Background: an optimization exercise with open tools, aiming at small area. Do not read the settings as production practice. Only simulation tests tie the RTL to the original design; equivalence was not proved. Some runs may be left out. An edit can pass the tests and still lose a function that they never use. Power is estimated from default activity; no workload was simulated.

--- flow/run.sh ---
#!/bin/bash
# synth_recipe.tcl (not shown) runs the flow's synth.tcl, then flattens the netlist and writes it again
# the make line also repeats each setting of config.mk as NAME=value (left out here)
make -C /OpenROAD-flow-scripts/flow DESIGN_CONFIG=/design/flow/config.mk WORK_HOME=/design/flow/orfs CLKGATE_MAP_FILE= SYNTH_SCRIPT=/design/flow/synth_recipe.tcl finish
--- flow/config.mk ---
export PLATFORM = sky130hd
export DESIGN_NAME = Doorbell
export DESIGN_NICKNAME = Doorbell
export VERILOG_FILES = /design/flow/design.v
export SDC_FILE = /design/flow/constraint.sdc
export NUM_CORES = 4
export LEC_CHECK = 0
export CAP_MARGIN = 20
export CORE_MARGIN = 2
export CORE_UTILIZATION = 40
export SLEW_MARGIN = 20
--- flow/constraint.sdc ---
create_clock -name core_clock -period 20.0 [get_ports {CLK}]
set_input_delay 4.0000 -clock core_clock [delete_from_list [all_inputs] [get_ports {CLK}]]
set_output_delay 4.0000 -clock core_clock [all_outputs]
set_load 0.01 [all_outputs]
--- flow/design.v ---
module Doorbell
(input CLK
,input RST 
,input BTN_DRBL 
,input BTN_MODE
,input BTN_TRCK 
,output BEEP
,output[15:0]LED
,output[6:0]SEG
,output[7:0]CAT
,output LCD_E
,output LCD_RS
,output[7:0]LCD_DATA
);
reg[4:0]cnt_drbl;
reg lock;
reg[14:0]cnt_beep_div; 
always@(posedge CLK)
	if(RST)begin
		cnt_drbl<=1'b0;
		lock<=1'b0;
	end
	else if(BTN_DRBL)
		lock<=1'b1;
	else if(lock)
		if(cnt_drbl==5'd30)begin 
			cnt_drbl<=1'b0;
			lock<=1'b0;
		end
		else if(cnt_beep_div[14])
			cnt_drbl<=cnt_drbl+1'b1;
		else
			cnt_drbl<=cnt_drbl;
reg[6:0]cnt_beep; 
reg[5:0]cnt_beep_prgs; 
reg[6:0]pitch; 
reg[2:0]mode;
reg[2:0]trck;
reg beep;
parameter[6:0]m1=7'd47;
parameter[6:0]m2=7'd42;
parameter[6:0]m3=7'd37;
parameter[6:0]m4=7'd35;
parameter[6:0]m5=7'd31;
parameter[6:0]m6=7'd28;
parameter[6:0]m7=7'd25;
parameter[6:0]h1=7'd23;
parameter[6:0]h2=7'd21;
parameter[6:0]h3=7'd19;
parameter[6:0]h4=7'd17;
parameter[6:0]h5=7'd16;
parameter mute=1'b1;
wire BP_MODE;
wire BP_TRCK;
wire PR_MODE; 
wire PR_TRCK;
Debounce UUD1(CLK,RST,BTN_MODE,BP_MODE,PR_MODE);
Debounce UUD2(CLK,RST,BTN_TRCK,BP_TRCK,PR_TRCK);
always@(posedge CLK)
	if(RST)begin
		cnt_beep_div<=1'b0;
		cnt_beep_prgs<=1'b0;
	end
	else if(cnt_beep_div[14])begin
		cnt_beep_div<=1'b0;
		cnt_beep_prgs<=cnt_beep_prgs+1'b1;
	end
	else if(cnt_beep_prgs==6'd32 || BTN_DRBL)
		cnt_beep_prgs<=0;
	else
		cnt_beep_div<=cnt_beep_div+1'b1;
always@(posedge CLK)
	if(RST)begin
		cnt_beep<=1'b0;
		pitch<=m1;
		beep<=1'b0;
	end
	else begin
	cnt_beep<=cnt_beep+1'b1;
	if(cnt_beep==pitch && lock && ((mode==3'b001) || (mode==3'b011)))begin
		beep<=~beep;
		cnt_beep<=0;
		case(trck) 
			3'b001:case(cnt_beep_prgs) 
				6'd00:pitch<=h3;
				6'd01:pitch<=h2;
				6'd02:pitch<=h3;
				6'd03:pitch<=h2;
				6'd04:pitch<=h3;
				6'd05:pitch<=m7;
				6'd06:pitch<=h2;
				6'd07:pitch<=h1;
				6'd08:pitch<=m6;
				6'd11:pitch<=m1;
				6'd12:pitch<=m3;
				6'd13:pitch<=m6;
				6'd14:pitch<=m7;
				6'd17:pitch<=m3;
				6'd18:pitch<=m5;
				6'd19:pitch<=m7;
				6'd20:pitch<=h1;
				6'd23:pitch<=mute; 
				default:;
				endcase
			3'b010:case(cnt_beep_prgs) 
				6'd00:pitch<=m5;
				6'd01:pitch<=mute;
				6'd02:pitch<=m5;
				6'd04:pitch<=m6;
				6'd06:pitch<=m5;
				6'd08:pitch<=h1;
				6'd10:pitch<=m7;
				6'd12:pitch<=mute;
				6'd14:pitch<=m5;
				6'd15:pitch<=mute;
				6'd16:pitch<=m5;
				6'd18:pitch<=m6;
				6'd20:pitch<=m5;
				6'd22:pitch<=h2;
				6'd24:pitch<=h1;
				6'd26:pitch<=mute;
				default:;
				endcase
			3'b011:case(cnt_beep_prgs) 
				6'd00:pitch<=m1;
				6'd01:pitch<=mute;
				6'd02:pitch<=m1;
				6'd04:pitch<=m5;
				6'd05:pitch<=mute;
				6'd06:pitch<=m5;
				6'd08:pitch<=m6;
				6'd09:pitch<=mute;
				6'd10:pitch<=m6;
				6'd12:pitch<=m5;
				6'd14:pitch<=mute;
				6'd16:pitch<=m4;
				6'd17:pitch<=mute;
				6'd18:pitch<=m4;
				6'd20:pitch<=m3;
				6'd21:pitch<=mute;
				6'd22:pitch<=m3;
				6'd24:pitch<=m2;
				6'd25:pitch<=mute;
				6'd26:pitch<=m2;
				6'd28:pitch<=m1;
				6'd29:pitch<=mute;
				default:;
				endcase
			3'b100:case(cnt_beep_prgs) 
				6'd00:pitch<=m6;
				6'd01:pitch<=m7;
				6'd02:pitch<=h1;
				6'd05:pitch<=m7;
				6'd06:pitch<=h1;
				6'd08:pitch<=h3;
				6'd10:pitch<=m7;
				6'd12:pitch<=mute;
				6'd14:pitch<=m3;
				6'd16:pitch<=m6;
				6'd19:pitch<=m5;
				6'd20:pitch<=m6;
				6'd22:pitch<=h1;
				6'd24:pitch<=m5;
				6'd26:pitch<=mute;
				default:;
				endcase
			3'b101:case(cnt_beep_prgs) 
				6'd00:pitch<=h1;
				6'd02:pitch<=h2;
				6'd04:pitch<=h3;
				6'd06:pitch<=h1;
				6'd07:pitch<=mute;
				6'd08:pitch<=h1;
				6'd10:pitch<=h2;
				6'd12:pitch<=h3;
				6'd14:pitch<=h1;
				6'd15:pitch<=mute;
				6'd16:pitch<=h3;
				6'd18:pitch<=h4;
				6'd20:pitch<=h5;
				6'd22:pitch<=mute;
				6'd24:pitch<=h3;
				6'd26:pitch<=h4;
				6'd28:pitch<=h5;
				6'd30:pitch<=mute;
				default:;
				endcase
			default:;
		endcase
	end
	end
assign BEEP=beep;
reg[12:0]cnt_led_div; 
reg[4:0]cnt_led_prgs; 
reg[15:0]led;
always@(posedge CLK)
	if(RST)
		cnt_led_div<=1'b0;
	else if(cnt_led_div==13'd4883)
		cnt_led_div<=1'b0;
	else
		cnt_led_div<=cnt_led_div+1'b1;
always@(posedge CLK)
	if(RST)begin
		cnt_led_prgs<=1'b0;
		led<=16'b0;
	end
	else if(cnt_led_div==13'd4883 && lock && (mode==3'b010))begin
		cnt_led_prgs<=cnt_led_prgs+1'b1;
		case(cnt_led_prgs)
			8'd00:led<=16'b10000000_00000000;
			8'd01:led<=16'b11000000_00000000;
			8'd02:led<=16'b11100000_00000000;
			8'd03:led<=16'b01110000_00000000;
			8'd04:led<=16'b00111000_00000000;
			8'd05:led<=16'b00011100_00000000;
			8'd06:led<=16'b00001110_00000000;
			8'd07:led<=16'b00000111_00000000;
			8'd08:led<=16'b00000011_10000000;
			8'd09:led<=16'b00000001_11000000;
			8'd10:led<=16'b00000000_11100000;
			8'd11:led<=16'b00000000_01110000;
			8'd12:led<=16'b00000000_00111000;
			8'd13:led<=16'b00000000_00011100;
			8'd14:led<=16'b00000000_00001110;
			8'd15:led<=16'b00000000_00000111;
			8'd16:led<=16'b00000000_00000011;
			8'd17:led<=16'b00000000_00000001;
			8'd18:led<=16'b00000000_00000000;
			8'd20:cnt_led_prgs<=1'b0;
			default:;
		endcase
	end
	else if(lock && mode==3'b011)
		case(pitch)
			m1:led<=16'b00000000_00000001;
			m2:led<=16'b00000000_00000010;
			m3:led<=16'b00000000_00000100;
			m4:led<=16'b00000000_00001000;
			m5:led<=16'b00000000_00010000;
			m6:led<=16'b00000000_00100000;
			m7:led<=16'b00000000_01000000;
			h1:led<=16'b00000000_10000000;
			h2:led<=16'b00000001_00000000;
			h3:led<=16'b00000010_00000000;
			h4:led<=16'b00000100_00000000;
			h5:led<=16'b00001000_00000000;
			mute:led<=16'b00000000_00000000;
		default:;
		endcase
	else if(!lock || mode==3'b001 || mode==3'b100)
		led<=16'b00000000_00000000;
assign LED=led;
reg[8:0]cnt_seg; 
reg[6:0]seg;
reg[7:0]cat;
always@(posedge CLK)
	if(RST)
		mode<=3'b001;
	else if(PR_MODE)
		if(mode==3'b100)
			mode<=3'b001;
		else
			mode<=mode+1'b1;
always@(posedge CLK)
	if(RST)
		trck<=3'b001;
	else if(PR_TRCK)
		if(trck==3'b101)
			trck<=3'b001;
		else
			trck<=trck+1'b1;
always@(posedge CLK)
	if(RST)
		cnt_seg<=1'b0;
	else if(cnt_seg==9'd488)
		cnt_seg<=1'b0;
	else
		cnt_seg<=cnt_seg+1'b1;
always@(posedge CLK)
	if(RST)begin
		seg<=7'h00;
		cat<=8'h00;
	end
	else if(cnt_seg==9'd244)begin
		case(mode)
			3'b001:seg<=7'h06;
			3'b010:seg<=7'h5b;
			3'b011:seg<=7'h4f;
			3'b100:seg<=7'h66;
		default:;
		endcase
		cat<=8'b1111_1110;
	end
	else if(cnt_seg==9'd488)begin
		case(trck)
			3'b001:seg<=7'h06;
			3'b010:seg<=7'h5b;
			3'b011:seg<=7'h4f;
			3'b100:seg<=7'h66;
			3'b101:seg<=7'h6d;
		default:;
		endcase
		cat<=8'b1111_1011;
	end
assign SEG=seg;
assign CAT=cat;
reg[127:0]row1;
reg[127:0]row2;
always@(posedge CLK)
	case(trck)
		3'd1:begin row1<="     Song 1     ";row2<="    Fur Elise   ";end
		3'd2:begin row1<="     Song 2     ";row2<=" Happy Birthday ";end
		3'd3:begin row1<="     Song 3     ";row2<="  Little  Star  ";end
		3'd4:begin row1<="     Song 4     ";row2<="Castle InThe Sky";end
		3'd5:begin row1<="     Song 5     ";row2<="  Brother John  ";end
		default:;
	endcase
wire[127:0]row_1;
wire[127:0]row_2;
assign row_1=row1; 
assign row_2=row2; 
parameter TIME_20MS=977; 
parameter TIME_500HZ=98; 
parameter IDLE=8'h00; 
parameter SET_FUNCTION=8'h01;
parameter DISP_OFF=8'h03;
parameter DISP_CLEAR=8'h02;
parameter ENTRY_MODE=8'h06;
parameter DISP_ON=8'h07;
parameter ROW1_ADDR=8'h05;
parameter ROW1_0=8'h04;
parameter ROW1_1=8'h0C;
parameter ROW1_2=8'h0D;
parameter ROW1_3=8'h0F;
parameter ROW1_4=8'h0E;
parameter ROW1_5=8'h0A;
parameter ROW1_6=8'h0B;
parameter ROW1_7=8'h09;
parameter ROW1_8=8'h08;
parameter ROW1_9=8'h18;
parameter ROW1_A=8'h19;
parameter ROW1_B=8'h1B;
parameter ROW1_C=8'h1A;
parameter ROW1_D=8'h1E;
parameter ROW1_E=8'h1F;
parameter ROW1_F=8'h1D;
parameter ROW2_ADDR=8'h1C;
parameter ROW2_0=8'h14;
parameter ROW2_1=8'h15;
parameter ROW2_2=8'h17;
parameter ROW2_3=8'h16;
parameter ROW2_4=8'h12;
parameter ROW2_5=8'h13;
parameter ROW2_6=8'h11;
parameter ROW2_7=8'h10;
parameter ROW2_8=8'h30;
parameter ROW2_9=8'h31;
parameter ROW2_A=8'h33;
parameter ROW2_B=8'h32;
parameter ROW2_C=8'h36;
parameter ROW2_D=8'h37;
parameter ROW2_E=8'h35;
parameter ROW2_F=8'h34;
reg[9:0]cnt_20ms;
always@(posedge CLK)
	if(RST)
		cnt_20ms<=1'b0;
	else if(cnt_20ms==TIME_20MS-1'b1)
		cnt_20ms<=cnt_20ms;
	else
		cnt_20ms<=cnt_20ms+1'b1 ;
wire delay_done=(cnt_20ms==TIME_20MS-1)?1'b1:1'b0;
reg[6:0]cnt_500hz;
always@(posedge CLK)
	if(RST)
		cnt_500hz<=1'b0;
	else if(delay_done)
		if(cnt_500hz==TIME_500HZ-1'b1)
			cnt_500hz<=1'b0;
		else
			cnt_500hz<=cnt_500hz+1'b1 ;
	else
		cnt_500hz<=1'b0;
assign LCD_E=(cnt_500hz>(TIME_500HZ-1'b1)/2)?1'b0:1'b1; 
wire write_flag;
assign write_flag=(cnt_500hz==TIME_500HZ-1'b1)?1'b1:1'b0;
reg[5:0]c_state;
reg[5:0]n_state;
always@(posedge CLK)
	if(RST)
		c_state<=IDLE;
	else if(write_flag)
		c_state<=n_state;
	else
		c_state<=c_state;
always@(*)
	case (c_state)
		IDLE:n_state=SET_FUNCTION;
		SET_FUNCTION:n_state=DISP_OFF;
		DISP_OFF:n_state=DISP_CLEAR;
		DISP_CLEAR:n_state=ENTRY_MODE;
		ENTRY_MODE:n_state=DISP_ON;
		DISP_ON:n_state=ROW1_ADDR;
		ROW1_ADDR:n_state=ROW1_0;
		ROW1_0:n_state=ROW1_1;
		ROW1_1:n_state=ROW1_2;
		ROW1_2:n_state=ROW1_3;
		ROW1_3:n_state=ROW1_4;
		ROW1_4:n_state=ROW1_5;
		ROW1_5:n_state=ROW1_6;
		ROW1_6:n_state=ROW1_7;
		ROW1_7:n_state=ROW1_8;
		ROW1_8:n_state=ROW1_9;
		ROW1_9:n_state=ROW1_A;
		ROW1_A:n_state=ROW1_B;
		ROW1_B:n_state=ROW1_C;
		ROW1_C:n_state=ROW1_D;
		ROW1_D:n_state=ROW1_E;
		ROW1_E:n_state=ROW1_F;
		ROW1_F:n_state=ROW2_ADDR;
		ROW2_ADDR:n_state=ROW2_0;
		ROW2_0:n_state=ROW2_1;
		ROW2_1:n_state=ROW2_2;
		ROW2_2:n_state=ROW2_3;
		ROW2_3:n_state=ROW2_4;
		ROW2_4:n_state=ROW2_5;
		ROW2_5:n_state=ROW2_6;
		ROW2_6:n_state=ROW2_7;
		ROW2_7:n_state=ROW2_8;
		ROW2_8:n_state=ROW2_9;
		ROW2_9:n_state=ROW2_A;
		ROW2_A:n_state=ROW2_B;
		ROW2_B:n_state=ROW2_C;
		ROW2_C:n_state=ROW2_D;
		ROW2_D:n_state=ROW2_E;
		ROW2_E:n_state=ROW2_F;
		ROW2_F:n_state=ROW1_ADDR;
		default:n_state=IDLE;
	endcase
reg lcd_rs;
always@(posedge CLK)
	if(RST)
		lcd_rs<=1'b0; 
	else if(write_flag)
		if((n_state==SET_FUNCTION)||(n_state==DISP_OFF)||(n_state==DISP_CLEAR)||(n_state==ENTRY_MODE)||(n_state==DISP_ON)||(n_state==ROW1_ADDR)||(n_state==ROW2_ADDR))
			lcd_rs<=1'b0;
		else
			lcd_rs<=1'b1;
	else
		lcd_rs<=lcd_rs;
assign LCD_RS=lcd_rs;
reg[7:0]lcd_data;
always@(posedge CLK)
	if(RST)
		lcd_data<=1'b0 ;
	else if(write_flag)
		case(n_state)
			IDLE:lcd_data<=8'h00;
			SET_FUNCTION:lcd_data<=8'h38; 
			DISP_OFF:lcd_data<=8'h08;
			DISP_CLEAR:lcd_data<=8'h01;
			ENTRY_MODE:lcd_data<=8'h06;
			DISP_ON:lcd_data<=8'h0c; 
			ROW1_ADDR:lcd_data<=8'h80; 
			ROW1_0:lcd_data<=row_1[127:120];
			ROW1_1:lcd_data<=row_1[119:112];
			ROW1_2:lcd_data<=row_1[111:104];
			ROW1_3:lcd_data<=row_1[103: 96];
			ROW1_4:lcd_data<=row_1[ 95: 88];
			ROW1_5:lcd_data<=row_1[ 87: 80];
			ROW1_6:lcd_data<=row_1[ 79: 72];
			ROW1_7:lcd_data<=row_1[ 71: 64];
			ROW1_8:lcd_data<=row_1[ 63: 56];
			ROW1_9:lcd_data<=row_1[ 55: 48];
			ROW1_A:lcd_data<=row_1[ 47: 40];
			ROW1_B:lcd_data<=row_1[ 39: 32];
			ROW1_C:lcd_data<=row_1[ 31: 24];
			ROW1_D:lcd_data<=row_1[ 23: 16];
			ROW1_E:lcd_data<=row_1[ 15:  8];
			ROW1_F:lcd_data<=row_1[  7:  0];
			ROW2_ADDR:lcd_data<=8'hc0; 
			ROW2_0:lcd_data<=row_2[127:120];
			ROW2_1:lcd_data<=row_2[119:112];
			ROW2_2:lcd_data<=row_2[111:104];
			ROW2_3:lcd_data<=row_2[103: 96];
			ROW2_4:lcd_data<=row_2[ 95: 88];
			ROW2_5:lcd_data<=row_2[ 87: 80];
			ROW2_6:lcd_data<=row_2[ 79: 72];
			ROW2_7:lcd_data<=row_2[ 71: 64];
			ROW2_8:lcd_data<=row_2[ 63: 56];
			ROW2_9:lcd_data<=row_2[ 55: 48];
			ROW2_A:lcd_data<=row_2[ 47: 40];
			ROW2_B:lcd_data<=row_2[ 39: 32];
			ROW2_C:lcd_data<=row_2[ 31: 24];
			ROW2_D:lcd_data<=row_2[ 23: 16];
			ROW2_E:lcd_data<=row_2[ 15:  8];
			ROW2_F:lcd_data<=row_2[  7:  0];
		endcase
	else
		lcd_data<=lcd_data;
assign LCD_DATA=lcd_data;
endmodule
module Debounce
(input CLK
,input RST
,input KEY
,output KP
,output PRESS
);
reg[8:0]cnt_h;
reg[8:0]cnt_l;
reg kp;
always @(posedge CLK)
	if(RST)
		cnt_l<=1'b0;
	else if(KEY==1'b0)
		cnt_l<=cnt_l+1'b1;
	else
		cnt_l<=1'b0;
always@(posedge CLK)
	if(RST)
		cnt_h<=1'b0;
	else if(KEY==1'b1)
		cnt_h<=cnt_h+1'b1;
	else
		cnt_h<=1'b0;
always@(posedge CLK)
	if(RST)
		kp<=1'b0;
	else if(cnt_h==9'd488) 
		kp<=1;
	else if(cnt_l==9'd488)
		kp<=0;
assign KP=kp;
assign PRESS=(cnt_h==9'd488)&&!kp; 
endmodule
==> flow_metrics.py, run 1 <==
metrics = {
    "setup_path": {
        "worstRegToRegCells": 8,
        "cp_cell_sequence": "inv_1, ha_1, a21oi_1, nor2_1, clkdlybuf4s50_1",
        "worstPathArrival_ns": 1.75,
        "cp_num_buf_inv": 2,
        "path_class": "register to primary output",
        "cp.required_ns": 16.00,
        "r2r-end": "pitch[0]$_SDFFE_PP1P_",
        "path_depth": 5,
    },
    "yosys": {
        "yosys_warnings": 2,
        "syn_area_mm2": 0.0112,
        "ys_top_cells_by_count": "nor2_1, dfxtp_1, nand2_1",
        "yosys.area.top_type_share_pct": 31.4,
        "synthArstFlopShare_pct": 0,
        "ys_seq_area_share_pct": 37.8,
    },
    "layout": {
        "final_cell_area_mm2": 0.0124,
        "n_all_buffers": 56,
        "drive_gt1_share_pct": 5.27,
        "syn_to_final_growth_pct": 11.3,
        "area_share_nonclk_buffers_pct": 4.27,
        "post-route-util_pct": 45.0,
        "num-nonclk-inverters": 63,
        "multiInputGateArea_mm2": 0.00635,
        "insertedDiodeCount": 0,
        "clock_area_share_pct": 4.87,
        "n_clock_buffer": 17,
    },
    "routing": {
        "met2_wirelength_um": 12400,
        "firstDrtPassIters": 6,
        "wirelength_met1_um": 13000,
        "wl_per_cell_um": 15.6,
        "routed_via_density": 5.52,
        "wl_met3_um": 1230,
        "drtAntennaViolNets": 0,
        "top_layer": "met4",
    },
    "floorplanning": {
        "dieArea_mm2": 0.0293,
        "boundaryPins": 47,
        "initial_utilization_pct": 40.4,
        "fp.dieW_um": 171,
    },
    "clock_tree": {
        "cts_hold_buf": 0,
        "clockRootBuffer": "clkbuf_16",
        "post-cts-setup-buffers": 0,
        "h-tree-depth": 4,
    },
    "placement": {
        "dp_hpwl_um": 19300,
        "placed_cells": 1732,
        "pre_cts_slack_ns": 13.98,
    },
    "global_routing": {
        "gr-usage-met2_pct": 29.9,
        "grt_pass1_vias": 8870,
        "grt_pass1_wl_um": 45100,
        "grt_busiest_layer": "met2",
        "grt_max_degree": 70,
    },
    "status": {
        "status": "no timing/DRC/antenna violations",
    },
    "timing": {
        "clock_skew_ns": 0.0142,
        "tightestPinTransition_ns": 1.02,
        "slew_headroom_pct": 32.0,
        "final_hold_viol_count": 0,
        "min_period_ns": 5.75,
    },
    "flow_run": {
        "maxCapViolCount": 0,
    },
}
## run 1: power breakdown
group	total [mW]	switching [mW]	internal (mW)
logic	0.0174	0.0109	0.00643
registers	0.410	0.00381	0.406
clock network	0.350	0.180	0.170
## run 1: registers in the layout (all words and copies together) (netlist names), 7 cells and up
| register | cells |
|---|---|
| UUD2.cnt_l | 9 |
| lcd_data | 8 |
| cnt_500hz | 7 |
| cnt_seg | 9 |
| cnt_20ms | 10 |
| UUD1.cnt_h | 9 |
| cnt_beep | 7 |
| led | 16 |
| cnt_led_div | 13 |
| UUD2.cnt_h | 9 |
| row2 | 22 |
| UUD1.cnt_l | 9 |
| cnt_beep_div | 15 |
## run 1: tightest hold or removal path, stage by stage (launching register included)
cell	delay [ns]
dfxtp_1	0.32
inv_1	0.05
nor4_1	0.04
## run 1: cells by family after synthesis
logic type	after synthesis	share of synthesized area, %
compound gates	280	16.9
xor+xnor	87	6.82
fa+ha+maj	35	3.92
buf+inv	146	5.32
flops	199	37.8
mux	26	2.39
simple gates	608	26.8
### The worst timing path, run 1

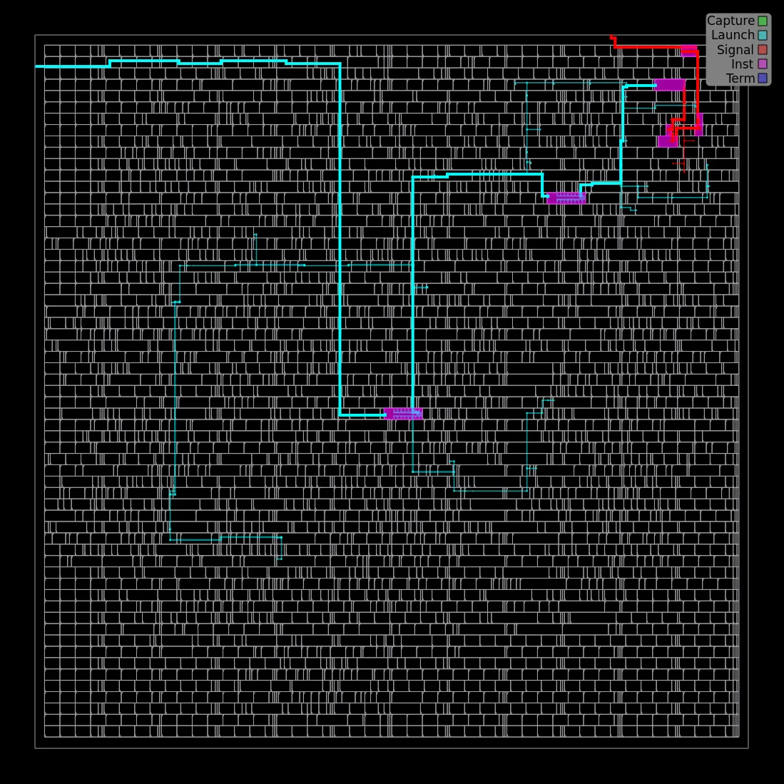
final worst slack: 14.25 ns
setup_tns: 0 ns

### Selected gate families, run 1

Bar = 50 um.
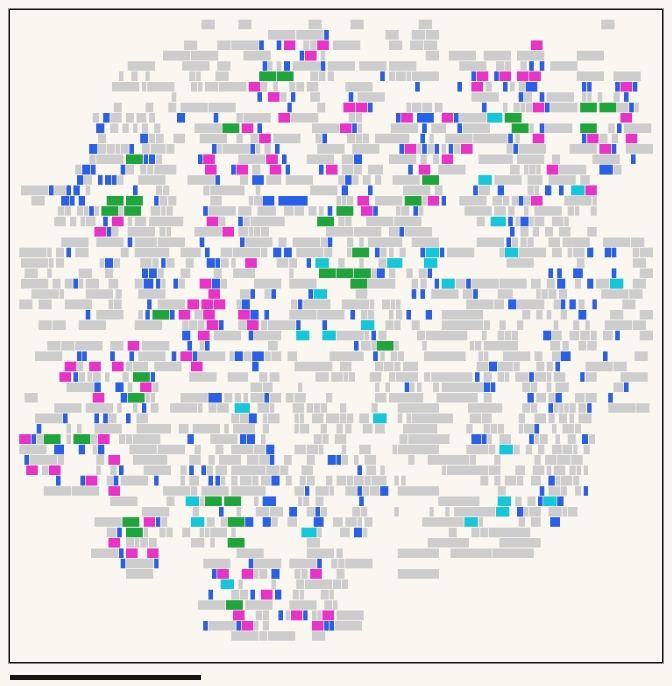
legend:
  cyan:
    family: mux cells
    cells: 26
    most_used: mux2i_1
  green:
    family: fa/ha/maj cells
    cells: 35
    most_used: ha_1
    where: all over the die
  magenta:
    family: xor and xnor cells
    cells: 87
    most_used: xnor2_1
    where: all over the die
  blue:
    family: nor cells
    cells: 286
    most_used: nor2_1
    where: all over the die
Non-Filler Instances: 1764
multi-input combinational area share: 51.1%
commonest non-fill, non-tap cell in the layout: nor2_1

### Wiring by layer, run 1

Bar = 50 um.
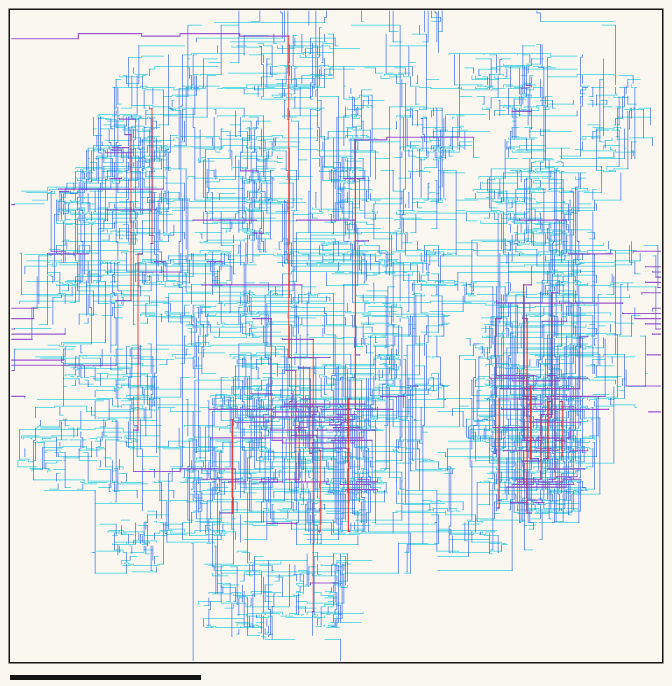
legend:
  purple:
    layer: metal 3
    wire_length: 1230 um
  cyan:
    layer: metal 1
    wire_length: 13000 um
  red:
    layer: metal 4
    wire_length: 830 um
  blue:
    layer: metal 2
    wire_length: 12400 um
Vias: 9731
GR Util All Layers: 19.0%

### Metal 4, run 1

Bar = 50 um.
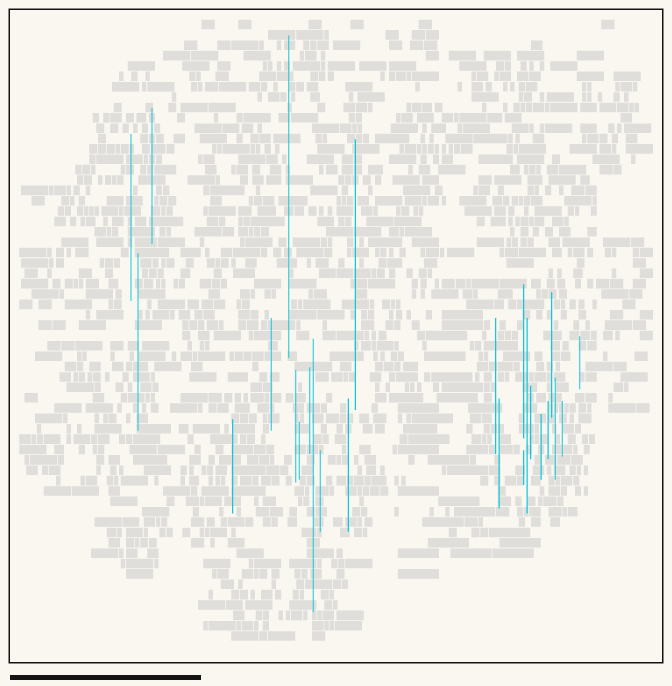

==> run 2: a larger rewrite; changed files in full <==
==> flow/design.v <==
module Doorbell
(input CLK
,input RST 
,input BTN_DRBL 
,input BTN_MODE
,input BTN_TRCK 
,output BEEP
,output[15:0]LED
,output[6:0]SEG
,output[7:0]CAT
,output LCD_E
,output LCD_RS
,output[7:0]LCD_DATA
);
wire pr_mode,pr_trck;
Debounce UUD1(CLK,RST,BTN_MODE,pr_mode);
Debounce UUD2(CLK,RST,BTN_TRCK,pr_trck);
reg[1:0]mode; 
reg[2:0]trck; 
always@(posedge CLK)
	if(RST)begin
		mode<=2'd0;
		trck<=3'd0;
	end
	else begin
		if(pr_mode)mode<={mode[1]^mode[0],~mode[0]};
		if(pr_trck)trck<=trck[2]?3'd0:{trck[1]&trck[0],trck[1]^trck[0],~trck[0]};
	end
reg[14:0]div;
reg[5:0]prgs;
wire beat=&{div[14],div[13],div[12],div[11],div[8],~div[7],~div[6],~div[5],~div[4],~div[3],~div[1],div[0]};
wire p32=&{prgs[5]};
always@(posedge CLK)
	if(RST)begin
		div<=15'd0;
		prgs<=6'd0;
	end
	else if(beat)begin
		div<=15'd0;
		prgs<={prgs[5]^(&prgs[4:0]),prgs[4]^(&prgs[3:0]),prgs[3]^(&prgs[2:0]),prgs[2]^(&prgs[1:0]),prgs[1]^(&prgs[0:0]),~prgs[0]};
	end
	else if(p32||BTN_DRBL)
		prgs<=6'd0;
	else
		div<={div[13:0],~(div[13]^div[14])};
reg[4:0]drbl; 
wire lock=~&drbl;
always@(posedge CLK)
	if(RST)
		drbl<=5'd31;
	else if(BTN_DRBL)begin
		if(!lock)drbl<=5'd0;
	end
	else if(&{drbl[4],~drbl[3],~drbl[2],~drbl[1],~drbl[0]})
		drbl<=5'd31;
	else if(beat)
		drbl<={drbl[3:0],~(drbl[2]^drbl[4])};
localparam M1=4'd0,M2=4'd1,M3=4'd2,M4=4'd3,M5=4'd4,M6=4'd5,M7=4'd6,
	H1=4'd7,H2=4'd8,H3=4'd9,H4=4'd10,H5=4'd11,MU=4'd12,PAT=4'd15;
reg[6:0]d;
reg[3:0]pi;
reg beep;
reg[3:0]pn;
always@(*)begin
	pn=pi;
	case(trck)
	3'd0:case(prgs)
		6'd0:pn=H3;
		6'd1:pn=H2;
		6'd2:pn=H3;
		6'd3:pn=H2;
		6'd4:pn=H3;
		6'd5:pn=M7;
		6'd6:pn=H2;
		6'd7:pn=H1;
		6'd8:pn=M6;
		6'd11:pn=M1;
		6'd12:pn=M3;
		6'd13:pn=M6;
		6'd14:pn=M7;
		6'd17:pn=M3;
		6'd18:pn=M5;
		6'd19:pn=M7;
		6'd20:pn=H1;
		6'd23:pn=MU;
		default:;
		endcase
	3'd1:case(prgs)
		6'd0:pn=M5;
		6'd1:pn=MU;
		6'd2:pn=M5;
		6'd4:pn=M6;
		6'd6:pn=M5;
		6'd8:pn=H1;
		6'd10:pn=M7;
		6'd12:pn=MU;
		6'd14:pn=M5;
		6'd15:pn=MU;
		6'd16:pn=M5;
		6'd18:pn=M6;
		6'd20:pn=M5;
		6'd22:pn=H2;
		6'd24:pn=H1;
		6'd26:pn=MU;
		default:;
		endcase
	3'd2:case(prgs)
		6'd0:pn=M1;
		6'd1:pn=MU;
		6'd2:pn=M1;
		6'd4:pn=M5;
		6'd5:pn=MU;
		6'd6:pn=M5;
		6'd8:pn=M6;
		6'd9:pn=MU;
		6'd10:pn=M6;
		6'd12:pn=M5;
		6'd14:pn=MU;
		6'd16:pn=M4;
		6'd17:pn=MU;
		6'd18:pn=M4;
		6'd20:pn=M3;
		6'd21:pn=MU;
		6'd22:pn=M3;
		6'd24:pn=M2;
		6'd25:pn=MU;
		6'd26:pn=M2;
		6'd28:pn=M1;
		6'd29:pn=MU;
		default:;
		endcase
	3'd3:case(prgs)
		6'd0:pn=M6;
		6'd1:pn=M7;
		6'd2:pn=H1;
		6'd5:pn=M7;
		6'd6:pn=H1;
		6'd8:pn=H3;
		6'd10:pn=M7;
		6'd12:pn=MU;
		6'd14:pn=M3;
		6'd16:pn=M6;
		6'd19:pn=M5;
		6'd20:pn=M6;
		6'd22:pn=H1;
		6'd24:pn=M5;
		6'd26:pn=MU;
		default:;
		endcase
	3'd4:case(prgs)
		6'd0:pn=H1;
		6'd2:pn=H2;
		6'd4:pn=H3;
		6'd6:pn=H1;
		6'd7:pn=MU;
		6'd8:pn=H1;
		6'd10:pn=H2;
		6'd12:pn=H3;
		6'd14:pn=H1;
		6'd15:pn=MU;
		6'd16:pn=H3;
		6'd18:pn=H4;
		6'd20:pn=H5;
		6'd22:pn=MU;
		6'd24:pn=H3;
		6'd26:pn=H4;
		6'd28:pn=H5;
		6'd30:pn=MU;
		default:;
		endcase
	default:;
	endcase
end
reg[6:0]pv;
always@(*)
	case(pn)
		M1:pv=7'd111; 
		M2:pv=7'd108; 
		M3:pv=7'd13; 
		M4:pv=7'd52; 
		M5:pv=7'd75; 
		M6:pv=7'd93; 
		M7:pv=7'd110; 
		H1:pv=7'd57; 
		H2:pv=7'd102; 
		H3:pv=7'd25; 
		H4:pv=7'd101; 
		H5:pv=7'd74; 
		default:pv=7'd64; 
	endcase
wire dz=~|d[5:0];
wire tog=dz&~d[6]&lock&!mode[0];
always@(posedge CLK)
	if(RST)begin
		d<=7'd111;
		pi<=M1;
		beep<=1'b0;
	end
	else if(tog)begin
		d<=pv;
		pi<=pn;
		beep<=~beep;
	end
	else
		d<={d[5:0],d[6]^d[5]^dz};
assign BEEP=beep;
reg[12:0]ldiv;
wire lwrap=&{ldiv[12],ldiv[11],~ldiv[10],ldiv[9],~ldiv[8],ldiv[7],~ldiv[6],~ldiv[5],~ldiv[4],ldiv[1],ldiv[0]}; 
always@(posedge CLK)
	if(RST||lwrap)
		ldiv<=13'd0;
	else
		ldiv<={ldiv[11:0],~(ldiv[2]^ldiv[12])};
reg[4:0]lp;
reg[3:0]q;
always@(posedge CLK)
	if(RST)begin
		lp<=5'd0;
		q<=MU;
	end
	else if(lwrap&&lock&&mode==2'd1)begin
		lp<=&{lp[4],lp[2]}?5'd0:{lp[4]^(&lp[3:0]),lp[3]^(&lp[2:0]),lp[2]^(&lp[1:0]),lp[1]^(&lp[0:0]),~lp[0]};
		case(lp)
			5'd19,5'd20:;
			default:q<=PAT;
		endcase
	end
	else if(lock&&mode==2'd2)
		q<=pi;
	else if(!lock||mode==2'd0||mode==2'd3)
		q<=MU;
wire[15:0]led;
wire qp=(q==PAT);
assign led[0]=qp&(lp==5'd16|lp==5'd17|lp==5'd18)|(q==4'd0);
assign led[1]=qp&(lp==5'd15|lp==5'd16|lp==5'd17)|(q==4'd1);
assign led[2]=qp&(lp==5'd14|lp==5'd15|lp==5'd16)|(q==4'd2);
assign led[3]=qp&(lp==5'd13|lp==5'd14|lp==5'd15)|(q==4'd3);
assign led[4]=qp&(lp==5'd12|lp==5'd13|lp==5'd14)|(q==4'd4);
assign led[5]=qp&(lp==5'd11|lp==5'd12|lp==5'd13)|(q==4'd5);
assign led[6]=qp&(lp==5'd10|lp==5'd11|lp==5'd12)|(q==4'd6);
assign led[7]=qp&(lp==5'd9|lp==5'd10|lp==5'd11)|(q==4'd7);
assign led[8]=qp&(lp==5'd8|lp==5'd9|lp==5'd10)|(q==4'd8);
assign led[9]=qp&(lp==5'd7|lp==5'd8|lp==5'd9)|(q==4'd9);
assign led[10]=qp&(lp==5'd6|lp==5'd7|lp==5'd8)|(q==4'd10);
assign led[11]=qp&(lp==5'd5|lp==5'd6|lp==5'd7)|(q==4'd11);
assign led[12]=qp&(lp==5'd4|lp==5'd5|lp==5'd6);
assign led[13]=qp&(lp==5'd3|lp==5'd4|lp==5'd5);
assign led[14]=qp&(lp==5'd2|lp==5'd3|lp==5'd4);
assign led[15]=qp&(lp==5'd1|lp==5'd2|lp==5'd3);
assign LED=led;
reg[7:0]ssub;
reg ph;
reg[2:0]sd; 
wire sev=&{~ssub[7],~ssub[6],ssub[5],~ssub[4],ssub[3],ssub[2],ssub[1],ssub[0]};
always@(posedge CLK)
	if(RST)begin
		ssub<=8'd0;
		ph<=1'b1;
		sd<=3'd7;
	end
	else if(sev)begin
		ssub<=ph?8'd1:8'd0;
		ph<=~ph;
		sd<=ph?{1'b0,mode}:trck;
	end
	else
		ssub<={ssub[6:0],~(ssub[0]^ssub[1]^ssub[7])};
reg[6:0]seg;
always@(*)
	case(sd)
		3'd0:seg=7'h06;
		3'd1:seg=7'h5b;
		3'd2:seg=7'h4f;
		3'd3:seg=7'h66;
		3'd4:seg=7'h6d;
		default:seg=7'h00;
	endcase
assign SEG=seg;
assign CAT=(sd==3'd7)?8'h00:ph?8'b1111_1011:8'b1111_1110;
reg ly_h;
reg[5:0]ly;
wire lterm=&{~ly[5],~ly[4],ly[2],~ly[1],~ly[0]};
wire wf=ly_h&lterm;
always@(posedge CLK)
	if(RST)begin
		ly_h<=1'b0;
		ly<=6'd15;
	end
	else if(lterm)begin
		ly_h<=~ly_h;
		ly<=6'd0;
	end
	else
		ly<={ly[4:0],~(ly[4]^ly[5])};
reg[5:0]ls;
reg[2:0]tl; 
reg prd; 
always@(posedge CLK)
	if(RST)begin
		ls<=6'd0;
		prd<=1'b0;
		tl<=3'd0;
	end
	else begin
		prd<=pr_trck;
		if(wf)begin
			ls<=&{ls[5],ls[4],ls[0]}?6'd16:{ls[5]^(&ls[4:0]),ls[4]^(&ls[3:0]),ls[3]^(&ls[2:0]),ls[2]^(&ls[1:0]),ls[1]^(&ls[0:0]),~ls[0]};
			tl<=!prd?trck:(trck==3'd0)?3'd4:{trck[2]&(trck[1]|trck[0]),~(trck[1]^trck[0]),~trck[0]};
		end
	end
reg wt,rs;
reg[7:0]ld;
always@(*)begin
	wt=1'b0;
	rs=1'b1;
	ld=8'h00;
	case(ls)
		6'd0:begin wt=1'b1;rs=1'b0;end
		6'd1:begin wt=1'b1;rs=1'b0;end
		6'd2:begin wt=1'b1;rs=1'b0;end
		6'd3:begin wt=1'b1;rs=1'b0;end
		6'd4:begin wt=1'b1;rs=1'b0;end
		6'd5:begin wt=1'b1;rs=1'b0;end
		6'd6:begin wt=1'b1;rs=1'b0;end
		6'd7:begin wt=1'b1;rs=1'b0;end
		6'd8:begin wt=1'b1;rs=1'b0;end
		6'd9:begin wt=1'b1;rs=1'b0;end
		6'd10:begin rs=1'b0;ld=8'h00;end
		6'd11:begin rs=1'b0;ld=8'h38;end
		6'd12:begin rs=1'b0;ld=8'h08;end
		6'd13:begin rs=1'b0;ld=8'h01;end
		6'd14:begin rs=1'b0;ld=8'h06;end
		6'd15:begin rs=1'b0;ld=8'h0c;end
		6'd16:begin rs=1'b0;ld=8'h80;end
		6'd33:begin rs=1'b0;ld=8'hc0;end
		6'd17:ld=8'h20;
		6'd18:ld=8'h20;
		6'd19:ld=8'h20;
		6'd20:ld=8'h20;
		6'd21:ld=8'h20;
		6'd22:ld=8'h53;
		6'd23:ld=8'h6f;
		6'd24:ld=8'h6e;
		6'd25:ld=8'h67;
		6'd26:ld=8'h20;
		6'd27:ld={5'b00110,trck_digit(tl)};
		6'd28:ld=8'h20;
		6'd29:ld=8'h20;
		6'd30:ld=8'h20;
		6'd31:ld=8'h20;
		6'd32:ld=8'h20;
		6'd34:
			case(tl)
				3'd0:ld=8'h20;
				3'd1:ld=8'h20;
				3'd2:ld=8'h20;
				3'd3:ld=8'h43;
				default:ld=8'h20;
			endcase
		6'd35:
			case(tl)
				3'd0:ld=8'h20;
				3'd1:ld=8'h48;
				3'd2:ld=8'h20;
				3'd3:ld=8'h61;
				default:ld=8'h20;
			endcase
		6'd36:
			case(tl)
				3'd0:ld=8'h20;
				3'd1:ld=8'h61;
				3'd2:ld=8'h4c;
				3'd3:ld=8'h73;
				default:ld=8'h42;
			endcase
		6'd37:
			case(tl)
				3'd0:ld=8'h20;
				3'd1:ld=8'h70;
				3'd2:ld=8'h69;
				3'd3:ld=8'h74;
				default:ld=8'h72;
			endcase
		6'd38:
			case(tl)
				3'd0:ld=8'h46;
				3'd1:ld=8'h70;
				3'd2:ld=8'h74;
				3'd3:ld=8'h6c;
				default:ld=8'h6f;
			endcase
		6'd39:
			case(tl)
				3'd0:ld=8'h75;
				3'd1:ld=8'h79;
				3'd2:ld=8'h74;
				3'd3:ld=8'h65;
				default:ld=8'h74;
			endcase
		6'd40:
			case(tl)
				3'd0:ld=8'h72;
				3'd1:ld=8'h20;
				3'd2:ld=8'h6c;
				3'd3:ld=8'h20;
				default:ld=8'h68;
			endcase
		6'd41:
			case(tl)
				3'd0:ld=8'h20;
				3'd1:ld=8'h42;
				3'd2:ld=8'h65;
				3'd3:ld=8'h49;
				default:ld=8'h65;
			endcase
		6'd42:
			case(tl)
				3'd0:ld=8'h45;
				3'd1:ld=8'h69;
				3'd2:ld=8'h20;
				3'd3:ld=8'h6e;
				default:ld=8'h72;
			endcase
		6'd43:
			case(tl)
				3'd0:ld=8'h6c;
				3'd1:ld=8'h72;
				3'd2:ld=8'h20;
				3'd3:ld=8'h54;
				default:ld=8'h20;
			endcase
		6'd44:
			case(tl)
				3'd0:ld=8'h69;
				3'd1:ld=8'h74;
				3'd2:ld=8'h53;
				3'd3:ld=8'h68;
				default:ld=8'h4a;
			endcase
		6'd45:
			case(tl)
				3'd0:ld=8'h73;
				3'd1:ld=8'h68;
				3'd2:ld=8'h74;
				3'd3:ld=8'h65;
				default:ld=8'h6f;
			endcase
		6'd46:
			case(tl)
				3'd0:ld=8'h65;
				3'd1:ld=8'h64;
				3'd2:ld=8'h61;
				3'd3:ld=8'h20;
				default:ld=8'h68;
			endcase
		6'd47:
			case(tl)
				3'd0:ld=8'h20;
				3'd1:ld=8'h61;
				3'd2:ld=8'h72;
				3'd3:ld=8'h53;
				default:ld=8'h6e;
			endcase
		6'd48:
			case(tl)
				3'd0:ld=8'h20;
				3'd1:ld=8'h79;
				3'd2:ld=8'h20;
				3'd3:ld=8'h6b;
				default:ld=8'h20;
			endcase
		6'd49:
			case(tl)
				3'd0:ld=8'h20;
				3'd1:ld=8'h20;
				3'd2:ld=8'h20;
				3'd3:ld=8'h79;
				default:ld=8'h20;
			endcase
		default:;
	endcase
end
function[2:0]trck_digit; 
	input[2:0]t;
	case(t)
		3'd0:trck_digit=3'd1;
		3'd1:trck_digit=3'd2;
		3'd2:trck_digit=3'd3;
		3'd3:trck_digit=3'd4;
		default:trck_digit=3'd5;
	endcase
endfunction
assign LCD_E=wt|~ly_h;
assign LCD_RS=rs;
assign LCD_DATA=ld;
endmodule
module Debounce
(input CLK
,input RST
,input KEY
,output PRESS
);
reg[8:0]c;
reg kp;
wire flip=&{~c[8],c[7],c[6],~c[5],~c[4],c[3],~c[2],c[1],c[0]}; 
wire kpn=kp^flip;
always@(posedge CLK)
	if(RST)begin
		c<=9'd0;
		kp<=1'b0;
	end
	else begin
		kp<=kpn;
		c<=(KEY^kpn)?(flip?9'd1:{c[7:0],~(c[4]^c[8])}):9'd0;
	end
assign PRESS=flip&~kp;
endmodule
==> flow/config.mk <==
export PLATFORM = sky130hd
export DESIGN_NAME = Doorbell
export DESIGN_NICKNAME = Doorbell
export VERILOG_FILES = /design/flow/design.v
export SDC_FILE = /design/flow/constraint.sdc
export NUM_CORES = 4
export LEC_CHECK = 0
export ABC_AREA = 1
export CAP_MARGIN = 20
export CORE_MARGIN = 2
export CORE_UTILIZATION = 60
export SLEW_MARGIN = 20
### Metal 4, run 2

Bar = 20 um.
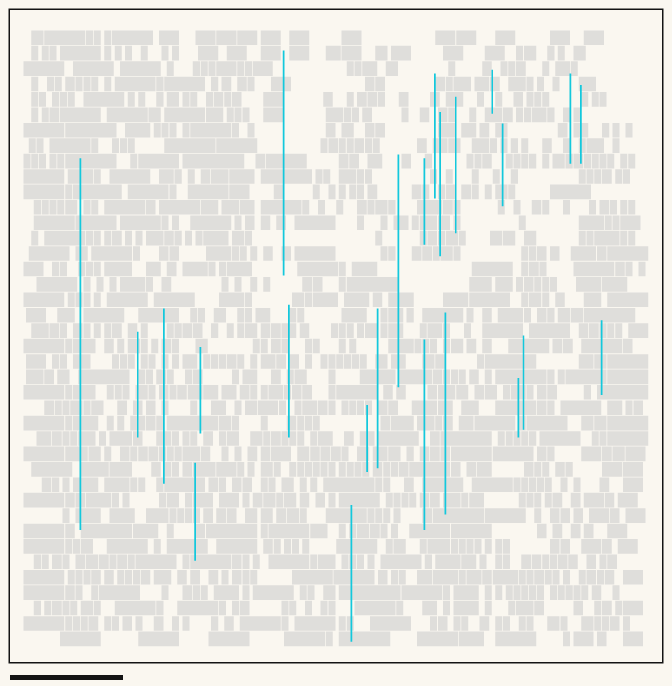
wire length on this layer: 558 um
share of all routed wire: 2.9%
Vias: 7722
Post-Route WL: 19300 um

### Selected gate families, run 2

Bar = 20 um.
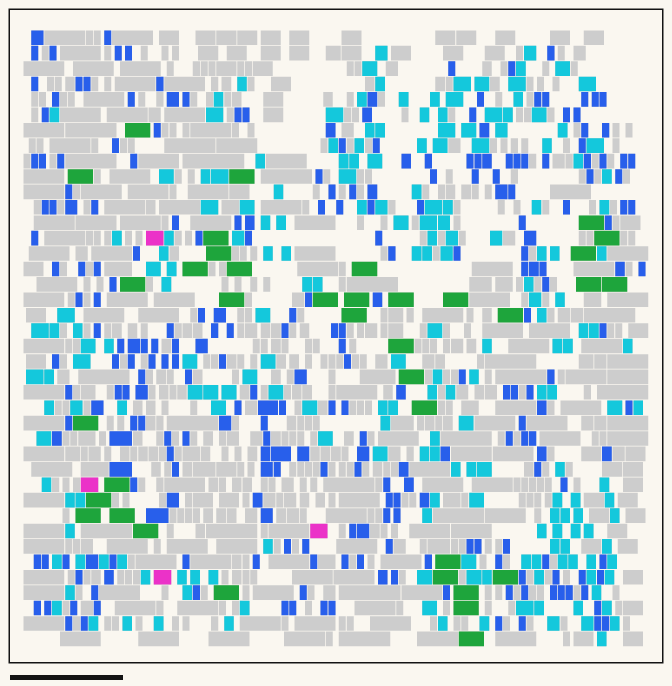
legend:
  cyan:
    family: aoi and oai cells
    cells: 203
    most_used: a21oi_1
    where: all over the die
  blue:
    family: nor cells
    cells: 256
    most_used: nor2_1
    where: all over the die
  magenta:
    family: xor and xnor cells
    cells: 4
    most_used: xor2_1
  green:
    family: fa/ha/maj cells
    cells: 37
    most_used: ha_1
commonest non-fill, non-tap cell in the layout: nand2_1
Non-Filler Instances: 1368
multi-input combinational area share: 49.6%

==> run 2 against run 1 <==
  * Routed wire length is 30% lower
  * Hold slack worse by 0.041 ns
  * Worst setup slack worse by 1.4 ns
  * Sequential power is 43% lower
  * Largest power group is now the clock network
  * Critical endpoint is now LCD_DATA[4]
  * Combinational power is 3% lower
  * Largest cell class unchanged
  * Global-route usage is 11 points higher
==> flow_metrics.py, run 2 <==
metrics = {
    "yosys": {
        "yosys.area.top_type_share_pct": 30.8,
        "ys_seq_area_share_pct": 30.8,
        "syn_area_mm2": 0.00740,
        "ys_top_cells_by_count": "nand2_1, nor2_1, inv_1",
        "synth_top_family_by_area": "simple AND/OR/NAND/NOR gates",
        "synthArstFlopShare_pct": 0,
        "muxShareOfSynthArea_pct": 0.135,
        "synth_xor_xnor_area_share_pct": 0.473,
        "synth-simple-area-share_pct": 34.3,
        "synth_compound_area_share_pct": 16.1,
    },
    "floorplanning": {
        "dieArea_mm2": 0.0132,
        "fp.dieW_um": 115,
        "coreArea_mm2": 0.0120,
        "boundaryPins": 47,
    },
    "pwr": {
        "internal-power_mw": 0.432,
        "swShare_pct": 23.6,
        "power_switching_mw": 0.133,
        "p_comb_share_pct": 3.0,
    },
    "routing": {
        "drtAntennaViolNets": 0,
        "routed_via_density": 5.64,
        "dr.first_iter.drc_count": 742,
        "firstDrtPassIters": 6,
    },
    "layout": {
        "largestRegisters": "div: 15 flops, ldiv: 13 flops",
        "syn_to_final_growth_pct": 15.5,
        "largest_reg_flops": 15,
        "drive_gt1_share_pct": 6.06,
        "multiInputGateArea_mm2": 0.00424,
        "insertedDiodeCount": 0,
        "top_register": "div",
        "regArea_mm2": 0.00228,
        "post-route-util_pct": 71.2,
    },
    "setup_path": {
        "path_delay_family": "simple AND/OR/NAND/NOR gates",
        "path_depth": 9,
        "r2r-end": "d[6]$_SDFF_PP1_",
        "path_class": "register to primary output",
        "cp.required_ns": 16.00,
        "cp_num_buf_inv": 3,
        "cp_cell_sequence": "inv_1, nor2_2, clkinv_1, nor3_1, nand2_1, o2111ai_1, nor2_1, o2111ai_1, clkdlybuf4s50_1",
        "worstPathArrival_ns": 3.18,
        "worstRegToRegCells": 19,
    },
    "timing": {
        "tightestPinTransition_ns": 0.999,
        "tns_ns": 0,
        "setup_viol": 0,
        "clock_skew_ns": 0.00822,
        "final_hold_viol_count": 0,
        "slew_headroom_pct": 33.3,
    },
    "clock_tree": {
        "post-cts-setup-buffers": 0,
        "cts.clk_slew.worst_paths_ns": 0.06,
        "clockRootBuffer": "clkbuf_16",
        "cts_hold_buf": 0,
        "h-tree-depth": 4,
    },
    "placement": {
        "placed_cells": 1336,
        "dp_hpwl_um": 14000,
        "pre_cts_slack_ns": 13.34,
    },
    "flow_run": {
        "maxCapViolCount": 0,
    },
    "status": {
        "status": "no timing/DRC/antenna violations",
    },
    "global_routing": {
        "grt_pass1_vias": 7062,
    },
}
### The worst timing path, run 2

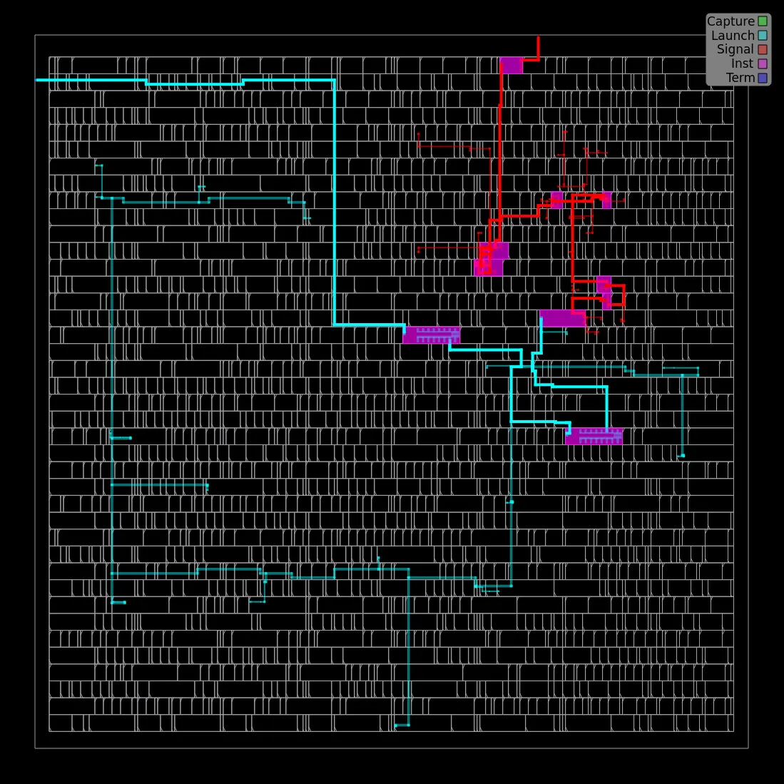
min cycle time layout: 7.18 ns
final worst slack: 12.82 ns

### Wiring by layer, run 2

Bar = 20 um.
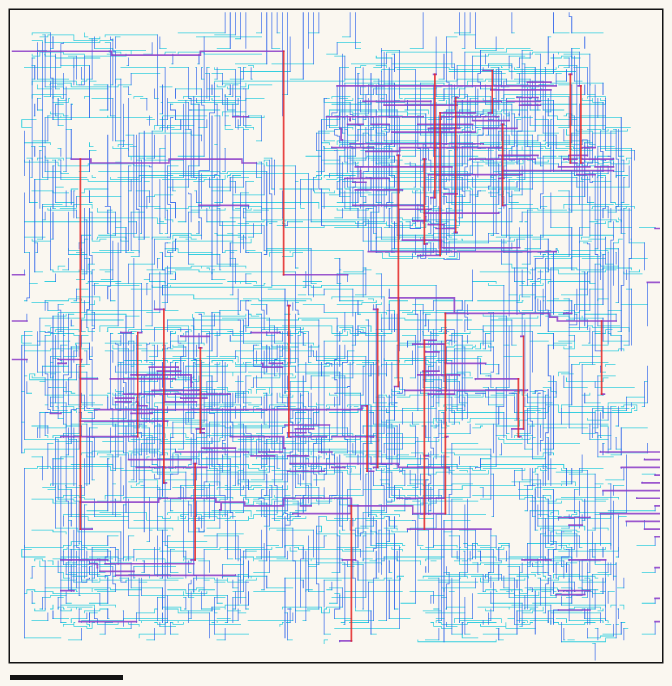
legend:
  blue:
    layer: metal 2
    wire_length: 8880 um
  red:
    layer: metal 4
    wire_length: 558 um
  purple:
    layer: metal 3
    wire_length: 1300 um
  cyan:
    layer: metal 1
    wire_length: 8540 um
WL/cell: 14.1 um
GR Util All Layers: 29.5%

## run 2: changes by cell type after synthesis, moves of 40 or more
cell and change:
inv_1 +123, nand2_1 +95, dfxtp_1 -61, clkbuf_1 -47, xnor2_1 -43, xor2_1 -40
## run 2: layer usage
metal | vias up | wire length [um] | GRT usage (%)
li1 | 3890 | - | -
met1 | 3465 | 8540 | 37.0
met2 | 311 | 8880 | 48.9
met3 | 56 | 1300 | 7.12
met4 | 0 | 557 | 12.2
met5 | - | 0 | 0
## run 2: layout make-up
class                      count  area share, %
clock buffer                  19           5.30
clock inverter                13           1.90
inverter                     196           8.66
multi-input combinational    830           49.6
sequential                   114           26.7
tap                          147           2.15
timing repair buffer          49           5.65
## run 2: power by group through the flow
| stage | Sequential [mW] | Clock (mW) | Combinational, mW |
|---|---|---|---|
| after floorplan | 0.238 | 0 | 0.0115 |
| after global placement | 0.239 | 0 | 0.0158 |
| after detailed placement | 0.239 | 0 | 0.0162 |
| after CTS | 0.234 | 0.319 | 0.0169 |
| after global routing | 0.235 | 0.328 | 0.0190 |
| final | 0.234 | 0.314 | 0.0169 |
### Signal wires on met3, run 2

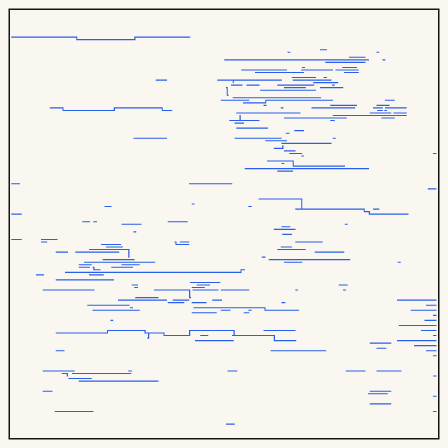

==> run 3: a larger rewrite; changed files in full <==
removed: flow/run.sh
==> flow/design.v <==
module Doorbell
(input CLK
,input RST 
,input BTN_DRBL 
,input BTN_MODE
,input BTN_TRCK 
,output BEEP
,output[15:0]LED
,output[6:0]SEG
,output[7:0]CAT
,output LCD_E
,output LCD_RS
,output[7:0]LCD_DATA
);
wire pr_mode,pr_trck;
Debounce UUD1(CLK,RST,BTN_MODE,pr_mode);
Debounce UUD2(CLK,RST,BTN_TRCK,pr_trck);
reg[1:0]mode; 
reg[2:0]trck; 
always@(posedge CLK)
	if(RST)begin
		mode<=2'd0;
		trck<=3'd0;
	end
	else begin
		if(pr_mode)mode<={mode[1]^mode[0],~mode[0]};
		if(pr_trck)trck<=trck[2]?3'd0:{trck[1]&trck[0],trck[1]^trck[0],~trck[0]};
	end
reg[14:0]div;
reg[5:0]prgs;
wire beat=&{div[14],div[13],div[12],div[11],div[8],~div[7],~div[6],~div[5],~div[4],~div[3],~div[1],div[0]};
wire p32=&{prgs[5]};
always@(posedge CLK)
	if(RST)begin
		div<=15'd0;
		prgs<=6'd0;
	end
	else if(beat)begin
		div<=15'd0;
		prgs<={prgs[5]^(&prgs[4:0]),prgs[4]^(&prgs[3:0]),prgs[3]^(&prgs[2:0]),prgs[2]^(&prgs[1:0]),prgs[1]^(&prgs[0:0]),~prgs[0]};
	end
	else if(p32||BTN_DRBL)
		prgs<=6'd0;
	else
		div<={div[13:0],~(div[13]^div[14])};
reg[4:0]drbl; 
wire lock=~&drbl;
always@(posedge CLK)
	if(RST)
		drbl<=5'd31;
	else if(BTN_DRBL)begin
		if(!lock)drbl<=5'd0;
	end
	else if(&{drbl[4],~drbl[3],~drbl[2],~drbl[1],~drbl[0]})
		drbl<=5'd31;
	else if(beat)
		drbl<={drbl[3:0],~(drbl[2]^drbl[4])};
localparam M1=4'd0,M2=4'd1,M3=4'd2,M4=4'd3,M5=4'd4,M6=4'd5,M7=4'd6,
	H1=4'd7,H2=4'd8,H3=4'd9,H4=4'd10,H5=4'd11,MU=4'd12,PAT=4'd15;
reg[6:0]d;
reg[3:0]pi;
reg beep;
reg[3:0]pn;
always@(*)begin
	pn=pi;
	case(trck)
	3'd0:case(prgs)
		6'd0:pn=H3;
		6'd1:pn=H2;
		6'd2:pn=H3;
		6'd3:pn=H2;
		6'd4:pn=H3;
		6'd5:pn=M7;
		6'd6:pn=H2;
		6'd7:pn=H1;
		6'd8:pn=M6;
		6'd11:pn=M1;
		6'd12:pn=M3;
		6'd13:pn=M6;
		6'd14:pn=M7;
		6'd17:pn=M3;
		6'd18:pn=M5;
		6'd19:pn=M7;
		6'd20:pn=H1;
		6'd23:pn=MU;
		default:;
		endcase
	3'd1:case(prgs)
		6'd0:pn=M5;
		6'd1:pn=MU;
		6'd2:pn=M5;
		6'd4:pn=M6;
		6'd6:pn=M5;
		6'd8:pn=H1;
		6'd10:pn=M7;
		6'd12:pn=MU;
		6'd14:pn=M5;
		6'd15:pn=MU;
		6'd16:pn=M5;
		6'd18:pn=M6;
		6'd20:pn=M5;
		6'd22:pn=H2;
		6'd24:pn=H1;
		6'd26:pn=MU;
		default:;
		endcase
	3'd2:case(prgs)
		6'd0:pn=M1;
		6'd1:pn=MU;
		6'd2:pn=M1;
		6'd4:pn=M5;
		6'd5:pn=MU;
		6'd6:pn=M5;
		6'd8:pn=M6;
		6'd9:pn=MU;
		6'd10:pn=M6;
		6'd12:pn=M5;
		6'd14:pn=MU;
		6'd16:pn=M4;
		6'd17:pn=MU;
		6'd18:pn=M4;
		6'd20:pn=M3;
		6'd21:pn=MU;
		6'd22:pn=M3;
		6'd24:pn=M2;
		6'd25:pn=MU;
		6'd26:pn=M2;
		6'd28:pn=M1;
		6'd29:pn=MU;
		default:;
		endcase
	3'd3:case(prgs)
		6'd0:pn=M6;
		6'd1:pn=M7;
		6'd2:pn=H1;
		6'd5:pn=M7;
		6'd6:pn=H1;
		6'd8:pn=H3;
		6'd10:pn=M7;
		6'd12:pn=MU;
		6'd14:pn=M3;
		6'd16:pn=M6;
		6'd19:pn=M5;
		6'd20:pn=M6;
		6'd22:pn=H1;
		6'd24:pn=M5;
		6'd26:pn=MU;
		default:;
		endcase
	3'd4:case(prgs)
		6'd0:pn=H1;
		6'd2:pn=H2;
		6'd4:pn=H3;
		6'd6:pn=H1;
		6'd7:pn=MU;
		6'd8:pn=H1;
		6'd10:pn=H2;
		6'd12:pn=H3;
		6'd14:pn=H1;
		6'd15:pn=MU;
		6'd16:pn=H3;
		6'd18:pn=H4;
		6'd20:pn=H5;
		6'd22:pn=MU;
		6'd24:pn=H3;
		6'd26:pn=H4;
		6'd28:pn=H5;
		6'd30:pn=MU;
		default:;
		endcase
	default:;
	endcase
end
reg[6:0]pv;
always@(*)
	case(pn)
		M1:pv=7'd111; 
		M2:pv=7'd108; 
		M3:pv=7'd13; 
		M4:pv=7'd52; 
		M5:pv=7'd75; 
		M6:pv=7'd93; 
		M7:pv=7'd110; 
		H1:pv=7'd57; 
		H2:pv=7'd102; 
		H3:pv=7'd25; 
		H4:pv=7'd101; 
		H5:pv=7'd74; 
		default:pv=7'd64; 
	endcase
wire dz=~|d[5:0];
wire tog=dz&~d[6]&lock&!mode[0];
always@(posedge CLK)
	if(RST)begin
		d<=7'd111;
		pi<=M1;
		beep<=1'b0;
	end
	else if(tog)begin
		d<=pv;
		pi<=pn;
		beep<=~beep;
	end
	else
		d<={d[5:0],d[6]^d[5]^dz};
assign BEEP=beep;
reg[12:0]ldiv;
wire lwrap=&{ldiv[12],ldiv[11],~ldiv[10],ldiv[9],~ldiv[8],ldiv[7],~ldiv[6],~ldiv[5],~ldiv[4],ldiv[1],ldiv[0]}; 
always@(posedge CLK)
	if(RST||lwrap)
		ldiv<=13'd0;
	else
		ldiv<={ldiv[11:0],~(ldiv[2]^ldiv[12])};
reg[4:0]lp;
reg[3:0]q;
always@(posedge CLK)
	if(RST)begin
		lp<=5'd0;
		q<=MU;
	end
	else if(lwrap&&lock&&mode==2'd1)begin
		lp<=&{lp[4],lp[2]}?5'd0:{lp[4]^(&lp[3:0]),lp[3]^(&lp[2:0]),lp[2]^(&lp[1:0]),lp[1]^(&lp[0:0]),~lp[0]};
		if(!(lp==5'd19||lp==5'd20))q<=PAT;
	end
	else if(lock&&mode==2'd2)
		q<=pi;
	else if(!lock||mode==2'd0||mode==2'd3)
		q<=MU;
wire[15:0]led;
wire qp=(q==PAT);
assign led[0]=qp&(lp==5'd16|lp==5'd17|lp==5'd18)|(q==4'd0);
assign led[1]=qp&(lp==5'd15|lp==5'd16|lp==5'd17)|(q==4'd1);
assign led[2]=qp&(lp==5'd14|lp==5'd15|lp==5'd16)|(q==4'd2);
assign led[3]=qp&(lp==5'd13|lp==5'd14|lp==5'd15)|(q==4'd3);
assign led[4]=qp&(lp==5'd12|lp==5'd13|lp==5'd14)|(q==4'd4);
assign led[5]=qp&(lp==5'd11|lp==5'd12|lp==5'd13)|(q==4'd5);
assign led[6]=qp&(lp==5'd10|lp==5'd11|lp==5'd12)|(q==4'd6);
assign led[7]=qp&(lp==5'd9|lp==5'd10|lp==5'd11)|(q==4'd7);
assign led[8]=qp&(lp==5'd8|lp==5'd9|lp==5'd10)|(q==4'd8);
assign led[9]=qp&(lp==5'd7|lp==5'd8|lp==5'd9)|(q==4'd9);
assign led[10]=qp&(lp==5'd6|lp==5'd7|lp==5'd8)|(q==4'd10);
assign led[11]=qp&(lp==5'd5|lp==5'd6|lp==5'd7)|(q==4'd11);
assign led[12]=qp&(lp==5'd4|lp==5'd5|lp==5'd6);
assign led[13]=qp&(lp==5'd3|lp==5'd4|lp==5'd5);
assign led[14]=qp&(lp==5'd2|lp==5'd3|lp==5'd4);
assign led[15]=qp&(lp==5'd1|lp==5'd2|lp==5'd3);
assign LED=led;
reg[7:0]ssub;
reg ph;
reg[2:0]sd; 
wire sev=&{~ssub[7],~ssub[6],ssub[5],~ssub[4],ssub[3],ssub[2],ssub[1],ssub[0]};
always@(posedge CLK)
	if(RST)begin
		ssub<=8'd0;
		ph<=1'b1;
		sd<=3'd7;
	end
	else if(sev)begin
		ssub<=ph?8'd1:8'd0;
		ph<=~ph;
		sd<=ph?{1'b0,mode}:trck;
	end
	else
		ssub<={ssub[6:0],~(ssub[0]^ssub[1]^ssub[7])};
reg[6:0]seg;
always@(*)
	case(sd)
		3'd0:seg=7'h06;
		3'd1:seg=7'h5b;
		3'd2:seg=7'h4f;
		3'd3:seg=7'h66;
		3'd4:seg=7'h6d;
		default:seg=7'h00;
	endcase
assign SEG=seg;
assign CAT=(sd==3'd7)?8'h00:ph?8'b1111_1011:8'b1111_1110;
reg ly_h;
reg[5:0]ly;
wire lterm=&{~ly[5],~ly[4],ly[2],~ly[1],~ly[0]};
wire wf=ly_h&lterm;
always@(posedge CLK)
	if(RST)begin
		ly_h<=1'b0;
		ly<=6'd15;
	end
	else if(lterm)begin
		ly_h<=~ly_h;
		ly<=6'd0;
	end
	else
		ly<={ly[4:0],~(ly[4]^ly[5])};
reg[5:0]ls;
wire[5:0]ls_n=ls[5]?(&ls[3:0]?{5'b01000,~ls[4]}:{ls[5:4],{ls[3]^(&ls[2:0]),ls[2]^(&ls[1:0]),ls[1]^(&ls[0:0]),~ls[0]}}):
	ls[4]?{1'b1,ls[0],4'b0000}:{1'b0,{ls[4]^(&ls[3:0]),ls[3]^(&ls[2:0]),ls[2]^(&ls[1:0]),ls[1]^(&ls[0:0]),~ls[0]}};
always@(posedge CLK)
	if(RST)
		ls<=6'd0;
	else if(wf)
		ls<=ls_n;
reg prd; 
reg[2:0]tl; 
always@(posedge CLK)begin
	prd<=pr_trck;
	if(wf)
		tl<=!prd?trck:(trck==3'd0)?3'd4:{trck[2]&(trck[1]|trck[0]),~(trck[1]^trck[0]),~trck[0]};
end
reg[7:0]cmd;
always@(*)begin
	cmd=8'h00;
	if(ls[4])
		cmd=ls[0]?8'hc0:8'h80;
	else
		case(ls[3:0])
			4'd11:cmd=8'h38;
			4'd12:cmd=8'h08;
			4'd13:cmd=8'h01;
			4'd14:cmd=8'h06;
			4'd15:cmd=8'h0c;
			default:;
		endcase
end
reg[7:0]chr;
always@(*)begin
	chr=8'h00;
	if(!ls[4])
		case(ls[3:0])
			4'd0:chr=8'h20;
			4'd1:chr=8'h20;
			4'd2:chr=8'h20;
			4'd3:chr=8'h20;
			4'd4:chr=8'h20;
			4'd5:chr=8'h53;
			4'd6:chr=8'h6f;
			4'd7:chr=8'h6e;
			4'd8:chr=8'h67;
			4'd9:chr=8'h20;
			4'd10:chr={5'b00110,trck_digit(tl)};
			4'd11:chr=8'h20;
			4'd12:chr=8'h20;
			4'd13:chr=8'h20;
			4'd14:chr=8'h20;
			4'd15:chr=8'h20;
		endcase
	else
		case(ls[3:0])
			4'd0:
				case(tl)
					3'd0:chr=8'h20;
					3'd1:chr=8'h20;
					3'd2:chr=8'h20;
					3'd3:chr=8'h43;
					default:chr=8'h20;
				endcase
			4'd1:
				case(tl)
					3'd0:chr=8'h20;
					3'd1:chr=8'h48;
					3'd2:chr=8'h20;
					3'd3:chr=8'h61;
					default:chr=8'h20;
				endcase
			4'd2:
				case(tl)
					3'd0:chr=8'h20;
					3'd1:chr=8'h61;
					3'd2:chr=8'h4c;
					3'd3:chr=8'h73;
					default:chr=8'h42;
				endcase
			4'd3:
				case(tl)
					3'd0:chr=8'h20;
					3'd1:chr=8'h70;
					3'd2:chr=8'h69;
					3'd3:chr=8'h74;
					default:chr=8'h72;
				endcase
			4'd4:
				case(tl)
					3'd0:chr=8'h46;
					3'd1:chr=8'h70;
					3'd2:chr=8'h74;
					3'd3:chr=8'h6c;
					default:chr=8'h6f;
				endcase
			4'd5:
				case(tl)
					3'd0:chr=8'h75;
					3'd1:chr=8'h79;
					3'd2:chr=8'h74;
					3'd3:chr=8'h65;
					default:chr=8'h74;
				endcase
			4'd6:
				case(tl)
					3'd0:chr=8'h72;
					3'd1:chr=8'h20;
					3'd2:chr=8'h6c;
					3'd3:chr=8'h20;
					default:chr=8'h68;
				endcase
			4'd7:
				case(tl)
					3'd0:chr=8'h20;
					3'd1:chr=8'h42;
					3'd2:chr=8'h65;
					3'd3:chr=8'h49;
					default:chr=8'h65;
				endcase
			4'd8:
				case(tl)
					3'd0:chr=8'h45;
					3'd1:chr=8'h69;
					3'd2:chr=8'h20;
					3'd3:chr=8'h6e;
					default:chr=8'h72;
				endcase
			4'd9:
				case(tl)
					3'd0:chr=8'h6c;
					3'd1:chr=8'h72;
					3'd2:chr=8'h20;
					3'd3:chr=8'h54;
					default:chr=8'h20;
				endcase
			4'd10:
				case(tl)
					3'd0:chr=8'h69;
					3'd1:chr=8'h74;
					3'd2:chr=8'h53;
					3'd3:chr=8'h68;
					default:chr=8'h4a;
				endcase
			4'd11:
				case(tl)
					3'd0:chr=8'h73;
					3'd1:chr=8'h68;
					3'd2:chr=8'h74;
					3'd3:chr=8'h65;
					default:chr=8'h6f;
				endcase
			4'd12:
				case(tl)
					3'd0:chr=8'h65;
					3'd1:chr=8'h64;
					3'd2:chr=8'h61;
					3'd3:chr=8'h20;
					default:chr=8'h68;
				endcase
			4'd13:
				case(tl)
					3'd0:chr=8'h20;
					3'd1:chr=8'h61;
					3'd2:chr=8'h72;
					3'd3:chr=8'h53;
					default:chr=8'h6e;
				endcase
			4'd14:
				case(tl)
					3'd0:chr=8'h20;
					3'd1:chr=8'h79;
					3'd2:chr=8'h20;
					3'd3:chr=8'h6b;
					default:chr=8'h20;
				endcase
			4'd15:
				case(tl)
					3'd0:chr=8'h20;
					3'd1:chr=8'h20;
					3'd2:chr=8'h20;
					3'd3:chr=8'h79;
					default:chr=8'h20;
				endcase
		endcase
end
function[2:0]trck_digit; 
	input[2:0]t;
	case(t)
		3'd0:trck_digit=3'd1;
		3'd1:trck_digit=3'd2;
		3'd2:trck_digit=3'd3;
		3'd3:trck_digit=3'd4;
		default:trck_digit=3'd5;
	endcase
endfunction
assign LCD_E=~ly_h|~ls[5]&~ls[4]&~(ls[3]&(ls[2]|ls[1]));
assign LCD_RS=ls[5];
assign LCD_DATA=ls[5]?chr:cmd;
endmodule
module Debounce
(input CLK
,input RST
,input KEY
,output PRESS
);
reg[8:0]c;
reg kp;
wire flip=&{~c[8],c[7],c[6],~c[5],~c[4],c[3],~c[2],c[1],c[0]}; 
wire kpn=kp^flip;
always@(posedge CLK)
	if(RST)begin
		c<=9'd0;
		kp<=1'b0;
	end
	else begin
		kp<=kpn;
		c<=(KEY^kpn)?(flip?9'd1:{c[7:0],~(c[4]^c[8])}):9'd0;
	end
assign PRESS=flip&~kp;
endmodule
==> flow/flow/run.sh <==
#!/bin/bash
# Own layout flow: the standard flow (standard.sh) with
#  - a stronger ABC script for the combinational logic (the registers are
#    mapped before ABC runs, so they are the standard synthesis's),
#  - no half/full-adder extraction (ABC maps those XORs itself),
#  - the smallest buffer on every port.
# standard.sh's make writes each step's log under orfs/logs; its own
# output goes to standard.log here.
set -euo pipefail
W=$PWD
rm -rf "$W/scripts_own"
cp -r "$FLOW_HOME/scripts" "$W/scripts_own"
cp "$W/flow/abc_area.script" "$W/scripts_own/abc_area.script"
bash "$W/standard.sh" SCRIPTS_DIR="$W/scripts_own" ABC_AREA=1 ADDER_MAP_FILE= \
  BUFFER_PORTS_ARGS="-buffer_cell sky130_fd_sc_hd__buf_1" finish > "$W/standard.log" 2>&1
==> flow/flow/abc_area.script <==
strash
&get -n
&deepsyn -T 30
&put
&get -n
&dch
&nf -R 1000
&put
topo
==> flow/standard.sh <==
#!/bin/bash
# synth_recipe.tcl (not shown) runs the flow's synth.tcl, then flattens the netlist and writes it again
# the make line also repeats each setting of config.mk as NAME=value (left out here)
make -C /OpenROAD-flow-scripts/flow DESIGN_CONFIG=/design/flow/config.mk WORK_HOME=/design/flow/orfs CLKGATE_MAP_FILE= SYNTH_SCRIPT=/design/flow/synth_recipe.tcl "${@:-finish}"
==> flow/config.mk <==
export PLATFORM = sky130hd
export DESIGN_NAME = Doorbell
export DESIGN_NICKNAME = Doorbell
export VERILOG_FILES = /design/flow/design.v
export SDC_FILE = /design/flow/constraint.sdc
export NUM_CORES = 4
export LEC_CHECK = 0
export ABC_AREA = 1
export CAP_MARGIN = 20
export CORE_MARGIN = 2
export CORE_UTILIZATION = 60
export CTS_BUF_LIST = sky130_fd_sc_hd__clkbuf_2 sky130_fd_sc_hd__clkbuf_4
export SLEW_MARGIN = 20
### Signal wires on met3, run 3

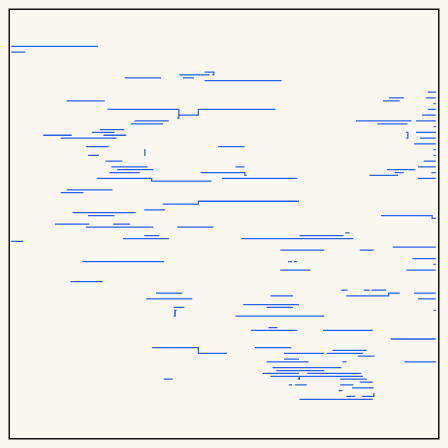
longest straight run: 26.2 um
main direction: horizontal
nets with wire on the layer: 96
wire length on this layer: 908 um
share of all routed wire: 6.4%
Vias: 5492
M3 GR Usage: 5.87%
Post-Route WL: 14200 um

### The worst timing path, run 3

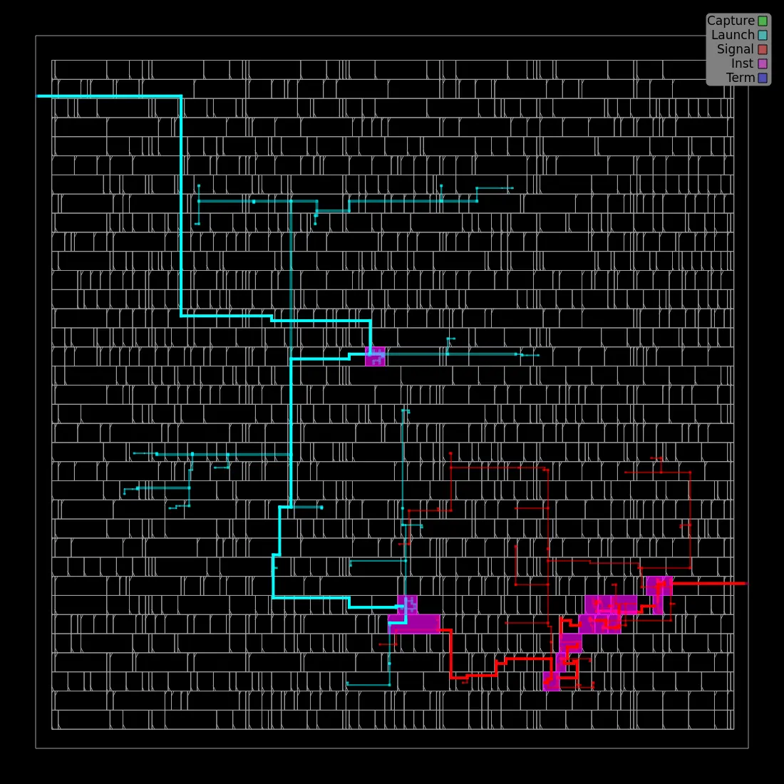
Core Util, Final: 68.0%
final worst slack: 12.66 ns

==> run 3 against run 2 <==
  * Hold slack better by 0.026 ns
  * Cell area is 27% lower
  * Register-to-register slack lost 0.92 ns
  * Largest power group is now registers
==> flow_metrics.py, run 3 <==
metrics = {
    "routing": {
        "dr.first_iter.drc_count": 408,
        "firstDrtPassIters": 5,
    },
    "yosys": {
        "yosys_warnings": 2,
        "ys_seq_area_share_pct": 40.6,
        "ys_top_cells_by_count": "dfxtp_1, nor2_1, nand2_1",
        "yosys.area.top_type_share_pct": 39.0,
        "synth_xor_xnor_area_share_pct": 3.54,
        "synth-simple-area-share_pct": 30.3,
        "muxShareOfSynthArea_pct": 0.374,
    },
    "floorplanning": {
        "dieArea_mm2": 0.0103,
        "coreArea_mm2": 0.00924,
        "fp.dieW_um": 101,
    },
    "global_routing": {
        "grt_pass1_wl_um": 23500,
        "grt_max_degree": 52,
    },
    "clock_tree": {
        "h-tree-depth": 4,
        "clockRootBuffer": "clkbuf_4",
        "cts.clk_slew.worst_paths_ns": 0.12,
        "post-cts-setup-buffers": 0,
    },
    "placement": {
        "pre_cts_slack_ns": 13.25,
        "dp_hpwl_um": 10100,
    },
    "timing": {
        "min_period_ns": 7.34,
        "clock_skew_ns": 0.0248,
        "slew_headroom_pct": 40.5,
    },
    "layout": {
        "drive_gt1_share_pct": 4.74,
        "syn_to_final_growth_pct": 10.3,
        "mostFrequentLayoutCell": "dfxtp_1",
        "largest_reg_flops": 15,
        "top_register": "div",
        "insertedDiodeCount": 0,
        "largestRegisters": "div: 15 flops, ldiv: 13 flops",
        "final_cell_area_mm2": 0.00628,
    },
    "status": {
        "status": "no timing/DRC/antenna violations",
    },
    "setup_path": {
        "path_delay_family": "compound AO/OA/AOI/OAI gates",
        "worstPathArrival_ns": 3.34,
    },
}
### Metal 4, run 3

Bar = 20 um.
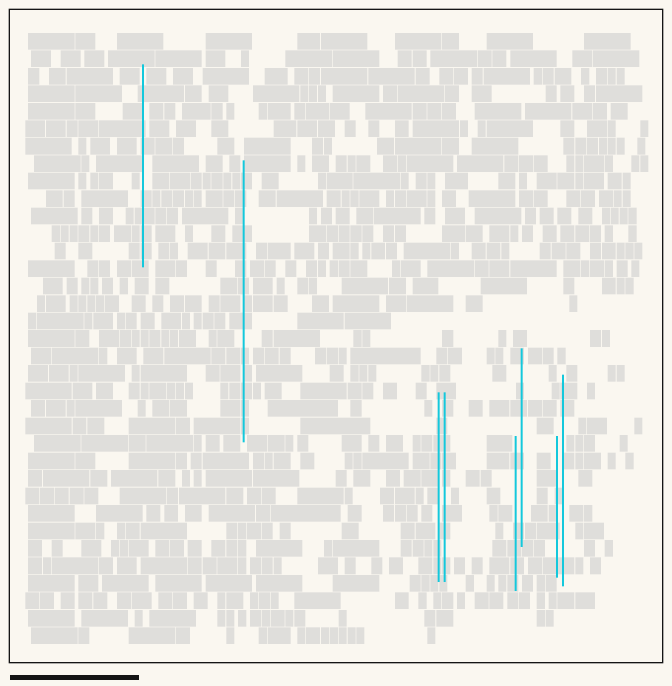
main direction: vertical
share of all routed wire: 1.7%
longest straight run: 43.5 um
wire length on this layer: 242 um
nets with wire on the layer: 8

### Wiring by layer, run 3

Bar = 20 um.
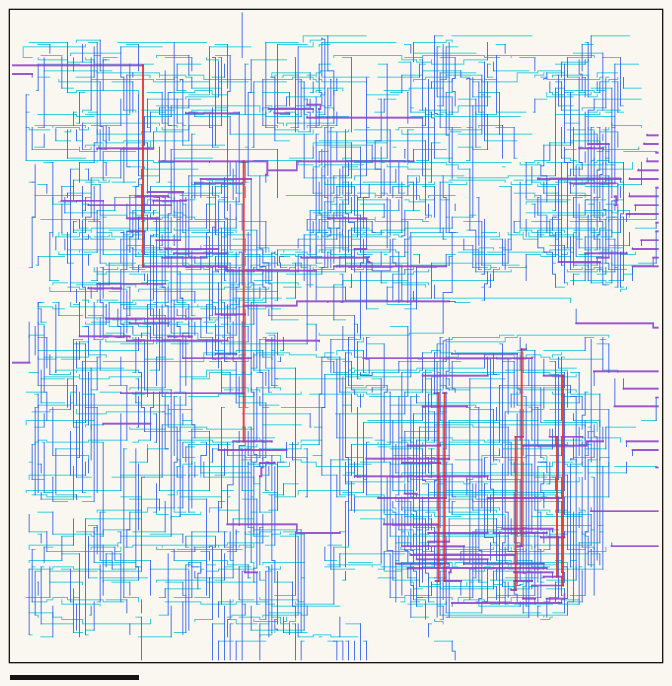
legend:
  blue:
    layer: metal 2
    wire_length: 6720 um
  red:
    layer: metal 4
    wire_length: 242 um
  cyan:
    layer: metal 1
    wire_length: 6300 um
  purple:
    layer: metal 3
    wire_length: 908 um
GR Util All Layers: 28.4%
WL/cell: 15.6 um

-- run 3: area by class of cell --
cell class	instances	area, um^2	share of cell area [%]
clock buffers	18	135	2.15
clock inverters	14	131	2.09
inverters	16	60.1	0.956
multi-input cells	569	3280	52.3
flip-flops and latches	114	2310	36.8
well taps	129	161	2.57
repair buffers	49	196	3.13
-- run 3: routing by layer --
layer	vias up	track usage (%)	part of all wire (%)
met5	-	0	0
met2	222	46.3	47
met1	2530	38.0	44
li1	2722	-	-
met3	18	5.87	6.4
met4	0	9.15	1.7
-- run 3: cell families (layout without fill, tap and decap cells) --
logic type,Yosys count,in the layout
buffers and inverters,22,97
XOR/XNOR,23,23
flip-flops,114,114
AND/OR/NAND/NOR,343,343
multiplexers,2,2
AO/OA/AOI/OAI,201,201
-- run 3: report_power, final --
part | switching (mW) | internal [mW]
clock | 0.0944 | 0.0645
sequential | 0.00611 | 0.234
combinational | 0.0119 | 0.00884
-- run 3: final timing paths --
check,endpoint,slack (ns),cells past startpoint
worst max-delay path,LCD_DATA[0],12.66,12
worst min-delay path,ly[1]$_SDFF_PP1_,0.44,1
worst max register to register,d[1]$_SDFF_PP1_,15.84,14
worst min register to register,ly[1]$_SDFF_PP1_,0.44,1

[static timing again, ports no longer ideal]
No port has a modelled driver above. Below, the same layouts with a new extraction and two added sets of constraints. Step 1 (the two cells are an assumption about what drives the block):
set clk [get_ports {CLK}]
set_driving_cell -lib_cell sky130_fd_sc_hd__clkbuf_16 $clk
set_driving_cell -lib_cell sky130_fd_sc_hd__buf_2 [delete_from_list [all_inputs] $clk]
Step 2 also shifts input and output timing later by t, the mid clock arrival at the registers, as if the neighbouring blocks saw the same clock. Three values: ideal, step 1, step 2; two values: the first two.
run | t (ns) | setup slack, ns | clock arrival spread, ns | worst slew at a driven data input, ns
run 1 | 0.484 | 14.249 / 14.198 / 13.945 | 0.016 / 0.016 | 0.04
run 2 | 0.462 | 12.817 / 12.778 / 13.240 | 0.011 / 0.011 | 0.03
run 3 | 0.520 | 12.662 / 12.629 / 13.149 | 0.025 / 0.025 | 0.03
After both steps every run listed still meets setup and hold. For run 1, which loses most, drivers alone change the setup slack by -0.051 ns; drivers and shift together by -0.304 ns.
